This design comes from an exercise in tuning for small area, a short achievable clock period and few clock cycles on the open sky130 flow, not from production work.
The RTL was checked by simulation tests, not by an equivalence proof against the original design.
Not every run is shown, and edits may drop behaviour that the tests do not exercise.
Power and IR drop assume default switching activity.

--- design.v ---
module CHIP(clk,
            rst_n,
            mem_wen_D,
            mem_addr_D,
            mem_wdata_D,
            mem_rdata_D,
            mem_addr_I,
            mem_rdata_I
    );
    input         clk, rst_n ;
    output        mem_wen_D  ;
    output [31:0] mem_addr_D ;
    output [31:0] mem_wdata_D;
    input  [31:0] mem_rdata_D;
    output [31:0] mem_addr_I ;
    input  [31:0] mem_rdata_I;
    reg    [31:0] PC          ;              
    reg   [31:0] PC_nxt      ;              
    wire          regWrite    ;              
    wire   [ 4:0] rs1, rs2, rd;              
    wire   [31:0] rs1_data    ;              
    wire   [31:0] rs2_data    ;              
    reg   [31:0] rd_data     ;              
    reg [4:0] state, state_nxt;
    reg [2:0] sub_state, sub_state_nxt;
    reg readInstr,nextReadInstr, updatePC;
    wire branch;
    reg regShouldWrite;
    reg aluValid,mulWaiting;
    reg [1:0] aluMode;
    reg [31:0] in_A,in_B;
    wire aluReady;
    wire [63:0] aluOut;
    reg [11:0] immtest;
    reg [31:0] ex_result;  
    parameter IDLE = 5'd0;
    parameter AUIPC  = 5'd1;
    parameter JAL  = 5'd2;
    parameter JALR = 5'd3;
    parameter BEQ = 5'd4;
    parameter LW  = 5'd5;
    parameter SW  = 5'd6;
    parameter ADDI  = 5'd7;
    parameter SLTI  = 5'd8;
    parameter ADD  = 5'd9;
    parameter SUB  = 5'd10;
    parameter XOR  = 5'd11;
    parameter MUL  = 5'd12;
    parameter ID = 3'd0;
    parameter EX = 3'd1;
    parameter MEM = 3'd2;
    parameter WB = 3'd3;
    parameter BUFFER = 3'd4;
    reg_file reg0(                           
        .clk(clk),                           
        .rst_n(rst_n),                       
        .wen(regWrite),                      
        .a1(rs1),                            
        .a2(rs2),                            
        .aw(rd),                             
        .d(rd_data),                         
        .q1(rs1_data),                       
        .q2(rs2_data));                      
    mulDiv alu0(
        .clk(clk),
        .rst_n(rst_n),
        .valid(aluValid),
        .ready(aluReady),
        .mode(aluMode),
        .in_A(in_A),
        .in_B(in_B),
        .out(aluOut)
    );
    assign rs1 = mem_rdata_I[19:15];
    assign rs2 = mem_rdata_I[24:20];
    assign rd = mem_rdata_I[11:7];
    assign mem_addr_I = PC;
    assign mem_addr_D = (state == LW)? $signed(rs1_data) + $signed(mem_rdata_I[31:20]):$signed(rs1_data) + $signed({mem_rdata_I[31:25],mem_rdata_I[11:7]});
    assign mem_wen_D = (state == SW && sub_state==EX)? 1'd1:1'd0;
    assign mem_wdata_D = rs2_data;
    assign regWrite = regShouldWrite&&(sub_state==WB);
    assign branch = (state==JAL||state==JALR||state==BEQ);
    always @(*)begin
        if(!readInstr)begin
            state_nxt = state;
        end
        else begin
            state_nxt = IDLE;
            case (mem_rdata_I[6:0])
                7'b0010011:begin 
                    case (mem_rdata_I[14:12])
                        3'b000:begin 
                            state_nxt = ADDI;
                        end
                        3'b010:state_nxt = SLTI; 
                    endcase
                end
                7'b0110011:begin 
                    case ({mem_rdata_I[31:25],mem_rdata_I[14:12]})
                        10'd0:state_nxt=ADD; 
                        10'h100:state_nxt=SUB; 
                        10'h4:state_nxt=XOR; 
                        10'h8:state_nxt=MUL; 
                    endcase
                end
                7'b0000011:begin 
                    case (mem_rdata_I[14:12])
                        3'b010:state_nxt=LW; 
                    endcase
                end
                7'b0100011:begin 
                    case (mem_rdata_I[14:12])
                        3'b010:state_nxt=SW; 
                    endcase
                end
                7'b1100011:begin 
                    case (mem_rdata_I[14:12])
                        3'b000:state_nxt=BEQ; 
                    endcase
                end
                7'b0010111:begin 
                    state_nxt=AUIPC;
                end
                7'b1101111:begin
                    state_nxt = JAL;
                end
                7'b1100111:begin
                    state_nxt = JALR;
                end
                default:state_nxt=IDLE;
            endcase
        end
    end
    always @(*)begin
        mulWaiting = 1'd0;
        in_A = 32'd0;
        in_B = 32'd0;
        aluMode = 2'd1;
        aluValid = 1'd0;
        regShouldWrite = 1'd0;
        immtest=12'd0;
        updatePC = 1'd0;
        aluValid = 1'd0;
        sub_state_nxt = ID;
        if(state!=MUL&&sub_state!=EX)begin
            mulWaiting = 1'd0;
            aluMode = 2'd0;
            aluValid = 1'd0;
            in_A = 32'd0;
            in_B = 32'd0;
        end
        case (sub_state)
            ID:begin
                rd_data = 32'd0;
                sub_state_nxt = EX;
                updatePC = 1'd0;
                regShouldWrite = 1'd0;
            end
            EX:begin
                rd_data = 32'd0;
                sub_state_nxt = WB;
                updatePC=1'd0;
                regShouldWrite = 1'd0;
                case (state)
                    ADDI:begin
                        rd_data = $signed(mem_rdata_I[31:20])+$signed(rs1_data);
                    end
                    SLTI:begin
                         rd_data =32'd0;
                         immtest=mem_rdata_I[31:20];
                         if($signed(rs1_data)<$signed(mem_rdata_I[31:20]))begin
                            rd_data = 32'd1;
                         end
                    end
                    ADD: rd_data = $signed(rs1_data)+$signed(rs2_data);
                    SUB: rd_data = $signed(rs1_data)-$signed(rs2_data);
                    XOR: rd_data = rs1_data^rs2_data;
                    MUL:begin
                        if(!mulWaiting)begin
                            aluValid = 1'd1;
                        end
                        else aluValid = 1'd0;
                        in_A = rs1_data;
                        in_B = rs2_data;
                        aluMode = 2'd0;
                        mulWaiting=1'd1;
                        sub_state_nxt = EX;
                        rd_data = aluOut[31:0];
                        if(aluReady)begin
                            sub_state_nxt = WB;
                            mulWaiting = 1'd0;
                        end
                    end
                    LW:begin 
                    end
                    SW:begin
                    end
                    AUIPC:rd_data = {mem_rdata_I[31:12],12'd0} + PC;
                    JAL:rd_data = PC+32'd4;
                    JALR:rd_data = PC+32'd4;
                    BEQ:rd_data = 32'd0;
                endcase
            end
            WB:begin
                regShouldWrite = 1'd0;
                updatePC = 1'd1;
                sub_state_nxt = ID;
                rd_data = ex_result;
                case (state)
                    ADDI:regShouldWrite = 1'd1;
                    SLTI: regShouldWrite = 1'd1;
                    ADD: regShouldWrite = 1'd1;
                    SUB: regShouldWrite = 1'd1;
                    XOR: regShouldWrite = 1'd1;
                    MUL:regShouldWrite = 1'd1;
                    LW: begin
                        regShouldWrite = 1'd1;
                        rd_data = mem_rdata_D;
                    end
                    AUIPC:regShouldWrite = 1'd1;
                    JAL:regShouldWrite = 1'd1;
                    JALR:regShouldWrite = 1'd1;
                endcase
            end
            default: rd_data = 32'd0;
        endcase
    end
    always @(*)begin
        PC_nxt = PC;
        nextReadInstr = 1'd0;
        if(updatePC)begin
            nextReadInstr=1'd1;
            PC_nxt = PC+32'd4;
            if(branch)begin
                if(state==JAL)begin
                    PC_nxt = $signed({mem_rdata_I[31],mem_rdata_I[19:12],mem_rdata_I[20],mem_rdata_I[30:21],1'd0})+$signed(PC);
                end
                else if(state==JALR)begin
                    PC_nxt = $signed(rs1_data)+$signed(mem_rdata_I[31:20]);
                end
                else if(state==BEQ) begin
                    if(rs1_data==rs2_data)begin
                        PC_nxt = $signed({mem_rdata_I[31],mem_rdata_I[7],mem_rdata_I[30:25],mem_rdata_I[11:8],1'd0})+$signed(PC);
                    end
                end            
            end
        end
    end
    always @(posedge clk or negedge rst_n) begin
        if (!rst_n) begin
            PC <= 32'h00400000;  
            state <=IDLE;
            sub_state <=ID;
            readInstr <= 1'd1;
            ex_result <= 32'd0;
        end
        else begin
            PC <= PC_nxt;
            state <= state_nxt;
            sub_state<=sub_state_nxt;
            readInstr <=nextReadInstr;
            if (sub_state == EX) ex_result <= rd_data;
        end
    end
endmodule
module reg_file(clk, rst_n, wen, a1, a2, aw, d, q1, q2);
    parameter BITS = 32;
    parameter word_depth = 32;
    parameter addr_width = 5;  
    input clk, rst_n, wen;  
    input [BITS-1:0] d;
    input [addr_width-1:0] a1, a2, aw;
    output [BITS-1:0] q1, q2;
    reg [BITS-1:0] mem [0:word_depth-1];
    reg [BITS-1:0] mem_nxt [0:word_depth-1];
    integer i;
    assign q1 = mem[a1];
    assign q2 = mem[a2];
    always @(*) begin
        for (i=0; i<word_depth; i=i+1)
            mem_nxt[i] = (wen && (aw == i)) ? d : mem[i];
    end
    always @(posedge clk or negedge rst_n) begin
        if (!rst_n) begin
            mem[0] <= 0;  
            for (i=1; i<word_depth; i=i+1) begin
                case(i)
                    32'd2: mem[i] <= 32'h7fffeffc;  
                    32'd3: mem[i] <= 32'h10008000;  
                    default: mem[i] <= 32'h0;
                endcase
            end
        end
        else begin
            mem[0] <= 0;
            for (i=1; i<word_depth; i=i+1)
                mem[i] <= mem_nxt[i];
        end
    end
endmodule
module mulDiv(clk, rst_n, valid, ready, mode, in_A, in_B, out);
    input         clk, rst_n;
    input         valid;
    input  [1:0]  mode;  
    output        ready;
    input  [31:0] in_A, in_B;
    output [63:0] out;
    parameter IDLE = 3'd0;
    parameter MUL  = 3'd1;
    parameter DIV  = 3'd2;
    parameter SHIFT = 3'd3;
    parameter AVG = 3'd4;
    parameter OUT  = 3'd5;
    reg  [ 2:0] state, state_nxt;
    reg  [ 4:0] counter, counter_nxt;
    reg  [63:0] shreg, shreg_nxt;
    reg  [31:0] alu_in, alu_in_nxt;
    reg  [32:0] alu_out;
    assign ready = (state == OUT);
    assign out = ready? shreg : 64'd0;
    always @(*) begin
        case(state)
            IDLE: begin
                if(!valid)state_nxt = IDLE;
                else begin
                    case(mode)
                        2'd0 : state_nxt = MUL;
                        2'd1 : state_nxt = DIV;
                        2'd2 : state_nxt = SHIFT;
                        2'd3 : state_nxt = AVG;
                        default: state_nxt = IDLE;
                    endcase
                end
            end
            MUL : state_nxt = counter<31 ? MUL:OUT;
            DIV : state_nxt = counter<31 ? DIV:OUT;
            SHIFT : state_nxt = OUT;
            AVG : state_nxt = OUT;
            OUT : state_nxt = IDLE;
            default : state_nxt = IDLE;
        endcase
    end
    always @(*) begin
        if(state == MUL || state == DIV)
            counter_nxt = counter + 5'd1;
        else
            counter_nxt = 5'd0;
    end
    always @(*) begin
        case(state)
            IDLE: begin
                if (valid) alu_in_nxt = in_B;
                else       alu_in_nxt = 0;
            end
            OUT : alu_in_nxt = 0;
            default: alu_in_nxt = alu_in;
        endcase
    end
    always @(*)begin
        case(state)
            MUL : 
                alu_out = shreg[0]? alu_in + shreg[63:32] : shreg[63:32];
            DIV : 
                alu_out = (shreg[62:31] >= alu_in)? {1'd1, shreg[62:31]-alu_in}:{1'd0, shreg[62:31]}; 
            SHIFT :
                alu_out = shreg[31:0]>>alu_in[2:0];
            AVG :  
                alu_out = (shreg[31:0] + alu_in)>>1;
            default:
                alu_out = 33'd0;
        endcase
    end    
    always @(*)begin
        shreg_nxt = shreg; 
        case(state)
            IDLE : begin
                shreg_nxt = 64'd0;
                if(valid) shreg_nxt[31:0] = in_A;
                else ;
            end
            MUL : begin
                shreg_nxt = shreg>>1;
                shreg_nxt[63:31] = alu_out;
            end
            DIV : begin
                shreg_nxt = shreg<<1;
                shreg_nxt[63:32]= alu_out[31:0]; 
                shreg_nxt[0] = alu_out[32];
            end
            SHIFT : 
                shreg_nxt = {32'd0, alu_out[31:0]};
            AVG : 
                shreg_nxt = {32'd0, alu_out[31:0]};
            default:
                shreg_nxt = 64'd0;
        endcase
    end
    always @(posedge clk or negedge rst_n) begin
        if (!rst_n) begin
            state <= IDLE;
            shreg <=64'd0;
            alu_in <=32'd0;
            counter <= 5'd0;
        end
        else begin
            state <= state_nxt;
            shreg <=shreg_nxt;
            alu_in <=alu_in_nxt;
            counter <= counter_nxt;
        end
    end
endmodule
--- run.sh ---
#!/bin/bash
# synth_recipe.tcl (not shown) runs the flow's synth.tcl, then flattens the netlist and writes it again
# the make line also repeats each setting of config.mk as NAME=value (left out here)
make -C /OpenROAD-flow-scripts/flow DESIGN_CONFIG=/design/flow/config.mk WORK_HOME=/design/flow/orfs CLKGATE_MAP_FILE= SYNTH_SCRIPT=/design/flow/synth_recipe.tcl finish
--- config.mk ---
export PLATFORM = sky130hd
export DESIGN_NAME = CHIP
export DESIGN_NICKNAME = CHIP
export VERILOG_FILES = /design/flow/design.v
export SDC_FILE = /design/flow/constraint.sdc
export NUM_CORES = 4
export LEC_CHECK = 0
export CAP_MARGIN = 20
export CORE_MARGIN = 2
export CORE_UTILIZATION = 30
export PLACE_DENSITY = 0.45
export SETUP_SLACK_MARGIN = 0.3
export SLEW_MARGIN = 20
--- constraint.sdc ---
create_clock -name core_clock -period 10.0 [get_ports {clk}]
set_input_delay 2.0000 -clock core_clock [delete_from_list [all_inputs] [get_ports {clk}]]
set_output_delay 2.0000 -clock core_clock [all_outputs]
set_load 0.01 [all_outputs]
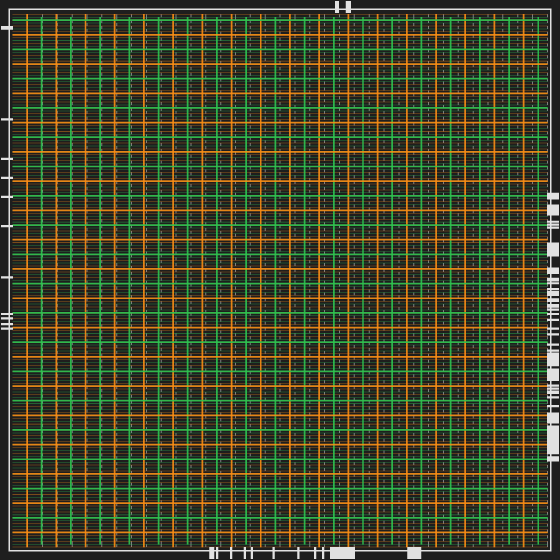
Fig. 1. Floorplan with the power grid (run 1).
Pins as bars on the die edge. Tap cells in grey.
| net | colour |
|---|---|
| VDD | green |
| VSS | orange |
met5 straps: 36
met1 rails: 183
tap cells: 3,312
met4 straps: 36
signal pins: 163

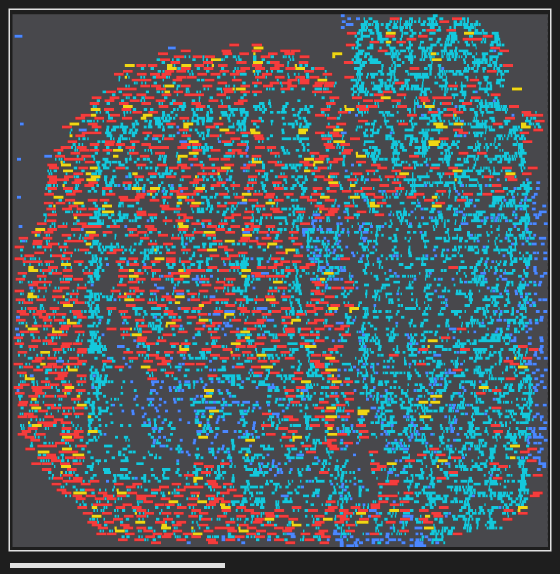
Fig. 2. Cell classes on the final placement (run 1).
Bar = 200 um. Fill, decap, tap and diode cells in grey.
| class | colour | cells | share of their area |
|---|---|---|---|
| combinational and other logic | cyan | 6,911 | 51% |
| clock drivers and dummy loads | yellow | 274 | 6.0% |
| sequential cells | red | 1,167 | 35% |
| remaining buffers and delay cells | blue | 807 | 8.2% |
fin util: 35.9%
design area: 0.0885 mm2
Core Footprint: 0.246 mm2

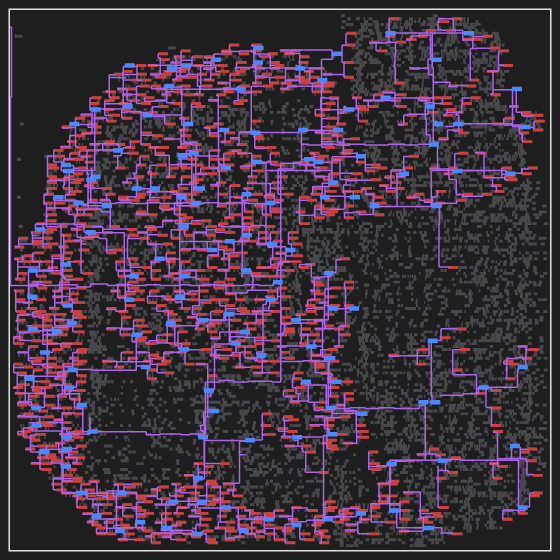
Fig. 3. Routed clock nets over the placement (run 1).
[flip-flops] red | count: 1,167
[clock wires] purple | length: 19,100 um
[clock drivers] blue | count: 148
flops lie: widely spread
Clk pwr share: 34.5%
skew final: 0.0817 ns
Clk. pwr: 5.62 mW

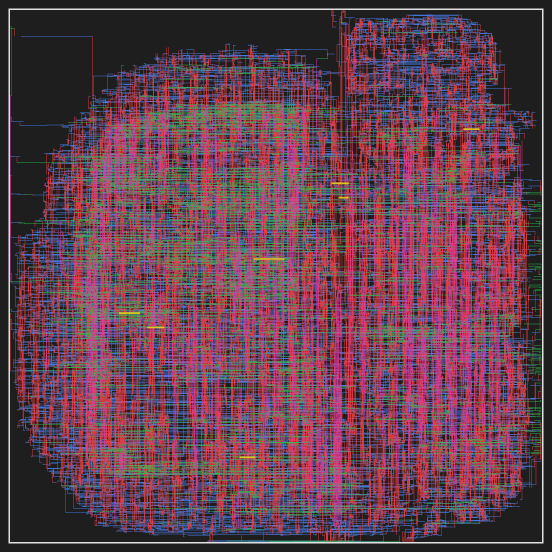
Fig. 4. Signal wires by layer (run 1).
| layer | colour | wire length |
|---|---|---|
| metal 1 | blue | 188 mm |
| metal 2 | red | 201 mm |
| metal 5 | yellow | 110 um |
| metal 4 | magenta | 32.0 mm |
| metal 3 | green | 47.6 mm |

==> results_dict.tcl, run 1 <==
set metrics [dict create \
    yosys.area.top_type "dfrtp_1" \
    drt-total-wl_mm 469 \
    placedInstanceArea_mm2 0.0832 \
    synth_top_family_by_area "compound AO/OA/AOI/OAI gates" \
    final-seq-area_mm2 0.0292 \
    pin_count 163 \
    drv_cap 0 \
    chipHeight_um 502 \
    finalHoldViolations 0 \
    ys_types 117 \
    status "timing/DRC/antenna clean" \
    seq_area_frac_synth_pct 39.3 \
    fill_cells 25500 \
    hold_class "flip-flop to flip-flop" \
    nNetsFinal 9393 \
    num_rows 182 \
    final.clkbuf_count 229 \
    met2_length_mm 201 \
    rsz0062_at_grt "false" \
    slew_violations 0 \
    synthFlopType "dfrtp_1" \
    cpMaxStageDelayCell "or4b_4" \
    cpPeakStageDelay_ns 0.54 \
    antenna_found_initial 19 \
    die_w_um 502 \
    regToRegSetupSlack_ns 3.26 \
    dr.pass1.iters 10 \
    synth_mux_area_share_pct 2.13 \
    clockBufferDepth 3 \
    cts-root-buf "clkbuf_16" \
    worstRegToRegCells 23 \
    initial_utilization_pct 30.2 \
    top_layer "met5" \
    clock_sinks 1167 \
    area_growth_pct 19.0 \
    drive_gt1_share_pct 13.3 \
    drtIter0Drc 11900 \
    slew_headroom_pct 20.2 \
    synth_most_common_cell "dfrtp_1" \
    n_sequential_cell 1167 \
    rr_endpoint "reg0.mem[3][17]" \
    postCtsSetupRepairBufs 4 \
    holdWs_ns 0.479 \
    synthTopCellsByCount "dfrtp_1 (1,135), nand2_1 (1,079), nor2_1 (822)" \
    h-tree-depth 4 \
    fin_total_pwr_mw 16.3 \
    min_path_cells 1 \
    grt_pass1_vias 74500 \
]
Testbench counts for the RTL of run 1, summed over its fixed seeds: cycles 121,836.
run 1: flip-flops by register name, indices dropped and copies added, names as in the netlist:
signal        count
readInstr         1
alu0.state        3
alu0.shreg       64
PC               32
state             4
sub_state         2
alu0.counter      5
reg0.mem        992
ex_result        32
alu0.alu_in      32
run 1: routing by layer:
metal,vias to the layer above,global-route usage (%)
li1,32900,-
met1,38900,46.8
met2,5098,54.6
met3,1337,9.79
met4,14,20.7
met5,-,0.116
run 1: worst max-delay path by stage:
| stage | from | endpoint | depth (start not counted) |
|---|---|---|---|
| global placement | mem_rdata_I[15] | mem_addr_D[30] | 27 |
| finish | mem_rdata_I[16] | mem_addr_D[30] | 25 |
| global route | mem_rdata_I[17] | mem_addr_D[27] | 26 |
| floorplan | mem_rdata_I[17] | mem_addr_D[30] | 24 |
| CTS | mem_rdata_I[15] | mem_addr_D[30] | 27 |
| detailed placement | mem_rdata_I[15] | mem_addr_D[30] | 27 |
run 1: where the power goes:
part	switching [mW]	internal, mW	leakage [nW]
clock	2.39	3.24	2.44
combinational	3.60	1.65	19.6
sequential	0.435	4.98	16.0
Fig. 5: run 1, track usage over the die
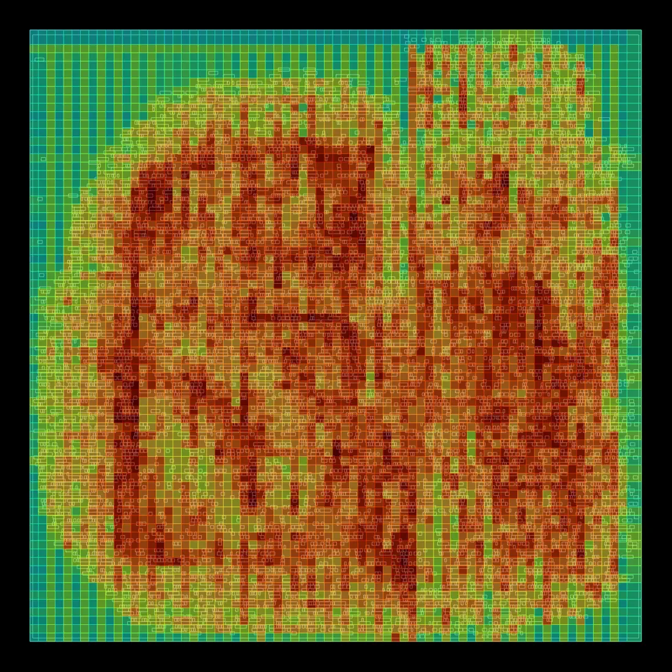

## Run 2: files that changed since run 1, shown whole
==> design.v <==
module CHIP(clk,
            rst_n,
            mem_wen_D,
            mem_addr_D,
            mem_wdata_D,
            mem_rdata_D,
            mem_addr_I,
            mem_rdata_I
    );
    input         clk, rst_n ;
    output        mem_wen_D  ;
    output [31:0] mem_addr_D ;
    output [31:0] mem_wdata_D;
    input  [31:0] mem_rdata_D;
    output [31:0] mem_addr_I ;
    input  [31:0] mem_rdata_I;
    reg  [31:2] pc;
    reg         ex_valid;
    reg  [4:0]  ex_rd;
    reg         ex_wb, ex_inv, ex_ld, ex_sw, ex_beq, ex_jalr, ex_mul, ex_xor, ex_slt, ex_pcx, ex_pred;
    reg  [31:0] opA, opB, sdata;
    reg  [31:2] ex_pcx_v;
    reg  [31:0] mS, mC;
    reg         mul_fin;
    wire [31:0] inst = mem_rdata_I;
    wire [4:0]  rs1 = inst[19:15];
    wire [4:0]  rs2 = inst[24:20];
    wire [4:0]  rd  = inst[11:7];
    wire i_opimm = ~inst[6] & ~inst[5] &  inst[4] & ~inst[2];
    wire i_op    = ~inst[6] &  inst[5] &  inst[4];
    wire i_load  = ~inst[6] & ~inst[5] & ~inst[4];
    wire i_store = ~inst[6] &  inst[5] & ~inst[4];
    wire i_auipc = ~inst[6] &  inst[4] &  inst[2];
    wire i_beq   =  inst[6] & ~inst[2];
    wire i_jalr  =  inst[6] &  inst[2] & ~inst[3];
    wire i_jal   =  inst[6] &  inst[3];
    wire i_slti  = i_opimm & inst[13];
    wire i_mul   = i_op & inst[25];
    wire i_xor   = i_op & inst[14];
    wire i_sub   = i_op & inst[30];
    wire [31:0] immI = {{20{inst[31]}}, inst[31:20]};
    wire [31:0] immS = {{20{inst[31]}}, inst[31:25], inst[11:7]};
    wire [31:2] immBJ = inst[3] ? {{12{inst[31]}}, inst[19:12], inst[20], inst[30:22]}
                                : {{20{inst[31]}}, inst[7], inst[30:25], inst[11:9]};
    wire [31:2] pc4    = pc + 30'd1;
    wire [31:2] tgt_if = pc + immBJ;
    wire [31:2] pcU    = {pc[31:12] + inst[31:12], pc[11:2]};
    wire        pred   = i_jal | (i_beq & (inst[31] | (rs1 == rs2)));
    reg  [31:0] rf [1:31];
    reg  [31:1] rfv;           
    function [31:0] rf_init;
        input [4:0] a;
        begin
            case (a)
                5'd2:    rf_init = 32'h7fffeffc;
                5'd3:    rf_init = 32'h10008000;
                default: rf_init = 32'h0;
            endcase
        end
    endfunction
    wire [31:0] rd1_raw = (rs1 == 5'd0) ? 32'd0 : rf[rs1];
    wire [31:0] rd2_raw = (rs2 == 5'd0) ? 32'd0 : rf[rs2];
    wire        v1 = (rs1 == 5'd0) ? 1'b0 : rfv[rs1];
    wire        v2 = (rs2 == 5'd0) ? 1'b0 : rfv[rs2];
    wire [31:0] rd1 = v1 ? rd1_raw : rf_init(rs1);
    wire [31:0] rd2 = v2 ? rd2_raw : rf_init(rs2);
    wire        stall   = ex_valid & ex_mul & ~mul_fin;
    wire [31:0] sum     = opA + opB + {31'd0, ex_inv};
    wire        slt     = (opA[31] == opB[31]) ? opA[31] : sum[31];
    wire [31:0] result  = ex_ld  ? mem_rdata_D :
                          ex_xor ? (opA ^ opB) :
                          ex_slt ? {31'd0, slt} :
                          ex_pcx ? {ex_pcx_v, 2'b00} : sum;
    wire        we      = ex_valid & ex_wb & ~stall;
    wire        taken   = (opA == opB);
    wire        redirect = ex_valid & (ex_jalr | (ex_beq & (taken != ex_pred)));
    wire [31:2] redir_pc = ex_jalr ? sum[31:2] : ex_pcx_v;
    assign mem_addr_I  = {pc, 2'b00};
    assign mem_addr_D  = sum;
    assign mem_wdata_D = sdata;
    assign mem_wen_D   = ex_valid & ex_sw;
    wire [31:0] rs1v = (we && ex_rd == rs1) ? result : rd1;
    wire [31:0] rs2v = (we && ex_rd == rs2) ? result : rd2;
    wire        use_immI = ~inst[6] & ~inst[5] | (inst[6] & inst[2]);    
    wire        inv_if   = i_sub | i_slti;
    wire [31:0] opB_sel  = i_store ? immS : use_immI ? immI : rs2v;
    function [63:0] csa;    
        input [31:0] a, b, c;
        reg   [31:0] s, k;
        begin
            s = a ^ b ^ c;
            k = (a & b) | (a & c) | (b & c);
            csa = {k[30:0], 1'b0, s};
        end
    endfunction
    wire [31:0] pp0 = opB[0] ? opA        : 32'd0;
    wire [31:0] pp1 = opB[1] ? {opA[30:0], 1'b0} : 32'd0;
    wire [31:0] pp2 = opB[2] ? {opA[29:0], 2'b0} : 32'd0;
    wire [31:0] pp3 = opB[3] ? {opA[28:0], 3'b0} : 32'd0;
    wire [63:0] l1a = csa(mS, mC, pp0);
    wire [63:0] l1b = csa(pp1, pp2, pp3);
    wire [63:0] l2  = csa(l1a[31:0], l1a[63:32], l1b[31:0]);
    wire [63:0] l3  = csa(l2[31:0], l2[63:32], l1b[63:32]);
    wire        mul_last = (opB[31:4] == 28'd0);
    always @(posedge clk or negedge rst_n) begin
        if (!rst_n) begin
            pc       <= 30'h00100000;
            ex_valid <= 1'b0;
            mul_fin  <= 1'b0;
            rfv      <= 31'd0;
        end else begin
            mul_fin <= stall & mul_last;
            if (we) rfv[ex_rd] <= 1'b1;
            if (redirect)       pc <= redir_pc;
            else if (!stall)    pc <= pred ? tgt_if : pc4;
            if (!stall)         ex_valid <= ~redirect;
        end
    end
    always @(posedge clk) begin
        if (we) rf[ex_rd] <= result;
        if (stall) begin
            mS <= mul_last ? 32'd0 : l3[31:0];
            mC <= mul_last ? 32'd0 : l3[63:32];
            opA <= mul_last ? l3[31:0]  : {opA[27:0], 4'd0};
            opB <= mul_last ? l3[63:32] : {4'd0, opB[31:4]};
        end else begin
            mS <= 32'd0;
            mC <= 32'd0;
            opA <= rs1v;
            opB <= inv_if ? ~opB_sel : opB_sel;
            sdata <= rs2v;
            ex_rd   <= rd;
            ex_wb   <= ~(i_store | i_beq) & (rd != 5'd0);
            ex_inv  <= inv_if;
            ex_ld   <= i_load;
            ex_sw   <= i_store;
            ex_beq  <= i_beq;
            ex_jalr <= i_jalr;
            ex_mul  <= i_mul;
            ex_xor  <= i_xor;
            ex_slt  <= i_slti;
            ex_pcx  <= i_auipc | i_jal | i_jalr;
            ex_pred <= pred;
            ex_pcx_v <= i_auipc ? pcU : (pred | ~i_beq) ? pc4 : tgt_if;
        end
    end
endmodule
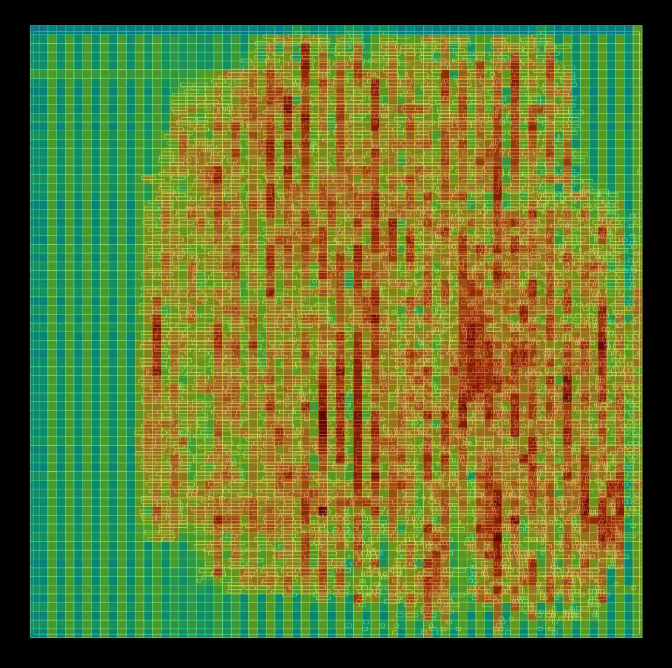
Fig. 6. Track usage over the die (run 2).
GR Layer Usage met1: 28.5%
busiest grt layer: met2

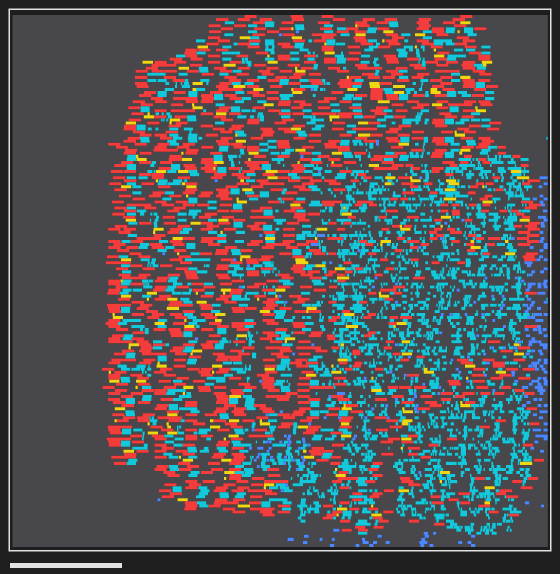
Fig. 7. Cell classes on the final placement (run 2).
Bar = 100 um. Fill, decap, tap and diode cells in grey.
| class | colour | cells | share of their area |
|---|---|---|---|
| remaining buffers and delay cells | blue | 284 | 3.4% |
| clock drivers and dummy loads | yellow | 258 | 6.0% |
| sequential cells | red | 1,258 | 48% |
| combinational and other logic | cyan | 3,166 | 42% |
Core Footprint: 0.228 mm2
fraction of area in registers: 46.1%
design area: 0.0786 mm2
Core Rows: 175

==> results_dict.tcl, run 2 <==
set metrics [dict create \
    synth_most_common_cell "edfxtp_1" \
    synthFlopType "edfxtp_1" \
    fin_total_pwr_mw 20.0 \
    cpMaxStageDelayCell "xnor2_1" \
    dr.pass1.iters 6 \
    postCtsSetupRepairBufs 0 \
    slew_violations 0 \
    hold_class "flip-flop to flip-flop" \
    grt_use_met2_pct 34.9 \
    finClkSkew_ns 0.0369 \
    pwr-share-comb_pct 34.9 \
    initial_utilization_pct 30.2 \
    drtIter0Drc 4677 \
    die_w_um 483 \
    synth_top_family_by_area "multiplexers" \
    post-route-util_pct 34.5 \
    top_register "rf" \
    ys_types 108 \
    area_growth_pct 14.1 \
    top_layer "met5" \
    grt_pass1_vias 45300 \
    internal-power_mw 12.5 \
    rsz0062_at_grt "false" \
    chipHeight_um 483 \
    holdWs_ns 0.475 \
    cpPeakStageDelay_ns 1.00 \
    drv_cap 0 \
    pin_count 163 \
    pwr-share-clk_pct 26.0 \
    min_path_cells 1 \
    p_sw_mw 7.51 \
    switching_share_pct 37.4 \
    worstRegToRegCells 14 \
    synthTopCellsByCount "edfxtp_1 (1,070), mux4_2 (564), nor2_1 (282)" \
    critPathCapture "mem_addr_D[25]" \
    clockBufferDepth 3 \
    finalHoldViolations 0 \
    status "timing/DRC/antenna clean" \
    drive_gt1_share_pct 20.5 \
    largest_reg_flops 992 \
    met2_length_mm 121 \
    antenna_found_initial 11 \
    rr_endpoint "opB[26]" \
    nNetsFinal 5143 \
    synth_mux_area_share_pct 21.5 \
    yosys.area.top_type "edfxtp_1" \
]
Testbench counts for the RTL of run 2, summed over its fixed seeds: cycles 38,577.
-- run 2: changes by cell type in the layout (fill, tap and decap cells not counted), sizes merged, moves of 176 or more --
cell    before   now
o21ai      884   174
buf        651   137
nand2     1081   214
nor2       829   282
mux4        19   564
dfrtp     1135    62
a22o       181     5
a22oi      510    27
a21oi      781   224
edfxtp       0  1070
ha         282   105
-- run 2: final cells by class --
cell class                      instances  area [um2]
Tap cell                             3009        3760
Fill cell                           21800      149000
Antenna cell                            1        2.50
Multi-Input combinational cell       2969       30800
Inverter                              197         744
Clock inverter                         78         697
Timing Repair Buffer                  284        2580
Sequential cell                      1258       36200
Clock buffer                          180        3820
-- run 2: worst max-delay path: cells and delay by family, from the launching register on --
family,cells,cell delay [ns]
xor gates and xnor gates,1,1.00
adders and majority gates,1,0.55
buffers and inverters,2,0.97
DFF,1,0.30
AOI/OAI and AO/OA,7,1.80
-- run 2: power groups by stage --
stage | logic (mW) | registers [mW] | clock network [mW]
5_1_grt | 7.50 | 7.89 | 5.50
4_1_cts | 6.98 | 7.84 | 5.32
6_report | 7.00 | 7.85 | 5.20
3_3_place_gp | 6.90 | 7.94 | 0
2_1_floorplan | 4.02 | 7.64 | 0
3_5_place_dp | 6.95 | 7.94 | 0
Fig. 8: run 2, floorplan with the power grid
Pins as bars on the die edge. Tap cells in grey.
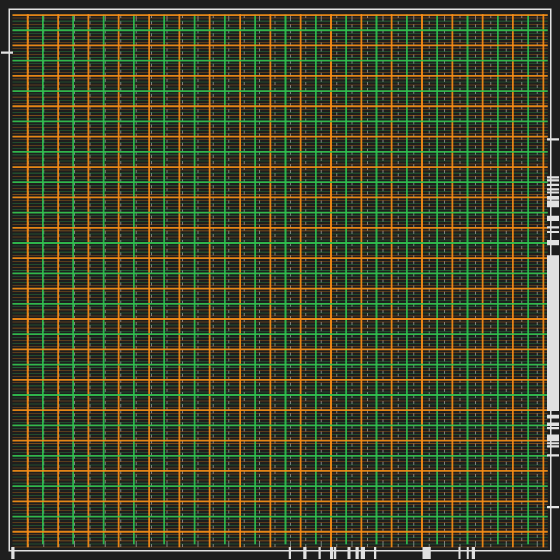

==> run 2 -> run 3 <==
--- a/design.v
+++ b/design.v
@@ -24,2 +24,3 @@
     reg         mul_fin;
+    reg         ex_st;
     wire [31:0] inst = mem_rdata_I;
@@ -47,3 +48,3 @@
     wire [31:2] pcU    = {pc[31:12] + inst[31:12], pc[11:2]};
-    wire        pred   = i_jal | (i_beq & (inst[31] | (rs1 == rs2)));
+    wire        pred_b = i_jal | (i_beq & (inst[31] | (rs1 == rs2)));
     reg  [31:0] rf [1:31];
@@ -60,8 +61,26 @@
     endfunction
-    wire [31:0] rd1_raw = (rs1 == 5'd0) ? 32'd0 : rf[rs1];
-    wire [31:0] rd2_raw = (rs2 == 5'd0) ? 32'd0 : rf[rs2];
-    wire        v1 = (rs1 == 5'd0) ? 1'b0 : rfv[rs1];
-    wire        v2 = (rs2 == 5'd0) ? 1'b0 : rfv[rs2];
+    wire [31:0] dec1 = 32'd1 << rs1;
+    wire [31:0] dec2 = 32'd1 << rs2;
+    reg  [31:0] rd1_raw, rd2_raw;
+    integer k;
+    always @(*) begin
+        rd1_raw = 32'd0;
+        rd2_raw = 32'd0;
+        for (k = 1; k < 32; k = k + 1) begin
+            rd1_raw = rd1_raw | ({32{dec1[k]}} & rf[k]);
+            rd2_raw = rd2_raw | ({32{dec2[k]}} & rf[k]);
+        end
+    end
+    wire        v1  = |(dec1[31:1] & rfv);
+    wire        v2  = |(dec2[31:1] & rfv);
     wire [31:0] rd1 = v1 ? rd1_raw : rf_init(rs1);
     wire [31:0] rd2 = v2 ? rd2_raw : rf_init(rs2);
+    wire        ex_w1   = we && (ex_rd == rs1);
+    wire        jb_ex   = ex_w1 & ex_pcx;
+    wire        jb_x1   = (rs1 == 5'd1) & ~ex_w1;
+    wire        jr_ok   = i_jalr & (jb_ex | jb_x1);
+    wire [31:0] jbase   = jb_ex ? {ex_pcx_v, 2'b00} : (rfv[1] ? rf[1] : 32'd0);
+    wire [31:0] jtgt    = jbase + immI;
+    wire        pred    = pred_b | jr_ok;
+    wire [31:2] pred_pc = i_jalr ? jtgt[31:2] : tgt_if;
     wire        stall   = ex_valid & ex_mul & ~mul_fin;
@@ -75,3 +94,3 @@
     wire        taken   = (opA == opB);
-    wire        redirect = ex_valid & (ex_jalr | (ex_beq & (taken != ex_pred)));
+    wire        redirect = ex_valid & ((ex_jalr & ~ex_pred) | (ex_beq & (taken != ex_pred)));
     wire [31:2] redir_pc = ex_jalr ? sum[31:2] : ex_pcx_v;
@@ -80,3 +99,3 @@
     assign mem_wdata_D = sdata;
-    assign mem_wen_D   = ex_valid & ex_sw;
+    assign mem_wen_D   = ex_st;
     wire [31:0] rs1v = (we && ex_rd == rs1) ? result : rd1;
@@ -110,2 +129,3 @@
             rfv      <= 31'd0;
+            ex_st    <= 1'b0;
         end else begin
@@ -114,5 +134,10 @@
             if (redirect)       pc <= redir_pc;
-            else if (!stall)    pc <= pred ? tgt_if : pc4;
+            else if (!stall)    pc <= pred ? pred_pc : pc4;
             if (!stall)         ex_valid <= ~redirect;
+            ex_st <= ~stall & ~redirect & i_store;
         end
+    end
+    always @(posedge clk) begin
+        sdata    <= rs2v;
+        ex_pcx_v <= i_auipc ? pcU : (pred | ~i_beq) ? pc4 : tgt_if;
     end
@@ -130,3 +155,2 @@
             opB <= inv_if ? ~opB_sel : opB_sel;
-            sdata <= rs2v;
             ex_rd   <= rd;
@@ -143,3 +167,2 @@
             ex_pred <= pred;
-            ex_pcx_v <= i_auipc ? pcU : (pred | ~i_beq) ? pc4 : tgt_if;
         end
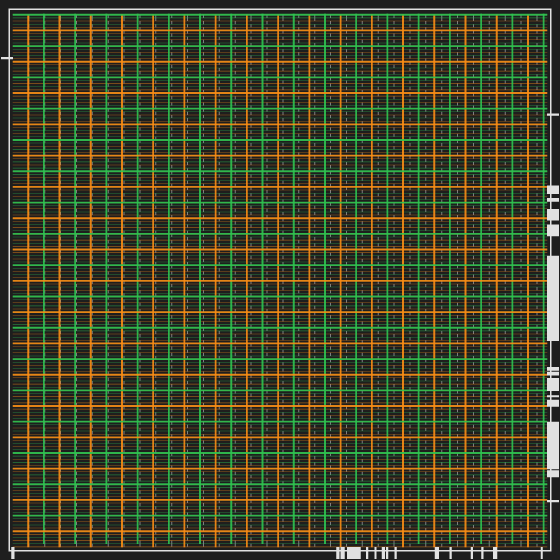
Fig. 9. Floorplan with the power grid (run 3).
Pins as bars on the die edge. Tap cells in grey.
| net | colour |
|---|---|
| VSS | orange |
| VDD | green |
tap cells: 2,838
met1 rails: 171
met5 straps: 34
met4 straps: 34
rows: 170

==> results_dict.tcl, run 3 <==
set metrics [dict create \
    status "timing/DRC/antenna clean" \
    finClkSkew_ns 0.0766 \
    dieArea_mm2 0.220 \
    fin_total_pwr_mw 21.2 \
    cts.repair.resized 0 \
    post-route-util_pct 35.2 \
    syn_inst 5818 \
    h-tree-depth 4 \
    drv_cap 0 \
    internal-power_mw 12.6 \
    synth-edff-count 1007 \
    top_register "rf" \
    fill_cells 21300 \
    rsz0062_at_grt "false" \
    area_growth_pct 16.3 \
    crit_buf_inv 1 \
    initial_utilization_pct 30.2 \
    synthTopCellsByCount "edfxtp_1 (1,007), a22oi_1 (916), nand2_1 (568)" \
    placedInstanceArea_mm2 0.0709 \
    dr.pass1.iters 9 \
    num_rows 170 \
    die_w_um 469 \
    synth_most_common_cell "edfxtp_1" \
    pwr-share-comb_pct 37.2 \
    drtIter0Drc 10900 \
    pwr-share-clk_pct 25.1 \
    finalHoldViolations 0 \
    cpMaxStageDelayCell "xnor2_1" \
    final_area_mm2 0.0755 \
    grt_overflow_total 0 \
    antenna_found_initial 31 \
    switching_share_pct 40.5 \
    final-setup-viol-count 0 \
    cpPeakStageDelay_ns 0.90 \
    crit_chain "ha_1, a211o_1, a21o_1, nor3_2, o21ai_1, a311oi_2, nor2_1, o21a_1, and2_1, xnor2_1, clkdlybuf4s50_1" \
    largest_reg_flops 992 \
    avgSynthCellArea_um2 11.2 \
    seq_area_frac_synth_pct 54.8 \
    ys_types 98 \
    pg_clk_mw 5.32 \
    hold_class "flip-flop to flip-flop" \
    holdWs_ns 0.529 \
    top_power_group "sequential cells" \
    synthFlopType "edfxtp_1" \
    p_sw_mw 8.56 \
    nNetsFinal 6246 \
    clockBufferDepth 3 \
    grt_pass1_vias 54300 \
    crit_family "compound AO/OA/AOI/OAI gates" \
    powerDensity_mw_per_mm2 280 \
    clock_latency_ns 0.85 \
    postCtsSetupRepairBufs 0 \
    cts-root-buf "clkbuf_16" \
    chipHeight_um 469 \
    slew_violations 0 \
    seq-power_mw 7.98 \
]
Testbench counts for the RTL of run 3, summed over its fixed seeds: cycles 37,510.
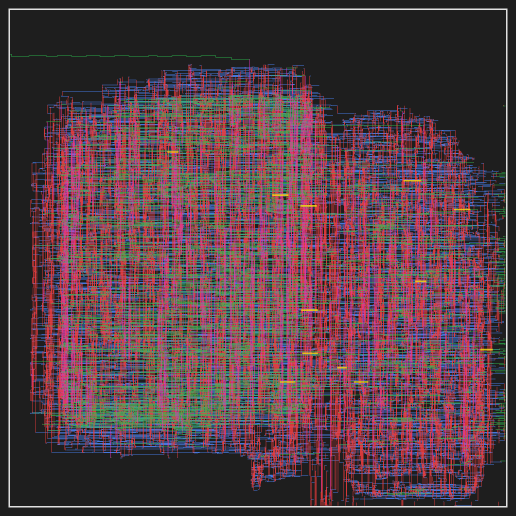
Fig. 10. Signal wires by layer (run 3).
Routed WL per cell: 40.1 um
GRT Util Overall: 31.2%
final wirelength: 357 mm
DR vias: 57,900

-- run 3: area by class of cell --
class	count	area [um2]	area share [%]
flip-flops and latches	1258	35600	47.1
multi-input cells	3959	27900	36.9
clock buffers	180	3700	4.90
well taps	2838	3550	4.70
repair buffers	353	3070	4.06
clock inverters	82	907	1.20
inverters	222	833	1.10
diodes	7	17.5	0.0232
-- run 3: cells by family after synthesis --
logic type               after synthesis  synth area share (%)
AO/OA/AOI/OAI                       1795                  19.8
XOR/XNOR                             157                  2.12
adder cells (fa/ha/maj)              246                  6.10
buffers and inverters                602                  3.55
flip-flops                          1258                  54.8
multiplexers                          65                  1.01
other                                  1               0.00577
AND/OR/NAND/NOR                     1694                  12.6
-- run 3: metal layers --
metal  GRT usage, %  share of wire (%)
met5              0              0.040
met3           11.2                 14
met2           46.6                 42
met4           14.5                5.8
met1           40.2                 38
-- run 3: worst paths after layout --
path / from / end / cells past startpoint
setup reg to reg: opB[0] / opA[12] / 15
max in group asynchronous: rst_n / rfv[18] / 2
hold / removal: rfv[13] / rfv[13] / 1
setup / recovery: opA[6] / mem_addr_D[29] / 11
hold reg to reg: rfv[13] / rfv[13] / 1
min in group asynchronous: rst_n / pc[15] / 1
Fig. 11: run 3, routed clock nets over the placement
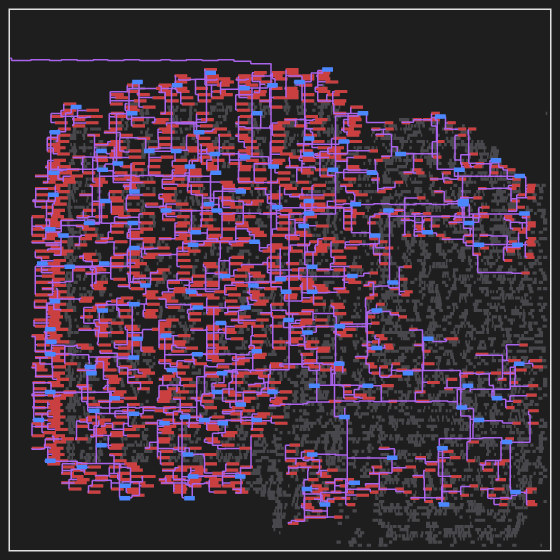

--- run 4 (changed files replaced; the others as in run 3) ---
==> design.v <==
module CHIP(clk,
            rst_n,
            mem_wen_D,
            mem_addr_D,
            mem_wdata_D,
            mem_rdata_D,
            mem_addr_I,
            mem_rdata_I
    );
    input         clk, rst_n ;
    output        mem_wen_D  ;
    output [31:0] mem_addr_D ;
    output [31:0] mem_wdata_D;
    input  [31:0] mem_rdata_D;
    output [31:0] mem_addr_I ;
    input  [31:0] mem_rdata_I;
    reg  [31:2] pc;
    reg         ex_valid;
    reg  [4:0]  ex_rd;
    reg         ex_wb, ex_inv, ex_imm_en, ex_ld, ex_st, ex_beq, ex_jalr, ex_mul, ex_xor, ex_slt, ex_lnk, ex_pred, ex_aui;
    reg  [19:0] ex_imm;
    reg  [31:0] opA, opB;
    reg  [31:2] ex_pcx_v;
    reg  [31:0] mS, mC;
    reg         mul_fin;
    reg         m_wb, m_ld, m_st;
    reg  [4:0]  m_rd;
    reg  [31:0] m_res, m_sdata;
    reg  [31:0] rf [1:31];
    reg  [31:1] rfv;           
    wire [31:0] inst = mem_rdata_I;
    wire [4:0]  rs1 = inst[19:15];
    wire [4:0]  rs2 = inst[24:20];
    wire [4:0]  rd  = inst[11:7];
    wire i_opimm = ~inst[6] & ~inst[5] &  inst[4] & ~inst[2];
    wire i_op    = ~inst[6] &  inst[5] &  inst[4];
    wire i_load  = ~inst[6] & ~inst[5] & ~inst[4];
    wire i_store = ~inst[6] &  inst[5] & ~inst[4];
    wire i_auipc = ~inst[6] &  inst[4] &  inst[2];
    wire i_beq   =  inst[6] & ~inst[2];
    wire i_jalr  =  inst[6] &  inst[2] & ~inst[3];
    wire i_jal   =  inst[6] &  inst[3];
    wire i_slti  = i_opimm & inst[13];
    wire i_mul   = i_op & inst[25];
    wire i_xor   = i_op & inst[14];
    wire i_sub   = i_op & inst[30];
    wire use_rs1 = ~(inst[2] & (inst[3] | inst[4]));
    wire use_rs2 = inst[5] & ~inst[2];
    wire [31:0] immI = {{20{inst[31]}}, inst[31:20]};
    wire [31:2] immBJ = inst[3] ? {{12{inst[31]}}, inst[19:12], inst[20], inst[30:22]}
                                : {{20{inst[31]}}, inst[7], inst[30:25], inst[11:9]};
    wire [31:2] pc4    = pc + 30'd1;
    wire [31:2] tgt_if = pc + immBJ;
    function [31:0] rf_init;
        input [4:0] a;
        begin
            case (a)
                5'd2:    rf_init = 32'h7fffeffc;
                5'd3:    rf_init = 32'h10008000;
                default: rf_init = 32'h0;
            endcase
        end
    endfunction
    wire [31:0] dec1 = 32'd1 << rs1;
    wire [31:0] dec2 = 32'd1 << rs2;
    reg  [31:0] rd1_raw, rd2_raw;
    integer k;
    always @(*) begin
        rd1_raw = 32'd0;
        rd2_raw = 32'd0;
        for (k = 1; k < 32; k = k + 1) begin
            rd1_raw = rd1_raw | ({32{dec1[k]}} & rf[k]);
            rd2_raw = rd2_raw | ({32{dec2[k]}} & rf[k]);
        end
    end
    wire        v1  = |(dec1[31:1] & rfv);
    wire        v2  = |(dec2[31:1] & rfv);
    wire [31:0] rd1 = v1 ? rd1_raw : rf_init(rs1);
    wire [31:0] rd2 = v2 ? rd2_raw : rf_init(rs2);
    wire        stall_ex = ex_valid & ex_mul & ~mul_fin;
    wire [31:0] immx    = ex_aui ? {ex_imm, 12'd0} :
                          ex_imm_en ? {{20{ex_imm[11]}}, ex_imm[11:0]} : opB;
    wire [31:0] bop     = ex_inv ? ~immx : immx;
    wire [31:0] aop     = ex_aui ? {ex_pcx_v, 2'b00} : opA;
    wire [31:0] sum     = aop + bop + {31'd0, ex_inv};
    wire        slt     = (opA[31] == bop[31]) ? opA[31] : sum[31];
    wire [31:0] ex_res  = ex_xor ? (opA ^ opB) :
                          ex_slt ? {31'd0, slt} :
                          ex_lnk ? {ex_pcx_v, 2'b00} : sum;
    wire        e_we    = ex_valid & ex_wb;           
    wire        taken   = (opA == opB);
    wire        redirect = ex_valid & (ex_jalr | (ex_beq & (taken != ex_pred)));
    wire [31:2] redir_pc = ex_jalr ? sum[31:2] : ex_pcx_v;
    wire [31:0] m_result = m_ld ? mem_rdata_D : m_res;
    assign mem_addr_I  = {pc, 2'b00};
    assign mem_addr_D  = m_res;
    assign mem_wdata_D = m_sdata;
    assign mem_wen_D   = m_st;
    wire        f1e = e_we && (ex_rd == rs1);
    wire        f2e = e_we && (ex_rd == rs2);
    wire        f1m = m_wb && (m_rd == rs1);
    wire        f2m = m_wb && (m_rd == rs2);
    wire [31:0] rs1v = f1e ? ex_res : f1m ? m_result : rd1;
    wire [31:0] rs2v = f2e ? ex_res : f2m ? m_result : rd2;
    wire        hazard = ex_ld & ((f1e & use_rs1) | (f2e & use_rs2));
    wire        stall_if = stall_ex | hazard;
    wire        pred_b  = i_jal | (i_beq & (inst[31] | (rs1 == rs2)));
    wire        pred    = pred_b;
    wire [31:2] pred_pc = tgt_if;
    function [63:0] csa;    
        input [31:0] a, b, c;
        reg   [31:0] s, q;
        begin
            s = a ^ b ^ c;
            q = (a & b) | (a & c) | (b & c);
            csa = {q[30:0], 1'b0, s};
        end
    endfunction
    wire [31:0] pp0 = opB[0] ? opA        : 32'd0;
    wire [31:0] pp1 = opB[1] ? {opA[30:0], 1'b0} : 32'd0;
    wire [31:0] pp2 = opB[2] ? {opA[29:0], 2'b0} : 32'd0;
    wire [31:0] pp3 = opB[3] ? {opA[28:0], 3'b0} : 32'd0;
    wire [63:0] l1a = csa(mS, mC, pp0);
    wire [63:0] l1b = csa(pp1, pp2, pp3);
    wire [63:0] l2  = csa(l1a[31:0], l1a[63:32], l1b[31:0]);
    wire [63:0] l3  = csa(l2[31:0], l2[63:32], l1b[63:32]);
    wire        mul_last = (opB[31:4] == 28'd0);
    always @(posedge clk or negedge rst_n) begin
        if (!rst_n) begin
            pc       <= 30'h00100000;
            ex_valid <= 1'b0;
            mul_fin  <= 1'b0;
            m_wb     <= 1'b0;
            m_st     <= 1'b0;
            rfv      <= 31'd0;
        end else begin
            mul_fin <= stall_ex & mul_last;
            if (m_wb) rfv[m_rd] <= 1'b1;
            if (redirect)        pc <= redir_pc;
            else if (!stall_if)  pc <= pred ? pred_pc : pc4;
            if (!stall_ex)       ex_valid <= ~redirect & ~hazard;
            m_wb <= e_we & ~stall_ex;
            m_st <= ex_valid & ex_st & ~stall_ex;
        end
    end
    always @(posedge clk) begin
        if (m_wb) rf[m_rd] <= m_result;
        m_ld    <= ex_ld;
        m_rd    <= ex_rd;
        m_res   <= ex_res;
        m_sdata <= opB;
        ex_pcx_v <= i_auipc ? pc : (pred | ~i_beq) ? pc4 : tgt_if;
        ex_imm  <= i_auipc ? inst[31:12] : {8'd0, i_store ? {inst[31:25], inst[11:7]} : inst[31:20]};
        if (stall_ex) begin
            mS <= mul_last ? 32'd0 : l3[31:0];
            mC <= mul_last ? 32'd0 : l3[63:32];
            opA <= mul_last ? l3[31:0]  : {opA[27:0], 4'd0};
            opB <= mul_last ? l3[63:32] : {4'd0, opB[31:4]};
        end else begin
            mS <= 32'd0;
            mC <= 32'd0;
            opA <= rs1v;
            opB <= rs2v;
            ex_rd     <= rd;
            ex_wb     <= ~(i_store | i_beq) & (rd != 5'd0);
            ex_inv    <= i_sub | i_slti;
            ex_imm_en <= ~i_op & ~i_beq;
            ex_ld     <= i_load;
            ex_st     <= i_store;
            ex_beq    <= i_beq;
            ex_jalr   <= i_jalr;
            ex_mul    <= i_mul;
            ex_xor    <= i_xor;
            ex_slt    <= i_slti;
            ex_lnk    <= i_jal | i_jalr;
            ex_aui    <= i_auipc;
            ex_pred   <= pred;
        end
    end
endmodule
==> config.mk <==
export PLATFORM = sky130hd
export DESIGN_NAME = CHIP
export DESIGN_NICKNAME = CHIP
export VERILOG_FILES = /design/flow/design.v
export SDC_FILE = /design/flow/constraint.sdc
export NUM_CORES = 4
export LEC_CHECK = 0
export CAP_MARGIN = 20
export CORE_MARGIN = 2
export CORE_UTILIZATION = 40
export PLACE_DENSITY = 0.5
export SETUP_SLACK_MARGIN = 5.0
export SLEW_MARGIN = 20
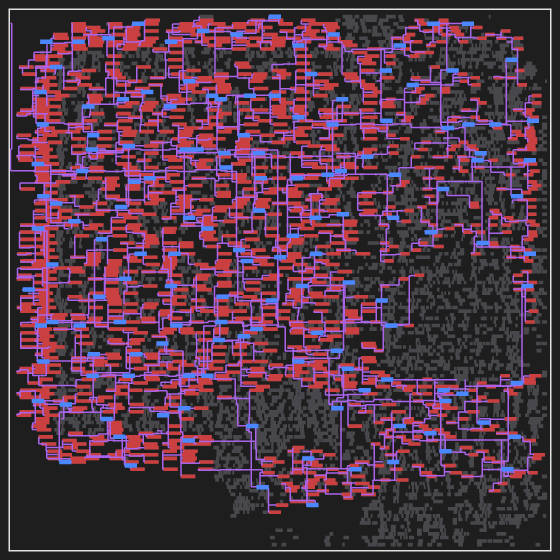
Fig. 12. Routed clock nets over the placement (run 4).
[clock wires] purple | length: 17,400 um
[clock drivers] blue | count: 145
[flip-flops] red | count: 1,320
flops lie: widely spread
Clk pwr share: 27.0%
Clk. pwr: 5.55 mW
skew final: 0.0529 ns

==> results_dict.tcl, run 4 <==
set metrics [dict create \
    powerDensity_mw_per_mm2 269 \
    seq_area_frac_synth_pct 56.2 \
    worstRegToRegCells 16 \
    fill_cells 14800 \
    crit_chain "clkdlybuf4s50_1, buf_4, nand3b_1, buf_4, nor2_4, buf_4, a22oi_1, nand4_1, nor2_1, a21boi_0, mux2i_1, mux2i_1, a21o_1" \
    avgSynthCellArea_um2 11.3 \
    min_to "m_ld" \
    hold_class "flip-flop to flip-flop" \
    initial_utilization_pct 40.3 \
    drtIter0Drc 10300 \
    top_layer "met5" \
    n_sequential_cell 1320 \
    grt_busiest_layer "met2" \
    h-tree-depth 4 \
    seq-cell-share_pct 48.2 \
    multi_input_area_share_pct 35.8 \
    routed-via-count 57500 \
    crit_buf_inv 4 \
    rr_endpoint "opA[21]" \
    seq-power_mw 8.01 \
    ys_types 89 \
    num_rows 148 \
    worstSetupPathDepth 13 \
    final.clkbuf_count 178 \
    critPathCapture "opA[12]" \
    top_register "rf" \
    status "timing/DRC/antenna clean" \
    r2r-start "ex_imm_en" \
    synth-edff-count 1010 \
    slew_violations 0 \
    pwr-share-comb_pct 34.1 \
    dieArea_mm2 0.167 \
    placedInstanceArea_mm2 0.0704 \
    synth_most_common_cell "edfxtp_1" \
    top_area_cell_class "flip-flops and latches" \
    drv_cap 0 \
    synthTopCellsByCount "edfxtp_1 (1,010), a22oi_1 (862), nand2_1 (453)" \
    nNetsFinal 6209 \
    final-seq-area_mm2 0.0369 \
    p_sw_mw 8.08 \
    area_growth_pct 16.7 \
    top_power_group "sequential cells" \
    rsz0062_at_grt "true" \
]
Testbench counts for the RTL of run 4, summed over its fixed seeds: cycles 38,827.
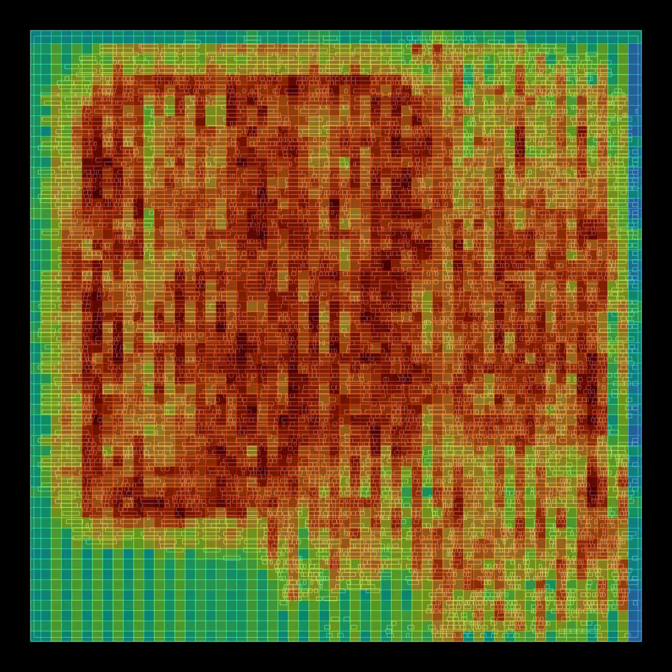
Fig. 13. Track usage over the die (run 4).
fin util: 47.0%
GR Layer Usage met3: 13.6%
grt met2 use: 59.0%
Routed WL per cell: 40.5 um
GR Layer Usage met1: 46.4%

## run 4: cell types whose count changed in the layout (fill, tap and decap cells not counted), sizes merged, moves of 35 or more
| cell | previous run | this run |
|---|---|---|
| nand2 | 569 | 453 |
| a21o | 64 | 24 |
| ha | 127 | 81 |
| dfxtp | 187 | 245 |
| xnor2 | 101 | 54 |
| o211ai | 64 | 29 |
| nand3 | 159 | 232 |
| mux2 | 6 | 52 |
| a22oi | 916 | 862 |
| xor2 | 56 | 96 |
| buf | 197 | 262 |
## run 4: what timing repair did
item / in CTS / in global routing
resized for setup: 70 / 85
endpoints found under the setup margin: 95 / 75
hold endpoints to repair: 0 / 0
pin swaps: 22 / 18
cloned: 0 / 2
setup buffers: 48 / 34
## run 4: kinds of logic (layout without fill, tap and decap cells)
logic type	after synthesis	after routing	share of synthesized area (%)
AO/OA/AOI/OAI	1750	1750	18.9
AND/OR/NAND/NOR	1595	1595	11.9
flip-flops	1320	1320	56.2
buffers and inverters	641	917	3.81
adder cells (fa/ha/maj)	197	197	5.09
XOR/XNOR	150	150	2.00
multiplexers	133	133	2.13
other	1	16	0.00572
Fig. 14: run 4, floorplan with the power grid
Pins as bars on the die edge. Tap cells in grey.
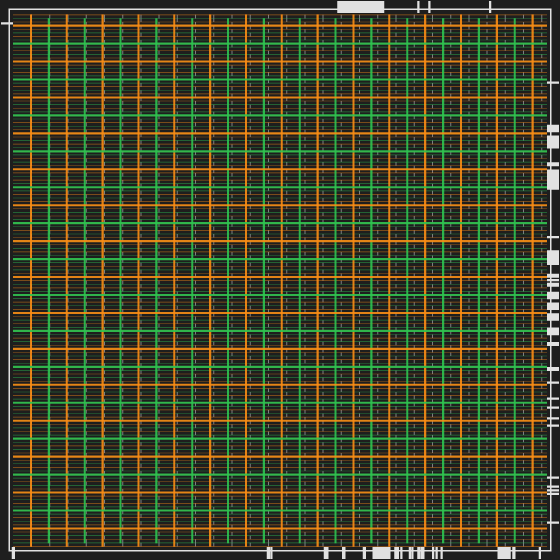

==> run 4 -> run 5 <==
--- a/design.v
+++ b/design.v
@@ -19,6 +19,6 @@
     reg  [4:0]  ex_rd;
-    reg         ex_wb, ex_inv, ex_imm_en, ex_ld, ex_st, ex_beq, ex_jalr, ex_mul, ex_xor, ex_slt, ex_lnk, ex_pred, ex_aui;
+    reg         ex_wb, ex_inv, ex_imm_en, ex_ld, ex_st, ex_beq, ex_jalr, ex_mul, ex_xor, ex_slt, ex_lnk, ex_pred, ex_aui, ex_pcs;
     reg  [19:0] ex_imm;
     reg  [31:0] opA, opB;
-    reg  [31:2] ex_pcx_v;
+    reg  [31:2] ex_pc;
     reg  [31:0] mS, mC;
@@ -81,5 +81,7 @@
     wire [31:0] immx    = ex_aui ? {ex_imm, 12'd0} :
+                          ex_beq ? {{19{ex_imm[11]}}, ex_imm[11:0], 1'b0} :
                           ex_imm_en ? {{20{ex_imm[11]}}, ex_imm[11:0]} : opB;
     wire [31:0] bop     = ex_inv ? ~immx : immx;
-    wire [31:0] aop     = ex_aui ? {ex_pcx_v, 2'b00} : opA;
+    wire [31:0] aop     = ex_pcs ? {ex_pc, 2'b00} : opA;
+    wire [31:2] ex_pc4  = ex_pc + 30'd1;
     wire [31:0] sum     = aop + bop + {31'd0, ex_inv};
@@ -88,3 +90,3 @@
                           ex_slt ? {31'd0, slt} :
-                          ex_lnk ? {ex_pcx_v, 2'b00} : sum;
+                          ex_lnk ? {ex_pc4, 2'b00} : sum;
     wire        e_we    = ex_valid & ex_wb;           
@@ -92,3 +94,3 @@
     wire        redirect = ex_valid & (ex_jalr | (ex_beq & (taken != ex_pred)));
-    wire [31:2] redir_pc = ex_jalr ? sum[31:2] : ex_pcx_v;
+    wire [31:2] redir_pc = (ex_beq & ex_pred) ? ex_pc4 : sum[31:2];
     wire [31:0] m_result = m_ld ? mem_rdata_D : m_res;
@@ -151,4 +153,6 @@
         m_sdata <= opB;
-        ex_pcx_v <= i_auipc ? pc : (pred | ~i_beq) ? pc4 : tgt_if;
-        ex_imm  <= i_auipc ? inst[31:12] : {8'd0, i_store ? {inst[31:25], inst[11:7]} : inst[31:20]};
+        ex_pc   <= pc;
+        ex_imm  <= i_auipc ? inst[31:12] :
+                   {8'd0, i_store ? {inst[31:25], inst[11:7]} :
+                          i_beq   ? {inst[31], inst[7], inst[30:25], inst[11:8]} : inst[31:20]};
         if (stall_ex) begin
@@ -176,2 +180,3 @@
             ex_aui    <= i_auipc;
+            ex_pcs    <= i_auipc | i_beq;
             ex_pred   <= pred;
==> flow/run.sh (new file) <==
#!/bin/bash
set -euo pipefail
bash standard.sh SETUP_SLACK_MARGIN=6.0 finish > standard.log 2>&1
==> standard.sh (new file) <==
#!/bin/bash
# synth_recipe.tcl (not shown) runs the flow's synth.tcl, then flattens the netlist and writes it again
# the make line also repeats each setting of config.mk as NAME=value (left out here)
make -C /OpenROAD-flow-scripts/flow DESIGN_CONFIG=/design/flow/config.mk WORK_HOME=/design/flow/orfs CLKGATE_MAP_FILE= SYNTH_SCRIPT=/design/flow/synth_recipe.tcl "${@:-finish}"
removed: run.sh
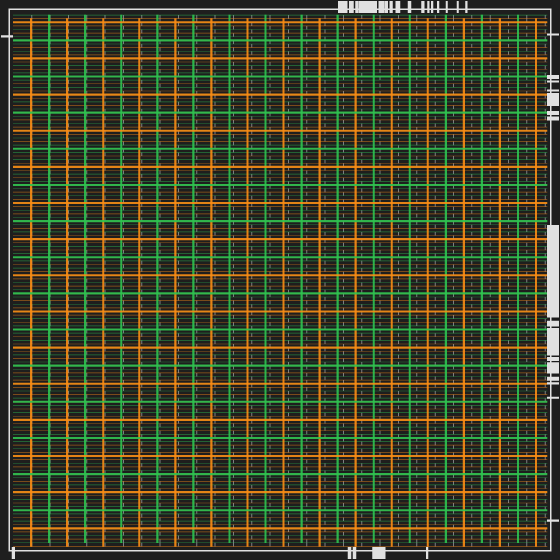
Fig. 15. Floorplan with the power grid (run 5).
Pins as bars on the die edge. Tap cells in grey.
| net | colour |
|---|---|
| VDD | green |
| VSS | orange |
signal pins: 163
met4 straps: 29
met1 rails: 148
chip height: 406 um
Peak supply drop: 0.185 mV

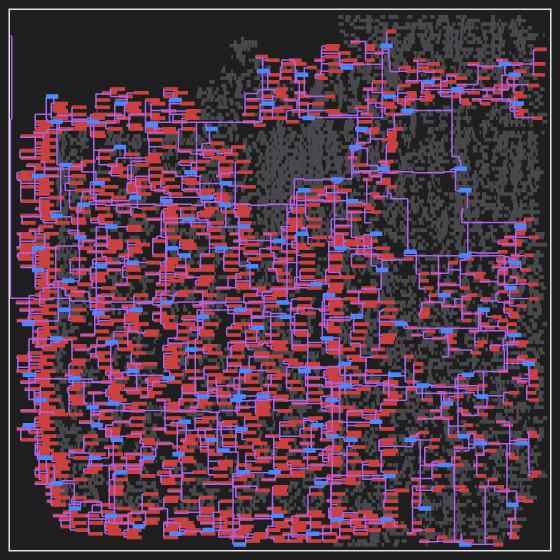
Fig. 16. Routed clock nets over the placement (run 5).
Clk pwr share: 25.0%
Clk. pwr: 5.61 mW
skew final: 0.0274 ns
Worst-Skew Late Latency: 0.80 ns

==> results_dict.tcl, run 5 <==
set metrics [dict create \
    multi_input_area_share_pct 35.6 \
    wire_per_inst_um 42.1 \
    area_growth_pct 26.5 \
    top_area_cell_class "flip-flops and latches" \
    ys_types 85 \
    initial_utilization_pct 40.3 \
    cp_max_fo 5 \
    status "timing/DRC/antenna clean" \
    drtIter0Drc 11100 \
    seq_area_frac_synth_pct 57.0 \
    avgSynthCellArea_um2 11.6 \
    worstSetupPathDepth 22 \
    seq-cell-share_pct 45.1 \
    worstRegToRegCells 13 \
    crit_buf_inv 3 \
    num_rows 147 \
    min_to "m_ld" \
    use_met3_pct 15.0 \
    nNetsFinal 6303 \
    dr.pass1.iters 13 \
    h-tree-depth 4 \
    top_layer "met5" \
    post-route-util_pct 50.9 \
    routed-via-count 58100 \
    r2r-start "opB[3]" \
    p_sw_mw 8.76 \
    drv_cap 0 \
    slew_violations 0 \
    hold_class "flip-flop to flip-flop" \
    layout_common_cells "edfxtp_1 (1,011), a22oi_1 (868), nand2_1 (422)" \
    synth_most_common_cell "edfxtp_1" \
    crit_chain "buf_6, buf_12, xor2_4, nor3_2, a31oi_1, nor2_1, o21a_2, nand2_4, inv_8, a21oi_4, a21oi_4, ha_4, a21oi_2, o211a_1, or3_4, o2111a_2, a21o_1, o21ai_2, a21oi_2, xnor2_1, or3_1, and3b_1" \
    n_sequential_cell 1321 \
    top_power_group "combinational logic" \
    synth-edff-count 1011 \
    synthTopCellsByCount "edfxtp_1 (1,011), a22oi_1 (875), nand2_1 (436)" \
    seq-power_mw 7.96 \
    final.clkbuf_count 182 \
    grt_busiest_layer "met2" \
    fill_cells 14200 \
    pwr-share-comb_pct 39.5 \
    powerDensity_mw_per_mm2 274 \
]
Testbench counts for the RTL of run 5, summed over its fixed seeds: cycles 38,827.
run 5: changes by cell type in the layout (fill, tap and decap cells not counted), sizes merged, moves of 19 or more:
cell | before | now
a21oi | 209 | 186
a31oi | 53 | 30
and2 | 133 | 159
buf | 262 | 520
nand3 | 232 | 201
nor2 | 297 | 278
o211ai | 29 | 50
o21ai | 219 | 146
xor2 | 96 | 117
run 5: timing repair:
| action | in CTS | in global routing |
|---|---|---|
| resized for setup | 661 | 265 |
| cloned | 15 | 6 |
| endpoints found under the hold margin | 0 | 0 |
| pin swaps | 183 | 186 |
| endpoints found under the setup margin | 118 | 137 |
| setup buffers | 234 | 83 |
run 5: logic make-up (layout without fill, tap and decap cells):
family          after synthesis  in the layout  synth area share, %
simple gates               1554           1558                 11.9
xor+xnor                    180            180                 2.43
compound gates             1630           1631                 18.1
mux                         109            109                 1.75
other cells                   1             15              0.00579
buf+inv                     605           1158                 3.69
flops                      1321           1321                 57.0
fa+ha+maj                   197            197                 5.15
run 5: metrics by stage:
step	cells	hold slack, ns
final	8329	0.415
after global routing	8319	0.443
after CTS	8227	0.390
after detailed placement	7713	0.377
after global placement	7713	0.380
after floorplan	5598	0.341
Fig. 17: run 5, track usage over the die
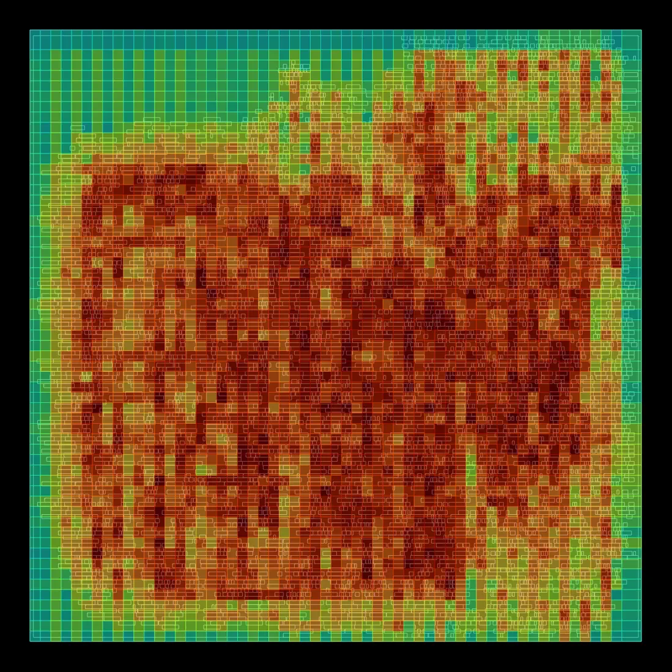

==> run 5 -> run 6 <==
--- a/design.v
+++ b/design.v
@@ -17,3 +17,3 @@
     reg  [31:2] pc;
-    reg         ex_valid;
+    reg         ex_valid, ex_replay;
     reg  [4:0]  ex_rd;
@@ -51,3 +51,12 @@
                                 : {{20{inst[31]}}, inst[7], inst[30:25], inst[11:9]};
-    wire [31:2] pc4    = pc + 30'd1;
+    function [29:0] inc30;
+        input [29:0] x;
+        integer j;
+        begin
+            inc30[0] = ~x[0];
+            for (j = 1; j < 30; j = j + 1)
+                inc30[j] = x[j] ^ (&(x | ~((30'd1 << j) - 30'd1)));
+        end
+    endfunction
+    wire [31:2] pc4    = inc30(pc);
     wire [31:2] tgt_if = pc + immBJ;
@@ -65,16 +74,14 @@
     wire [31:0] dec2 = 32'd1 << rs2;
-    reg  [31:0] rd1_raw, rd2_raw;
+    wire [31:1] sel1 = dec1[31:1] & rfv;
+    wire [31:1] sel2 = dec2[31:1] & rfv;
+    reg  [31:0] rd1, rd2;
     integer k;
     always @(*) begin
-        rd1_raw = 32'd0;
-        rd2_raw = 32'd0;
+        rd1 = ({32{dec1[2] & ~rfv[2]}} & rf_init(5'd2)) | ({32{dec1[3] & ~rfv[3]}} & rf_init(5'd3));
+        rd2 = ({32{dec2[2] & ~rfv[2]}} & rf_init(5'd2)) | ({32{dec2[3] & ~rfv[3]}} & rf_init(5'd3));
         for (k = 1; k < 32; k = k + 1) begin
-            rd1_raw = rd1_raw | ({32{dec1[k]}} & rf[k]);
-            rd2_raw = rd2_raw | ({32{dec2[k]}} & rf[k]);
+            rd1 = rd1 | ({32{sel1[k]}} & rf[k]);
+            rd2 = rd2 | ({32{sel2[k]}} & rf[k]);
         end
     end
-    wire        v1  = |(dec1[31:1] & rfv);
-    wire        v2  = |(dec2[31:1] & rfv);
-    wire [31:0] rd1 = v1 ? rd1_raw : rf_init(rs1);
-    wire [31:0] rd2 = v2 ? rd2_raw : rf_init(rs2);
     wire        stall_ex = ex_valid & ex_mul & ~mul_fin;
@@ -93,4 +100,4 @@
     wire        taken   = (opA == opB);
-    wire        redirect = ex_valid & (ex_jalr | (ex_beq & (taken != ex_pred)));
-    wire [31:2] redir_pc = (ex_beq & ex_pred) ? ex_pc4 : sum[31:2];
+    wire        redirect = ex_replay | (ex_valid & (ex_jalr | (ex_beq & (taken != ex_pred))));
+    wire [31:2] redir_pc = ex_replay ? ex_pc : (ex_beq & ex_pred) ? ex_pc4 : sum[31:2];
     wire [31:0] m_result = m_ld ? mem_rdata_D : m_res;
@@ -107,3 +114,2 @@
     wire        hazard = ex_ld & ((f1e & use_rs1) | (f2e & use_rs2));
-    wire        stall_if = stall_ex | hazard;
     wire        pred_b  = i_jal | (i_beq & (inst[31] | (rs1 == rs2)));
@@ -133,2 +139,3 @@
             ex_valid <= 1'b0;
+            ex_replay <= 1'b0;
             mul_fin  <= 1'b0;
@@ -141,4 +148,7 @@
             if (redirect)        pc <= redir_pc;
-            else if (!stall_if)  pc <= pred ? pred_pc : pc4;
-            if (!stall_ex)       ex_valid <= ~redirect & ~hazard;
+            else if (!stall_ex)  pc <= pred ? pred_pc : pc4;
+            if (!stall_ex) begin
+                ex_valid  <= ~redirect & ~hazard;
+                ex_replay <= ~redirect & hazard;
+            end
             m_wb <= e_we & ~stall_ex;
==> run.sh (new file) <==
#!/bin/bash
# synth_recipe.tcl (not shown) runs the flow's synth.tcl, then flattens the netlist and writes it again
# the make line also repeats each setting of config.mk as NAME=value (left out here)
make -C /OpenROAD-flow-scripts/flow DESIGN_CONFIG=/design/flow/config.mk WORK_HOME=/design/flow/orfs CLKGATE_MAP_FILE= SYNTH_SCRIPT=/design/flow/synth_recipe.tcl finish
removed: flow/run.sh
removed: standard.sh
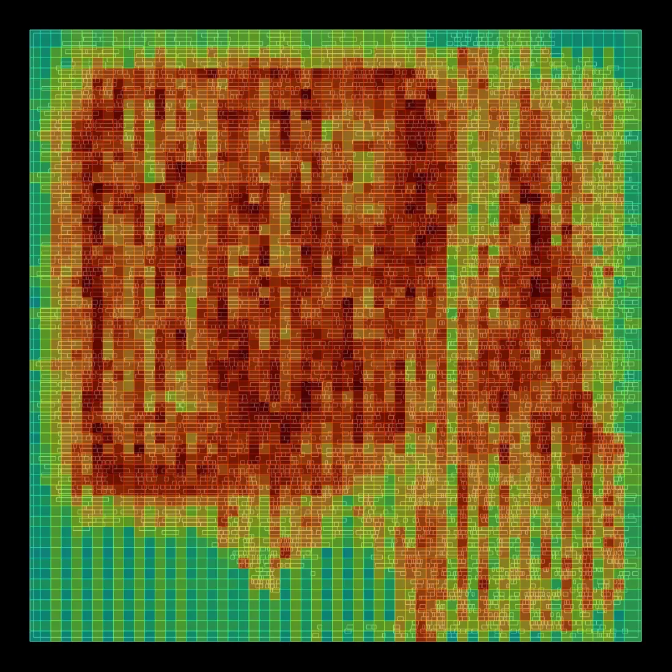
Fig. 18. Track usage over the die (run 6).
fin util: 46.0%
GRT Util Overall: 38.4%
GR Layer Usage met1: 47.6%

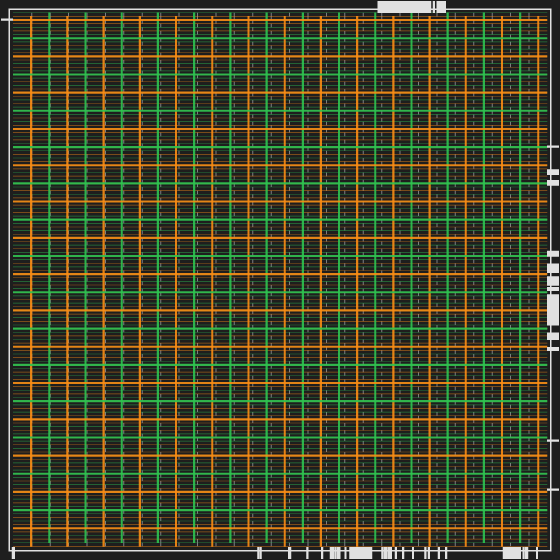
Fig. 19. Floorplan with the power grid (run 6).
Pins as bars on the die edge. Tap cells in grey.
Core Footprint: 0.160 mm2
chip height: 405 um
Die Wd: 405 um
Peak supply drop: 0.199 mV

==> results_dict.tcl, run 6 <==
set metrics [dict create \
    critPathKind "input pin to flip-flop" \
    synthArstFlopShare_pct 4.99 \
    tns_ns 0 \
    clock_latency_ns 0.81 \
    drtIter0Drc 10500 \
    layout_common_cells "edfxtp_1 (1,011), a22oi_1 (405), a221oi_1 (267)" \
    cp_max_fo 19 \
    nNetsFinal 5603 \
    synthAdderAreaFrac_pct 5.29 \
    synth_mux_area_share_pct 2.01 \
    powerDensity_mw_per_mm2 275 \
    pwr-share-clk_pct 26.5 \
    num_rows 147 \
    p_sw_mw 7.86 \
    r2r-start "opB[0]" \
    wire_per_inst_um 42.8 \
    hold_class "flip-flop to flip-flop" \
    crit_buf_inv 4 \
    drv_cap 0 \
    area_growth_pct 14.6 \
    min_to "m_ld" \
    synth_compound_area_share_pct 19.3 \
    finalHoldViolations 0 \
    synthTopCellsByCount "edfxtp_1 (1,011), a22oi_1 (406), clkbuf_1 (345)" \
    h-tree-depth 4 \
    grt_pass1_vias 51100 \
    post_synth_xor_area_fraction_pct 2.48 \
    clkSlewWorstSetupHoldPaths_ns 0.06 \
    crit_start "mem_rdata_I[24]" \
    fill_cells 14500 \
    fmax_mhz 194 \
    top_power_group "sequential cells" \
    worstSetupPathDepth 13 \
    routed-via-count 54300 \
    synthSimpleGateAreaFrac_pct 9.64 \
    numCtsBuffers 145 \
    worstRegToRegCells 14 \
    pwr-share-comb_pct 33.9 \
    dr.pass1.iters 12 \
    finClkSkew_ns 0.0351 \
    dp_cells 7266 \
    cp.arrival_ns 5.87 \
    seq_area_frac_synth_pct 57.5 \
    holdWs_ns 0.387 \
    p_leak_nw 26.5 \
    synth_most_common_cell "edfxtp_1" \
    initial_utilization_pct 40.1 \
    pg_clk_mw 5.36 \
    drt-total-wl_mm 323 \
    synth-edff-count 1011 \
    crit_chain "clkdlybuf4s50_1, buf_4, nor2_1, and2_1, and3_2, buf_4, buf_4, a22oi_1, nand4_1, nor4_1, nor3_1, a21oi_1, a21oi_1" \
    avgSynthCellArea_um2 12.1 \
    slew_violations 0 \
    status "timing/DRC/antenna clean" \
    seq-power_mw 8.03 \
    port-buffer-count 158 \
    final_cells 7538 \
    ys_types 83 \
    synth_top_family_by_area "compound AO/OA/AOI/OAI gates" \
]
Testbench counts for the RTL of run 6, summed over its fixed seeds: cycles 39,029.
[run 6: changes by cell type in the layout (fill, tap and decap cells not counted), moves of 52 or more]
cell / previous run / this run
a22o_1: 38 / 264
a221oi_1: 19 / 267
o21ai_1: 67 / 9
nand2_1: 422 / 231
buf_12: 76 / 1
buf_4: 310 / 146
buf_6: 95 / 14
a22oi_1: 868 / 405
a21oi_1: 128 / 180
o21ai_0: 43 / 126
[run 6: per-layer routing]
| metal | global-route usage [%] | up-vias | share of wire (%) |
|---|---|---|---|
| li1 | - | 20900 | - |
| met1 | 47.6 | 27000 | 35 |
| met2 | 58.2 | 4928 | 43 |
| met3 | 13.0 | 1418 | 14 |
| met4 | 22.7 | 16 | 8.0 |
| met5 | 0 | - | 0.028 |
[run 6: area by class of cell]
type	instances	area share, %
Sequential cell	1322	50.2
Clock inverter	75	0.956
Tap cell	2086	3.55
Antenna cell	6	0.0204
Timing Repair Buffer	320	3.91
Inverter	209	1.07
Multi-Input combinational cell	3337	35.0
Clock buffer	183	5.32
[run 6: what timing repair did]
item	CTS	global route
endpoints found under the setup margin	79	57
setup buffers	0	7
resized for setup	61	64
pin swaps	2	12
hold buffers	0	0
cloned	0	0
Fig. 20: run 6, cell classes on the final placement
Bar = 100 um. Fill, decap, tap and diode cells in grey.
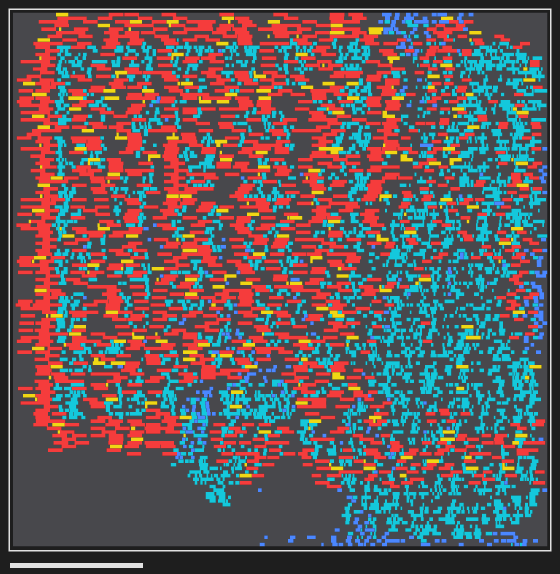

==> run 6 -> run 7 <==
--- a/design.v
+++ b/design.v
@@ -18,2 +18,3 @@
     reg         ex_valid, ex_replay;
+    reg         ex_fa1, ex_fa2, ex_fb1, ex_fb2;    
     reg  [4:0]  ex_rd;
@@ -28,2 +29,3 @@
     reg  [31:0] m_res, m_sdata;
+    reg  [31:0] w_res;         
     reg  [31:0] rf [1:31];
@@ -46,4 +48,2 @@
     wire i_sub   = i_op & inst[30];
-    wire use_rs1 = ~(inst[2] & (inst[3] | inst[4]));
-    wire use_rs2 = inst[5] & ~inst[2];
     wire [31:0] immI = {{20{inst[31]}}, inst[31:20]};
@@ -86,2 +86,5 @@
     end
+    wire [31:0] m_result = m_ld ? mem_rdata_D : m_res;
+    wire [31:0] A = ex_fa1 ? m_res : ex_fa2 ? w_res : opA;
+    wire [31:0] B = ex_fb1 ? m_res : ex_fb2 ? w_res : opB;
     wire        stall_ex = ex_valid & ex_mul & ~mul_fin;
@@ -89,9 +92,9 @@
                           ex_beq ? {{19{ex_imm[11]}}, ex_imm[11:0], 1'b0} :
-                          ex_imm_en ? {{20{ex_imm[11]}}, ex_imm[11:0]} : opB;
+                          ex_imm_en ? {{20{ex_imm[11]}}, ex_imm[11:0]} : B;
     wire [31:0] bop     = ex_inv ? ~immx : immx;
-    wire [31:0] aop     = ex_pcs ? {ex_pc, 2'b00} : opA;
+    wire [31:0] aop     = ex_pcs ? {ex_pc, 2'b00} : A;
     wire [31:2] ex_pc4  = ex_pc + 30'd1;
     wire [31:0] sum     = aop + bop + {31'd0, ex_inv};
-    wire        slt     = (opA[31] == bop[31]) ? opA[31] : sum[31];
-    wire [31:0] ex_res  = ex_xor ? (opA ^ opB) :
+    wire        slt     = (A[31] == bop[31]) ? A[31] : sum[31];
+    wire [31:0] ex_res  = ex_xor ? (A ^ B) :
                           ex_slt ? {31'd0, slt} :
@@ -99,6 +102,5 @@
     wire        e_we    = ex_valid & ex_wb;           
-    wire        taken   = (opA == opB);
+    wire        taken   = (A == B);
     wire        redirect = ex_replay | (ex_valid & (ex_jalr | (ex_beq & (taken != ex_pred))));
     wire [31:2] redir_pc = ex_replay ? ex_pc : (ex_beq & ex_pred) ? ex_pc4 : sum[31:2];
-    wire [31:0] m_result = m_ld ? mem_rdata_D : m_res;
     assign mem_addr_I  = {pc, 2'b00};
@@ -111,5 +113,3 @@
     wire        f2m = m_wb && (m_rd == rs2);
-    wire [31:0] rs1v = f1e ? ex_res : f1m ? m_result : rd1;
-    wire [31:0] rs2v = f2e ? ex_res : f2m ? m_result : rd2;
-    wire        hazard = ex_ld & ((f1e & use_rs1) | (f2e & use_rs2));
+    wire        hazard = ex_ld & (f1e | f2e);
     wire        pred_b  = i_jal | (i_beq & (inst[31] | (rs1 == rs2)));
@@ -126,6 +126,6 @@
     endfunction
-    wire [31:0] pp0 = opB[0] ? opA        : 32'd0;
-    wire [31:0] pp1 = opB[1] ? {opA[30:0], 1'b0} : 32'd0;
-    wire [31:0] pp2 = opB[2] ? {opA[29:0], 2'b0} : 32'd0;
-    wire [31:0] pp3 = opB[3] ? {opA[28:0], 3'b0} : 32'd0;
+    wire [31:0] pp0 = B[0] ? A               : 32'd0;
+    wire [31:0] pp1 = B[1] ? {A[30:0], 1'b0} : 32'd0;
+    wire [31:0] pp2 = B[2] ? {A[29:0], 2'b0} : 32'd0;
+    wire [31:0] pp3 = B[3] ? {A[28:0], 3'b0} : 32'd0;
     wire [63:0] l1a = csa(mS, mC, pp0);
@@ -134,3 +134,3 @@
     wire [63:0] l3  = csa(l2[31:0], l2[63:32], l1b[63:32]);
-    wire        mul_last = (opB[31:4] == 28'd0);
+    wire        mul_last = (B[31:4] == 28'd0);
     always @(posedge clk or negedge rst_n) begin
@@ -162,3 +162,4 @@
         m_res   <= ex_res;
-        m_sdata <= opB;
+        m_sdata <= B;
+        w_res   <= m_result;
         ex_pc   <= pc;
@@ -170,4 +171,8 @@
             mC <= mul_last ? 32'd0 : l3[63:32];
-            opA <= mul_last ? l3[31:0]  : {opA[27:0], 4'd0};
-            opB <= mul_last ? l3[63:32] : {4'd0, opB[31:4]};
+            opA <= mul_last ? l3[31:0]  : {A[27:0], 4'd0};
+            opB <= mul_last ? l3[63:32] : {4'd0, B[31:4]};
+            ex_fa1 <= 1'b0;
+            ex_fa2 <= 1'b0;
+            ex_fb1 <= 1'b0;
+            ex_fb2 <= 1'b0;
         end else begin
@@ -175,4 +180,8 @@
             mC <= 32'd0;
-            opA <= rs1v;
-            opB <= rs2v;
+            opA <= rd1;
+            opB <= rd2;
+            ex_fa1 <= f1e;
+            ex_fa2 <= f1m;
+            ex_fb1 <= f2e;
+            ex_fb2 <= f2m;
             ex_rd     <= rd;
==> flow/run.sh (new file) <==
#!/bin/bash
set -euo pipefail
bash standard.sh SETUP_SLACK_MARGIN=6.2 finish > standard.log 2>&1
==> standard.sh (new file) <==
#!/bin/bash
# synth_recipe.tcl (not shown) runs the flow's synth.tcl, then flattens the netlist and writes it again
# the make line also repeats each setting of config.mk as NAME=value (left out here)
make -C /OpenROAD-flow-scripts/flow DESIGN_CONFIG=/design/flow/config.mk WORK_HOME=/design/flow/orfs CLKGATE_MAP_FILE= SYNTH_SCRIPT=/design/flow/synth_recipe.tcl "${@:-finish}"
--- a/config.mk
+++ b/config.mk
@@ -13 +13,2 @@
 export SLEW_MARGIN = 20
+export TNS_END_PERCENT = 5
removed: run.sh
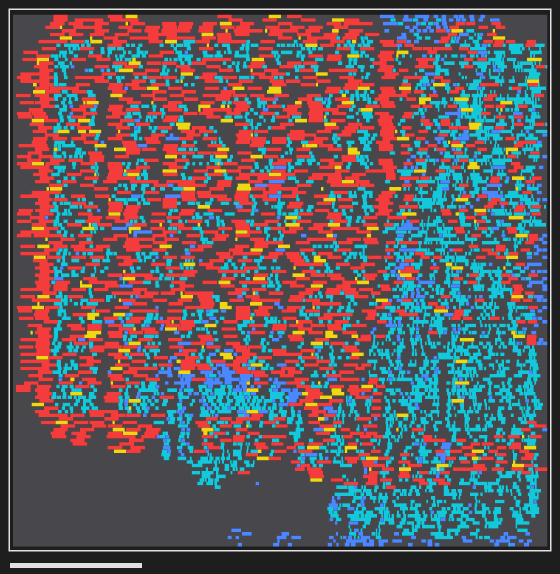
Fig. 21. Cell classes on the final placement (run 7).
Bar = 100 um. Fill, decap, tap and diode cells in grey.
Core Rows: 148
design area: 0.0797 mm2

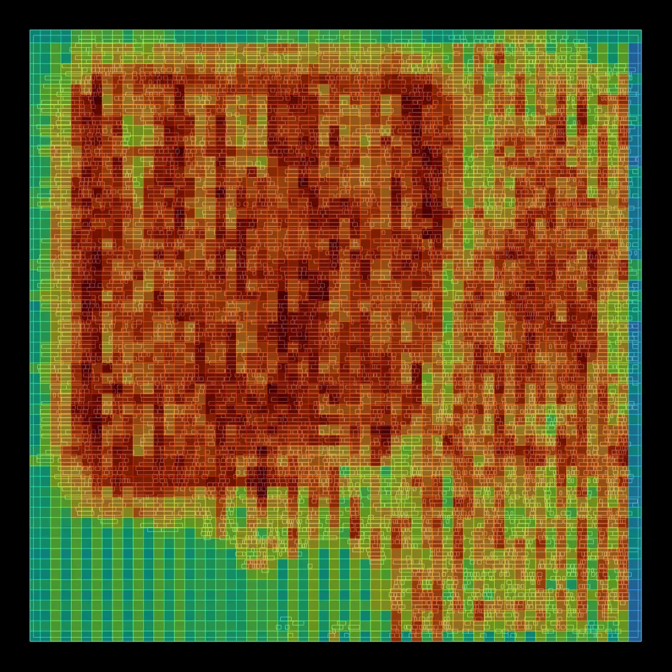
Fig. 22. Track usage over the die (run 7).
Routed WL per cell: 42.0 um
GR Layer Usage met1: 47.7%
grt met2 use: 58.3%
GRT Util Overall: 39.0%
GR Layer Usage met3: 13.8%

==> results_dict.tcl, run 7 <==
set metrics [dict create \
    status "timing/DRC/antenna clean" \
    cp_max_fo 7 \
    n_sequential_cell 1358 \
    dr.pass1.iters 7 \
    m1WireLength_mm 119 \
    top_area_cell_class "flip-flops and latches" \
    crit_chain "buf_12, buf_4, buf_12, mux2_2, mux2i_4, inv_1, a21oi_1, o21ai_0, xor2_1, ha_1, nand3_2, nand2b_4, a211oi_4, o211ai_1, buf_4, or2_4, o211ai_1, a21oi_2, xnor2_2, a221o_1" \
    top_power_group "combinational logic" \
    taps 2175 \
    top_layer "met5" \
    routed-via-count 56700 \
    nNetsFinal 6016 \
    synthTopCellsByCount "edfxtp_1 (1,011), a22oi_1 (361), nor2_1 (353)" \
    dp_cells 7554 \
    finClkSkew_ns 0.0458 \
    multi_input_cells 3469 \
    p_sw_mw 8.61 \
    clock_latency_ns 0.83 \
    finalHoldViolations 0 \
    cp.arrival_ns 5.09 \
    core_mm2 0.163 \
    postCtsSetupRepairBufs 148 \
    numCtsBuffers 147 \
    final-clk-cell-share_pct 6.08 \
    critPathKind "flip-flop to flip-flop" \
    crit_buf_inv 5 \
    h-tree-depth 4 \
    dr_wl_met3_mm 46.7 \
    holdWs_ns 0.454 \
    port-buffer-count 158 \
    fill_cells 14500 \
    final_cells 8056 \
    seq_area_frac_synth_pct 57.4 \
]
Testbench counts for the RTL of run 7, summed over its fixed seeds: cycles 39,055.
run 7: cell count changes in the layout (fill, tap and decap cells not counted), moves of 39 or more:
| cell | change |
|---|---|
| buf_12 | +46 |
| a22oi_1 | -44 |
| o221ai_1 | -39 |
| nor2_1 | +136 |
| and3_1 | -70 |
| buf_4 | +136 |
| and2_1 | -55 |
run 7: logic make-up (layout without fill, tap and decap cells):
logic type	after synthesis	after routing	synth area share (%)
AO/OA/AOI/OAI	1654	1654	18.8
XOR/XNOR	190	190	2.54
adder cells (fa/ha/maj)	202	202	5.18
buffers and inverters	626	1040	3.73
flip-flops	1358	1358	57.4
multiplexers	170	170	2.95
other	1	16	0.00572
AND/OR/NAND/NOR	1248	1251	9.36
run 7: path summary, 6_finish.rpt:
check,slack [ns],end,depth (start not counted),start
worst max-delay path,5.58,m_res[30],20,ex_fb2
worst min-delay path,0.45,m_rd[4],0,ex_rd[4]
worst max register to register,5.58,m_res[30],20,ex_fb2
worst min register to register,0.45,m_rd[4],0,ex_rd[4]
max in group asynchronous,8.00,pc[21],1,rst_n
min in group asynchronous,1.33,rfv[1],1,rst_n
Fig. 23: run 7, routed clock nets over the placement
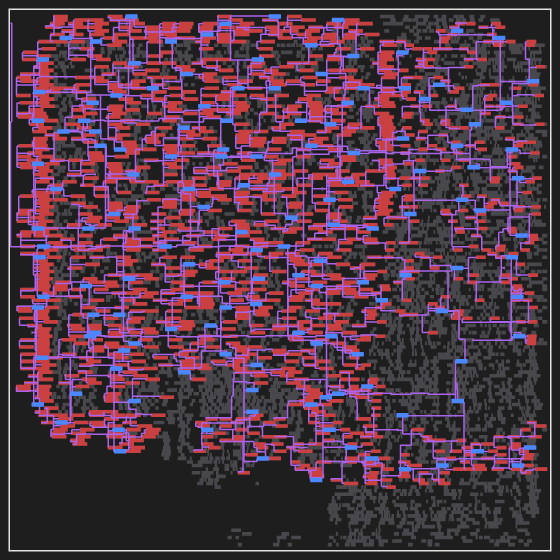

==> run 7 -> run 8 <==
==> run.sh (new file) <==
#!/bin/bash
# synth_recipe.tcl (not shown) runs the flow's synth.tcl, then flattens the netlist and writes it again
# the make line also repeats each setting of config.mk as NAME=value (left out here)
make -C /OpenROAD-flow-scripts/flow DESIGN_CONFIG=/design/flow/config.mk WORK_HOME=/design/flow/orfs CLKGATE_MAP_FILE= SYNTH_SCRIPT=/design/flow/synth_recipe.tcl finish
--- a/config.mk
+++ b/config.mk
@@ -13,2 +13 @@
 export SLEW_MARGIN = 20
-export TNS_END_PERCENT = 5
removed: flow/run.sh
removed: standard.sh
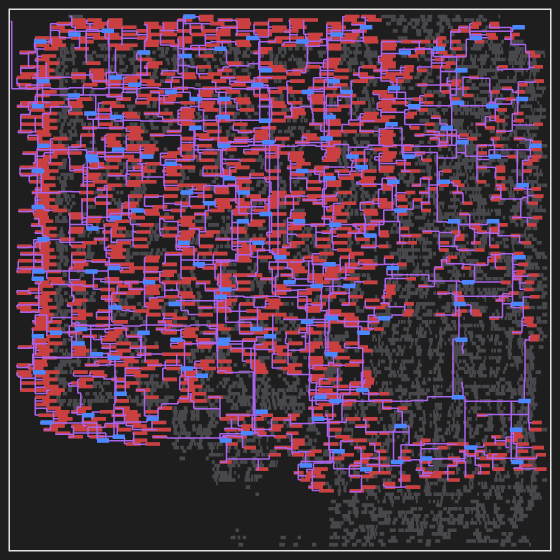
Fig. 24. Routed clock nets over the placement (run 8).
[clock drivers] blue | count: 147
[flip-flops] red | count: 1,358
[clock wires] purple | length: 17,800 um
routed clock nets: 148

==> results_dict.tcl, run 8 <==
set metrics [dict create \
    seq_area_frac_synth_pct 57.4 \
    nNetsFinal 5811 \
    top_area_cell_class "flip-flops and latches" \
    synthSimpleGateAreaFrac_pct 9.36 \
    r2r-start "ex_fb2" \
    crit_chain "dlygate4sd2_1, nor2b_1, nor2b_1, and3_4, buf_4, buf_4, a221oi_1, nand4_1, nor3_1, a31oi_1" \
    post_synth_xor_area_fraction_pct 2.54 \
    synth_compound_area_share_pct 18.8 \
    holdWs_ns 0.423 \
    routed-via-count 55300 \
    core_mm2 0.163 \
    regToRegSetupSlack_ns 4.99 \
    p_sw_mw 8.19 \
    multi_input_cells 3468 \
    cp.arrival_ns 5.79 \
    critPathCapture "opA[29]" \
    critPathKind "input pin to flip-flop" \
    crit_buf_inv 3 \
    top_layer "met5" \
    synthAdderAreaFrac_pct 5.18 \
    cp_max_fo 14 \
    status "timing/DRC/antenna clean" \
    h-tree-depth 4 \
    fill_cells 14600 \
    finalHoldViolations 0 \
    final_cells 7848 \
    worstRegToRegCells 10 \
    clock_latency_ns 0.80 \
    finClkSkew_ns 0.0286 \
    wire_per_inst_um 41.9 \
    synthTopCellsByCount "edfxtp_1 (1,011), a22oi_1 (361), nor2_1 (353)" \
    worstSetupPathDepth 10 \
    num_rows 148 \
    m1WireLength_mm 116 \
]
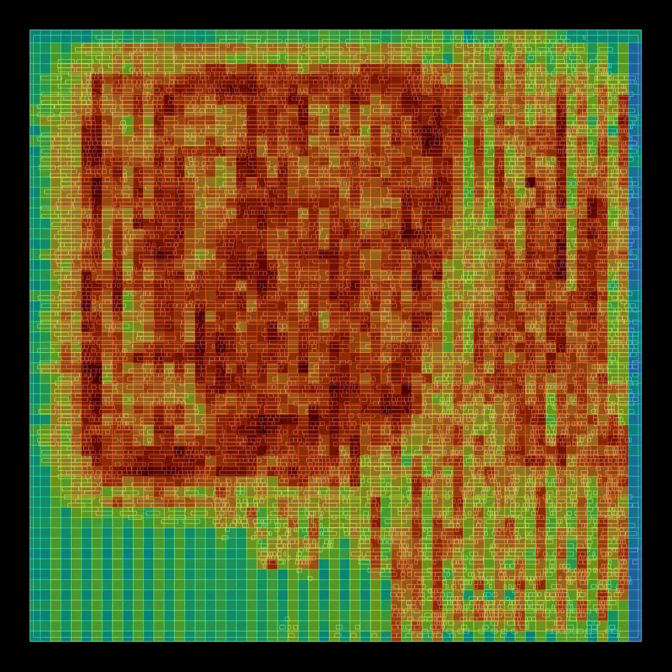
Fig. 25. Track usage over the die (run 8).
GRT Util Overall: 38.0%
grt met2 use: 56.9%
fin util: 46.5%

run 8: cell counts after synthesis:
No cell type changed its count.
run 8: worst min path at each step:
| stage | startpoint | slack (ns) | to | cells after the start |
|---|---|---|---|---|
| 2_1_floorplan | ex_ld | 0.34 | m_ld | 0 |
| 3_3_place_gp | ex_ld | 0.41 | m_ld | 0 |
| 3_5_place_dp | ex_ld | 0.41 | m_ld | 0 |
| 4_1_cts | ex_ld | 0.42 | m_ld | 0 |
| 5_1_grt | ex_ld | 0.41 | m_ld | 0 |
| 6_report | ex_ld | 0.42 | m_ld | 0 |
run 8: power groups by stage:
stage               clock [mW]  sequential (mW)  combinational, mW
floorplan                    0             7.83               3.99
CTS                       5.65             7.99               7.23
global placement             0             8.09               7.08
finish                    5.64             8.00               7.53
global route              5.86             8.06               7.93
detailed placement           0             8.10               7.09
run 8: per-layer routing:
| metal | vias up | global-route usage (%) |
|---|---|---|
| li1 | 21400 | - |
| met1 | 27600 | 46.3 |
| met2 | 4775 | 56.9 |
| met3 | 1444 | 15.3 |
| met4 | 22 | 21.8 |
| met5 | - | 0.402 |
Fig. 26: run 8, cell classes on the final placement
Bar = 100 um. Fill, decap, tap and diode cells in grey.
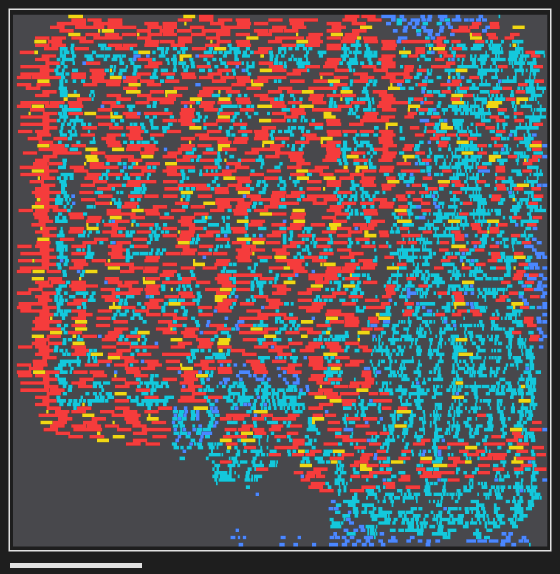

==> run 8 -> run 9 <==
--- a/design.v
+++ b/design.v
@@ -49,4 +49,22 @@
     wire [31:0] immI = {{20{inst[31]}}, inst[31:20]};
-    wire [31:2] immBJ = inst[3] ? {{12{inst[31]}}, inst[19:12], inst[20], inst[30:22]}
-                                : {{20{inst[31]}}, inst[7], inst[30:25], inst[11:9]};
+    wire [31:2] immJ  = {{12{inst[31]}}, inst[19:12], inst[20], inst[30:22]};
+    wire [31:2] immB  = {{20{inst[31]}}, inst[7], inst[30:25], inst[11:9]};
+    function [29:0] ks_add30;
+        input [29:0] x, y;
+        reg   [29:0] g, p, g2, p2;
+        integer j, d;
+        begin
+            g = x & y;
+            p = x ^ y;
+            for (d = 1; d < 30; d = d * 2) begin
+                g2 = g; p2 = p;
+                for (j = d; j < 30; j = j + 1) begin
+                    g2[j] = g[j] | (p[j] & g[j-d]);
+                    p2[j] = p[j] & p[j-d];
+                end
+                g = g2; p = p2;
+            end
+            ks_add30 = (x ^ y) ^ {g[28:0], 1'b0};
+        end
+    endfunction
     function [29:0] inc30;
@@ -61,3 +79,5 @@
     wire [31:2] pc4    = inc30(pc);
-    wire [31:2] tgt_if = pc + immBJ;
+    wire [31:2] tgt_j  = ks_add30(pc, immJ);
+    wire [31:2] tgt_b  = ks_add30(pc, immB);
+    wire [31:2] tgt_if = inst[3] ? tgt_j : tgt_b;
     function [31:0] rf_init;
==> flow/run.sh (new file) <==
#!/bin/bash
set -euo pipefail
bash standard.sh 'BUFFER_PORTS_ARGS=-buffer_cell sky130_fd_sc_hd__buf_2' SETUP_SLACK_MARGIN=6.2 finish > standard.log 2>&1
==> standard.sh (new file) <==
#!/bin/bash
# synth_recipe.tcl (not shown) runs the flow's synth.tcl, then flattens the netlist and writes it again
# the make line also repeats each setting of config.mk as NAME=value (left out here)
make -C /OpenROAD-flow-scripts/flow DESIGN_CONFIG=/design/flow/config.mk WORK_HOME=/design/flow/orfs CLKGATE_MAP_FILE= SYNTH_SCRIPT=/design/flow/synth_recipe.tcl "${@:-finish}"
--- a/config.mk
+++ b/config.mk
@@ -13 +13,2 @@
 export SLEW_MARGIN = 20
+export TNS_END_PERCENT = 5
removed: run.sh
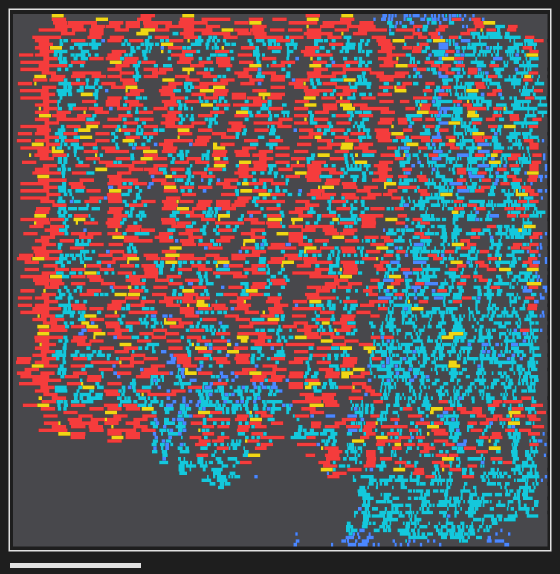
Fig. 27. Cell classes on the final placement (run 9).
Bar = 100 um. Fill, decap, tap and diode cells in grey.
Core Footprint: 0.165 mm2
fin util: 46.7%
fraction of area in registers: 48.9%
design area: 0.0769 mm2
Core Rows: 149

==> results_dict.tcl, run 9 <==
set metrics [dict create \
    synthAdderAreaFrac_pct 5.39 \
    routed-via-count 57000 \
    r2r-start "ex_fb2" \
    top_layer "met5" \
    final_cells 8018 \
    finClkSkew_ns 0.0373 \
    fill_cells 15100 \
    cp.arrival_ns 5.33 \
    critPathCapture "opA[0]" \
    status "timing/DRC/antenna clean" \
    cp_max_fo 26 \
    seq_area_frac_synth_pct 56.8 \
    pg_clk_mw 5.36 \
    h-tree-depth 4 \
    pg_comb_mw 8.67 \
    top_power_group "combinational logic" \
    finalHoldViolations 0 \
    synthSimpleGateAreaFrac_pct 9.80 \
    synth_compound_area_share_pct 18.7 \
    critPathKind "input pin to flip-flop" \
    post_synth_xor_area_fraction_pct 2.67 \
    regToRegSetupSlack_ns 5.56 \
    worstRegToRegCells 21 \
    seq-power_mw 8.08 \
    clock_latency_ns 0.80 \
]
Testbench counts for the RTL of run 9, summed over its fixed seeds: cycles 39,055.
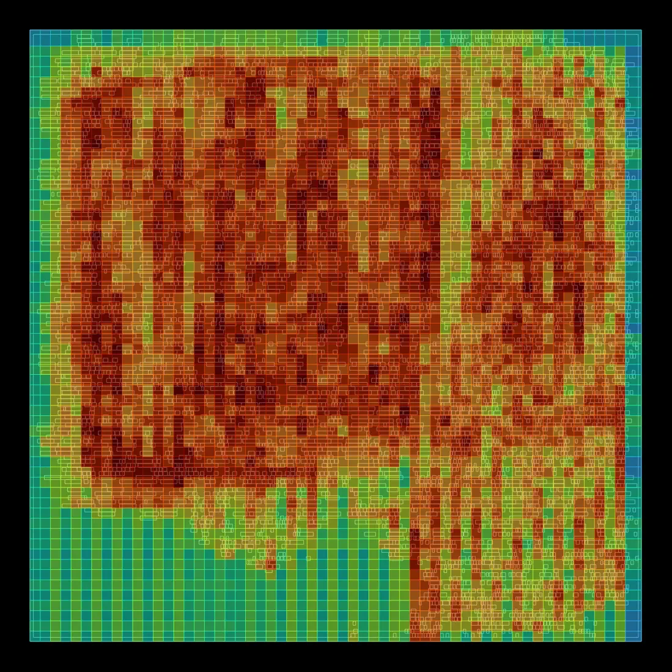
Fig. 28. Track usage over the die (run 9).
GRT Util Overall: 38.6%
GR Layer Usage met1: 46.4%
grt met2 use: 58.3%
Routed WL per cell: 42.2 um
GR Layer Usage met3: 13.3%

-- run 9: cell types whose count changed after synthesis, sizes merged, moves of 26 or more --
cell and change:
a222oi +30, a22oi -47, a31oi -26, and2 -57
and3 +68, nand2 +65, o21ai +33
-- run 9: stage by stage --
step / instance area (um2) / worst slack (ns)
CTS: 76200 / 5.64
global placement: 70100 / 4.41
finish: 76900 / 5.39
floorplan: 66400 / 5.71
detailed placement: 70100 / 4.43
global route: 76900 / 5.49
-- run 9: critical path: stages --
cell      delay [ns]
buf_2           0.36
nand2_1         0.09
nor2_1          0.53
and3_2          0.59
buf_6           0.58
a222oi_1        0.18
nand4_1         0.15
nor3_1          0.07
a21oi_1         0.51
a31o_2          0.18
-- run 9: how the worst min path moves through the flow --
stage | to | slack, ns | start | cells past startpoint
after floorplan | m_ld | 0.34 | ex_ld | 0
after global placement | m_ld | 0.43 | ex_ld | 0
after detailed placement | m_rd[0] | 0.43 | ex_rd[0] | 0
after CTS | m_ld | 0.46 | ex_ld | 0
after global routing | m_ld | 0.47 | ex_ld | 0
final | m_ld | 0.46 | ex_ld | 0
Fig. 29: run 9, routed clock nets over the placement
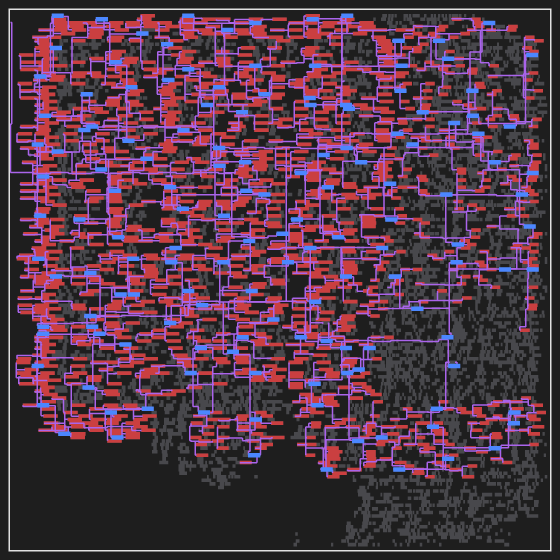

==> run 9 -> run 10 <==
--- a/config.mk
+++ b/config.mk
@@ -10,2 +10,3 @@
 export CORE_UTILIZATION = 40
+export CTS_BUF_LIST = sky130_fd_sc_hd__clkbuf_8
 export PLACE_DENSITY = 0.5
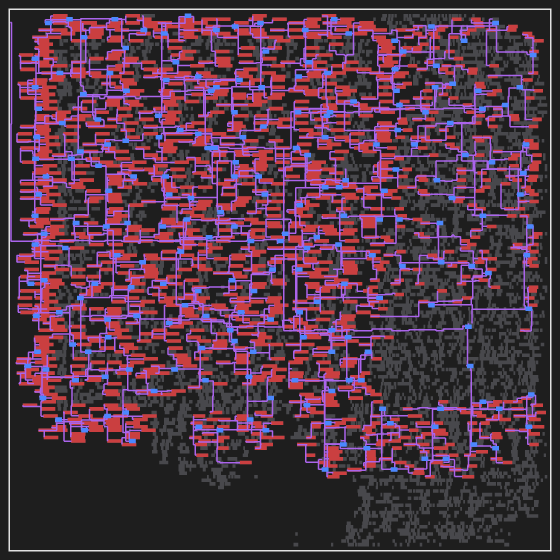
Fig. 30. Routed clock nets over the placement (run 10).
[flip-flops] red | count: 1,358
[clock drivers] blue | count: 218
[clock wires] purple | length: 18,500 um
flops lie: widely spread

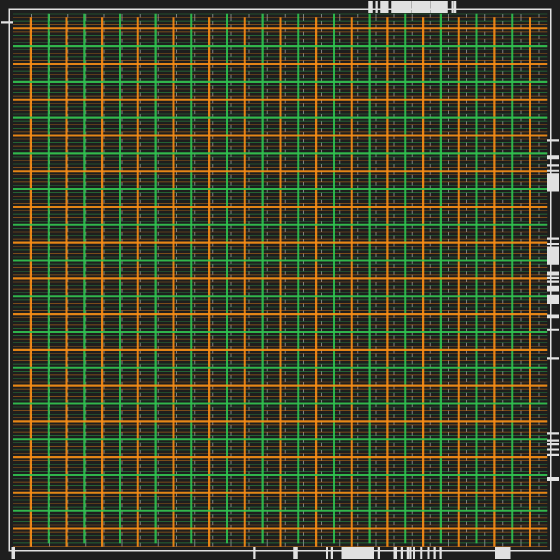
Fig. 31. Floorplan with the power grid (run 10).
Pins as bars on the die edge. Tap cells in grey.
| net | colour |
|---|---|
| VDD | green |
| VSS | orange |
met1 rails: 150
tap cells: 2,189
met4 straps: 29
signal pins: 163
Peak supply drop: 0.300 mV
Die Wd: 411 um
chip height: 411 um

==> results_dict.tcl, run 10 <==
set metrics [dict create \
    seq_area_frac_synth_pct 56.8 \
    crit_buf_inv 4 \
    crit_chain "buf_2, inv_4, nor2_1, and3_2, buf_4, a22o_1, a221oi_1, nand4_1, nor4_2, buf_4, a21oi_1" \
    synthAdderAreaFrac_pct 5.39 \
    core_mm2 0.165 \
    taps 2189 \
    worstRegToRegCells 11 \
    track_usage_pct 39.0 \
    post-route-util_pct 46.5 \
    post_synth_xor_area_fraction_pct 2.67 \
    grt_pass1_wl_mm 453 \
    cpMaxStageDelayCell "and3_2" \
    wire_per_inst_um 41.5 \
    dp_slack_ns 4.43 \
    critPathKind "input pin to flip-flop" \
    yosys.area.top_type_share_pct 45.8 \
    final_area_mm2 0.0767 \
    synthTopCellsByArea "edfxtp_1 (46%), dfxtp_1 (8.5%), a22o_1 (4.1%), a221oi_1 (3.9%), a22oi_1 (3.6%)" \
    placedInstanceArea_mm2 0.0701 \
    m1WireLength_mm 117 \
    hp-start "ex_ld" \
    critPathMostFrequentCell "buf_4" \
    holdWs_ns 0.445 \
    fin_ws_ns 5.39 \
    cpPeakStageDelay_ns 0.99 \
    cp.arrival_ns 5.56 \
    rr_endpoint "opA[12]" \
    synthFlopType "edfxtp_1" \
    synth_compound_area_share_pct 18.7 \
    min_path_cells 0 \
    seq-cell-share_pct 49.1 \
    num_rows 149 \
    clock_latency_ns 1.01 \
    fill_cells 15100 \
    synthSimpleGateAreaFrac_pct 9.80 \
    finClkSkew_ns 0.0673 \
    synth_seq_cells 1358 \
    routed-via-count 57300 \
    r2r-start "ex_fa1" \
    worstMarginPinSlew_ns 1.25 \
    critPathCapture "opB[11]" \
    cp_max_fo 19 \
    h-tree-depth 4 \
    regToRegSetupSlack_ns 5.50 \
    min_to "m_ld" \
    worstSetupPathDepth 11 \
    finalHoldViolations 0 \
    status "timing/DRC/antenna clean" \
    crit_family "simple AND/OR/NAND/NOR gates" \
    final_cells 8178 \
]
[run 10: changes by cell type in the layout (fill, tap and decap cells not counted), moves of 6 or more]
cell and delta:
buf_6 -7, clkbuf_1 -30, clkinv_1 +6, clkbuf_8 +241, inv_1 +79, clkbuf_16 -153, buf_4 +9
[run 10: repair_timing]
item                                   4_1_cts  5_1_grt
hold buffers                                 0        0
setup endpoints to repair                  206      160
endpoints found under the hold margin        0        0
cloned                                      11        2
pin swaps                                   43       24
resized for setup                          155       81
setup buffers                               83       15
[run 10: routing by layer]
metal  vias to the layer above  global-route usage [%]
met5                         -                  0.0848
met4                        30                    27.0
met3                      1645                    14.6
met2                      5042                    58.5
met1                     28400                    46.2
li1                      22300                       -
[run 10: report_power, final]
part | total (mW) | switching (mW) | internal (mW)
clock | 4.88 | 2.39 | 2.49
sequential | 8.08 | 0.753 | 7.33
combinational | 8.60 | 5.66 | 2.94
total | 21.6 | 8.80 | 12.8
[run 10: cells by family after synthesis]
kind of cell / Yosys count
other: 1
adders and majority gates: 215
xor gates and xnor gates: 202
buffers and inverters: 617
AOI/OAI and AO/OA: 1660
muxes: 164
and+or+nand+nor: 1322
DFF: 1358
Fig. 32: run 10, track usage over the die
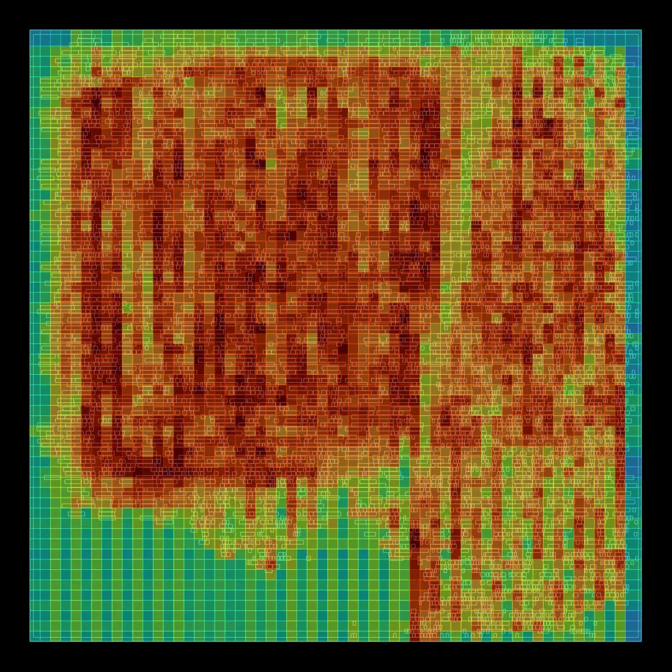

==> run 10 -> run 11 <==
--- a/design.v
+++ b/design.v
@@ -18,6 +18,7 @@
     reg         ex_valid, ex_replay;
-    reg         ex_fa1, ex_fa2, ex_fb1, ex_fb2;    
+    reg         fa_m, fa_w, fa_r, fb_m, fb_w, fb_r;
+    reg         sa_m, sa_w, sa_r, sa_p, sb_m, sb_w, sb_r, sb_i;
     reg  [4:0]  ex_rd;
-    reg         ex_wb, ex_inv, ex_imm_en, ex_ld, ex_st, ex_beq, ex_jalr, ex_mul, ex_xor, ex_slt, ex_lnk, ex_pred, ex_aui, ex_pcs;
-    reg  [19:0] ex_imm;
+    reg         ex_wb, ex_sub, ex_cin, ex_ld, ex_st, ex_beq, ex_jalr, ex_mul, ex_xor, ex_slt, ex_lnk, ex_pred;
+    reg  [31:0] ex_immv;       
     reg  [31:0] opA, opB;
@@ -51,2 +52,21 @@
     wire [31:2] immB  = {{20{inst[31]}}, inst[7], inst[30:25], inst[11:9]};
+    function [31:0] ks_add32;
+        input [31:0] x, y;
+        input        c;
+        reg   [32:0] g, p, g2, p2;
+        integer j, d;
+        begin
+            g = {x & y, c};
+            p = {x ^ y, 1'b0};
+            for (d = 1; d < 33; d = d * 2) begin
+                g2 = g; p2 = p;
+                for (j = d; j < 33; j = j + 1) begin
+                    g2[j] = g[j] | (p[j] & g[j-d]);
+                    p2[j] = p[j] & p[j-d];
+                end
+                g = g2; p = p2;
+            end
+            ks_add32 = (x ^ y) ^ g[31:0];
+        end
+    endfunction
     function [29:0] ks_add30;
@@ -107,12 +127,11 @@
     wire [31:0] m_result = m_ld ? mem_rdata_D : m_res;
-    wire [31:0] A = ex_fa1 ? m_res : ex_fa2 ? w_res : opA;
-    wire [31:0] B = ex_fb1 ? m_res : ex_fb2 ? w_res : opB;
+    wire [31:0] A = ({32{fa_m}} & m_res) | ({32{fa_w}} & w_res) | ({32{fa_r}} & opA);
+    wire [31:0] B = ({32{fb_m}} & m_res) | ({32{fb_w}} & w_res) | ({32{fb_r}} & opB);
     wire        stall_ex = ex_valid & ex_mul & ~mul_fin;
-    wire [31:0] immx    = ex_aui ? {ex_imm, 12'd0} :
-                          ex_beq ? {{19{ex_imm[11]}}, ex_imm[11:0], 1'b0} :
-                          ex_imm_en ? {{20{ex_imm[11]}}, ex_imm[11:0]} : B;
-    wire [31:0] bop     = ex_inv ? ~immx : immx;
-    wire [31:0] aop     = ex_pcs ? {ex_pc, 2'b00} : A;
+    wire [31:0] aop     = ({32{sa_m}} & m_res) | ({32{sa_w}} & w_res) | ({32{sa_r}} & opA) |
+                          ({32{sa_p}} & {ex_pc, 2'b00});
+    wire [31:0] bop     = (({32{sb_m}} & m_res) | ({32{sb_w}} & w_res) | ({32{sb_r}} & opB) |
+                           ({32{sb_i}} & ex_immv)) ^ {32{ex_sub}};
     wire [31:2] ex_pc4  = ex_pc + 30'd1;
-    wire [31:0] sum     = aop + bop + {31'd0, ex_inv};
+    wire [31:0] sum     = ks_add32(aop, bop, ex_cin);
     wire        slt     = (A[31] == bop[31]) ? A[31] : sum[31];
@@ -134,2 +153,4 @@
     wire        hazard = ex_ld & (f1e | f2e);
+    wire        pcs_if = i_auipc | i_beq;    
+    wire        imm_if = ~i_op;              
     wire        pred_b  = i_jal | (i_beq & (inst[31] | (rs1 == rs2)));
@@ -185,5 +206,6 @@
         ex_pc   <= pc;
-        ex_imm  <= i_auipc ? inst[31:12] :
-                   {8'd0, i_store ? {inst[31:25], inst[11:7]} :
-                          i_beq   ? {inst[31], inst[7], inst[30:25], inst[11:8]} : inst[31:20]};
+        ex_immv <= i_auipc ? {inst[31:12], 12'd0} :
+                   i_store ? {{20{inst[31]}}, inst[31:25], inst[11:7]} :
+                   i_beq   ? {{19{inst[31]}}, inst[31], inst[7], inst[30:25], inst[11:8], 1'b0} :
+                   i_slti  ? ~immI : immI;
         if (stall_ex) begin
@@ -193,6 +215,6 @@
             opB <= mul_last ? l3[63:32] : {4'd0, B[31:4]};
-            ex_fa1 <= 1'b0;
-            ex_fa2 <= 1'b0;
-            ex_fb1 <= 1'b0;
-            ex_fb2 <= 1'b0;
+            {fa_m, fa_w, fa_r} <= 3'b001;
+            {fb_m, fb_w, fb_r} <= 3'b001;
+            {sa_m, sa_w, sa_r, sa_p} <= 4'b0010;
+            {sb_m, sb_w, sb_r, sb_i} <= 4'b0010;
         end else begin
@@ -202,10 +224,10 @@
             opB <= rd2;
-            ex_fa1 <= f1e;
-            ex_fa2 <= f1m;
-            ex_fb1 <= f2e;
-            ex_fb2 <= f2m;
+            {fa_m, fa_w, fa_r} <= {f1e, ~f1e & f1m, ~f1e & ~f1m};
+            {fb_m, fb_w, fb_r} <= {f2e, ~f2e & f2m, ~f2e & ~f2m};
+            {sa_m, sa_w, sa_r, sa_p} <= {f1e & ~pcs_if, ~f1e & f1m & ~pcs_if, ~f1e & ~f1m & ~pcs_if, pcs_if};
+            {sb_m, sb_w, sb_r, sb_i} <= {f2e & ~imm_if, ~f2e & f2m & ~imm_if, ~f2e & ~f2m & ~imm_if, imm_if};
             ex_rd     <= rd;
             ex_wb     <= ~(i_store | i_beq) & (rd != 5'd0);
-            ex_inv    <= i_sub | i_slti;
-            ex_imm_en <= ~i_op & ~i_beq;
+            ex_sub    <= i_sub;
+            ex_cin    <= i_sub | i_slti;
             ex_ld     <= i_load;
@@ -218,4 +240,2 @@
             ex_lnk    <= i_jal | i_jalr;
-            ex_aui    <= i_auipc;
-            ex_pcs    <= i_auipc | i_beq;
             ex_pred   <= pred;
--- a/config.mk
+++ b/config.mk
@@ -10,3 +10,2 @@
 export CORE_UTILIZATION = 40
-export CTS_BUF_LIST = sky130_fd_sc_hd__clkbuf_8
 export PLACE_DENSITY = 0.5
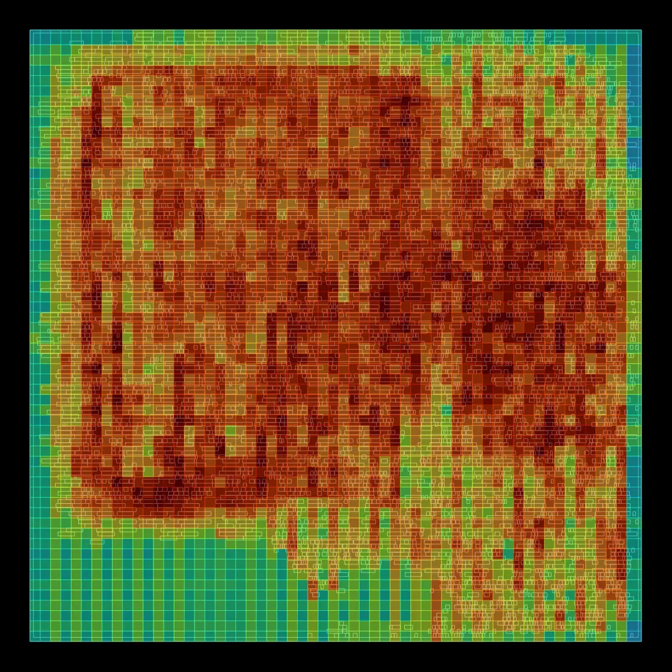
Fig. 33. Track usage over the die (run 11).
grt met2 use: 59.8%
fin util: 47.1%

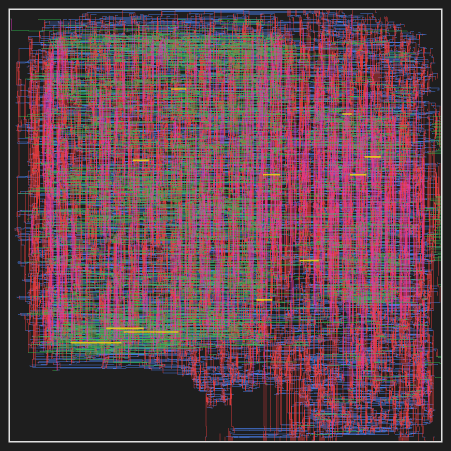
Fig. 34. Signal wires by layer (run 11).
| layer | colour | wire length |
|---|---|---|
| metal 4 | magenta | 31.0 mm |
| metal 5 | yellow | 238 um |
| metal 1 | blue | 123 mm |
| metal 3 | green | 51.4 mm |
| metal 2 | red | 148 mm |
GRT Util Overall: 40.7%
Routed WL per cell: 44.6 um

==> results_dict.tcl, run 11 <==
set metrics [dict create \
    pwr-share-clk_pct 25.5 \
    grt_pass1_wl_mm 467 \
    worstRegToRegCells 15 \
    internal-power_mw 13.3 \
    cts.repair.resized 211 \
    synth_compound_area_share_pct 20.5 \
    grt_busiest_layer "met2" \
    cp_max_fo 25 \
    yosys.area.top_type "edfxtp_1" \
    regToRegSetupSlack_ns 5.72 \
    critPathCapture "opA[21]" \
    synthSimpleGateAreaFrac_pct 8.77 \
    m1WireLength_mm 123 \
    status "timing/DRC/antenna clean" \
    pwr-share-comb_pct 36.5 \
    p_sw_mw 9.12 \
    top_power_group "sequential cells" \
    dieArea_mm2 0.168 \
    critPathKind "input pin to flip-flop" \
    holdWs_ns 0.376 \
    routed-via-count 57800 \
    irDropWorstVdd_mv 0.261 \
    pg_clk_mw 5.73 \
    synth-edff-count 1009 \
    cts_hold_buf 0 \
    min_path_cells 0 \
    chipHeight_um 410 \
    use_met3_pct 16.0 \
    synthFlopType "edfxtp_1" \
    die_w_um 410 \
    cp.arrival_ns 5.07 \
    final_common_cell "edfxtp_1" \
    synth_seq_cells 1378 \
    power_frac_seq_pct 38.0 \
    post_synth_xor_area_fraction_pct 2.79 \
    final_cells 7941 \
    clock_latency_ns 0.81 \
    pg_comb_mw 8.19 \
    fin_ws_ns 5.60 \
    fill_cells 15000 \
    numCtsBuffers 150 \
    finalHoldViolations 0 \
    worstMarginPinSlew_ns 1.20 \
    finClkSkew_ns 0.0393 \
    rr_endpoint "pc[17]" \
    num_rows 149 \
    switching_share_pct 40.6 \
    r2r-start "fb_w" \
    dp_slack_ns 4.39 \
    final_area_mm2 0.0774 \
]
Testbench counts for the RTL of run 11, summed over its fixed seeds: cycles 39,055.
[run 11: cell count changes in the layout (fill, tap and decap cells not counted), moves of 22 or more]
cell / change
a21oi_1: -89
a221oi_1: +22
a222oi_1: +91
a22o_1: +42
buf_6: +22
clkbuf_1: +28
clkbuf_16: +159
clkbuf_8: -243
inv_1: -53
mux2i_1: -36
mux2i_4: -27
nand2_1: -49
nor2_1: -63
o21ai_0: -50
[run 11: worst min path at each step]
stage / startpoint / end / slack (ns)
after floorplan: ex_ld / m_ld / 0.35
after global placement: ex_ld / m_ld / 0.36
after detailed placement: ex_ld / m_ld / 0.36
after CTS: ex_ld / m_ld / 0.38
after global routing: ex_ld / m_ld / 0.42
final: ex_ld / m_ld / 0.38
[run 11: layout make-up]
class / count / area share [%]
clock inverter: 81 / 1.09
antenna: 14 / 0.0453
sequential: 1378 / 49.1
multi-input combinational: 3384 / 34.8
clock buffer: 196 / 5.38
timing repair buffer: 479 / 4.88
inverter: 220 / 1.08
tap: 2189 / 3.54
[run 11: worst max-delay path: stages]
cell and delay, ns:
buf_2 0.21, nor2_1 0.54, nand2_1 0.53, nor2_4 0.45, buf_6 0.52, a222oi_1 0.38
a32oi_1 0.40

==> notes/layouts.md <==
Pictures saved along the way, in no particular order.

Routed clock nets over the placement.
Plate I
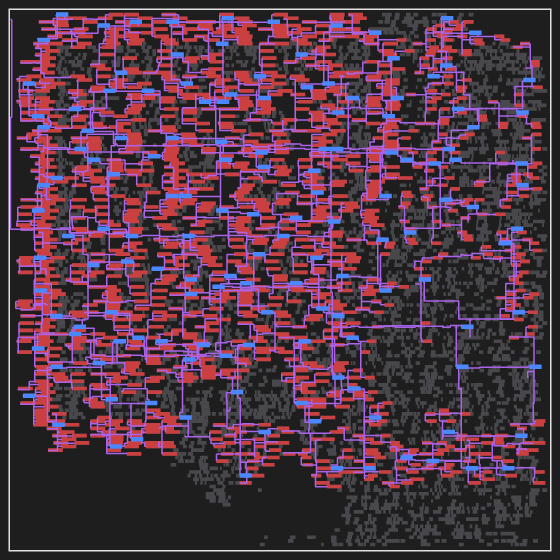
Plate II
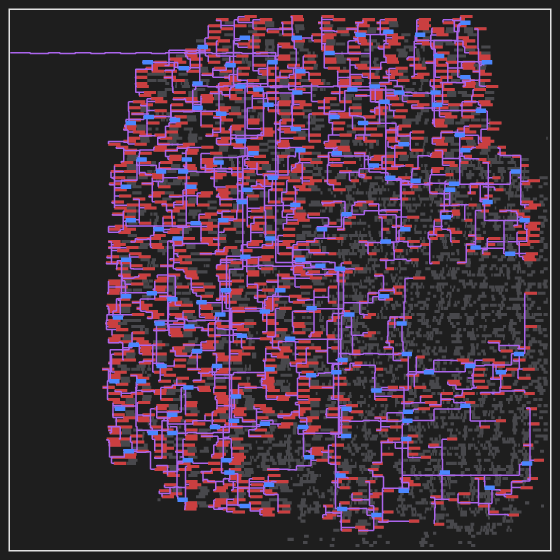
Plate III
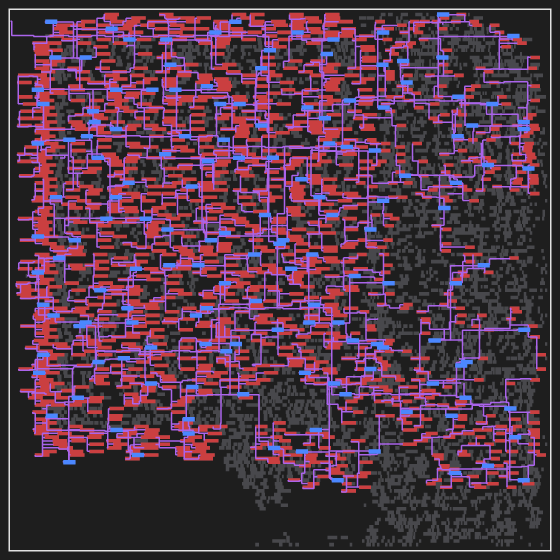
| picture | from |
|---|---|
| Plate III | run 11 |
| Plate I | run 6 |
| Plate II | run 2 |

Key to Plate III:
[clock wires] purple | length: 18,000 um
[clock drivers] blue | count: 150
[flip-flops] red | count: 1,378
routed clock nets: 151
flops lie: widely spread


## Gallery

Floorplan with the power grid.
Pins as bars on the die edge. Tap cells in grey.
picture 1
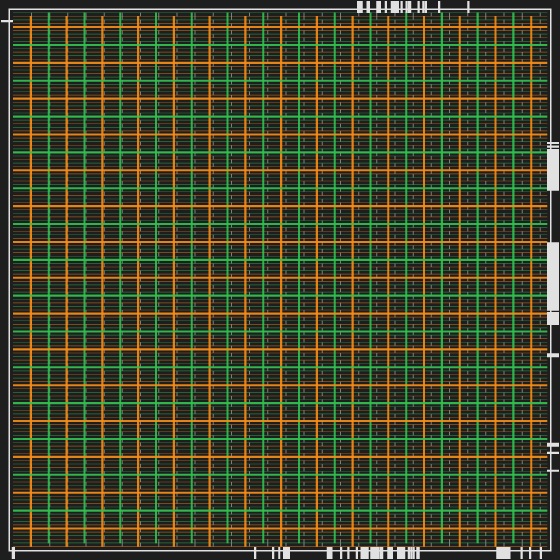
picture 2
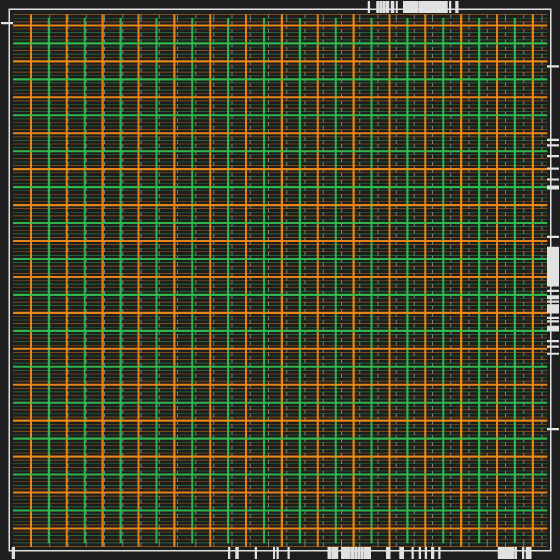
Picture 2 is run 7.
Picture 1 is run 11.

Key to picture 1:
| net | colour |
|---|---|
| VSS | orange |
| VDD | green |
met5 straps: 29
met4 straps: 29
rows: 149

port drivers added, routing unchanged:
No port has a modelled driver above. Below, the same layouts with a new extraction and two added sets of constraints. Step 1 (the two cells are an assumption about what drives the block):
set clk [get_ports {clk}]
set_driving_cell -lib_cell sky130_fd_sc_hd__clkbuf_16 $clk
set_driving_cell -lib_cell sky130_fd_sc_hd__buf_2 [delete_from_list [all_inputs] $clk]
Step 2 adds t to the input delays and takes it off the output delays; t is the mean of the earliest and latest rising clock arrival at the registers after step 1. Input paths then give back, and output paths get back, about the clock's delay inside the block. a / b / c = no drivers / after step 1 / after step 2; a / b = the first two.
run	t (ns)	setup WS [ns]	slew at the worst register clock pin (ns)
run 1	0.904	0.524 / 0.489 / 0.084	0.07 / 0.07
run 2	0.897	2.557 / 2.462 / 2.902	0.07 / 0.07
run 3	0.897	2.566 / 2.476 / 2.330	0.07 / 0.07
run 4	0.873	4.835 / 4.896 / 4.023	0.07 / 0.07
run 5	0.869	5.046 / 5.086 / 4.217	0.07 / 0.07
run 6	0.876	4.851 / 4.910 / 4.034	0.07 / 0.07
run 7	0.879	5.581 / 5.581 / 4.835	0.07 / 0.07
run 8	0.874	4.825 / 4.899 / 4.025	0.07 / 0.07
run 9	0.860	5.391 / 5.453 / 4.593	0.07 / 0.07
run 10	1.050	5.387 / 5.438 / 4.387	0.07 / 0.07
run 11	0.879	5.605 / 5.673 / 4.794	0.07 / 0.07
After both steps every run listed still meets setup and hold. The setup slack of run 10, which loses most, moves by +0.051 ns with the drivers and by -1.000 ns with both steps.
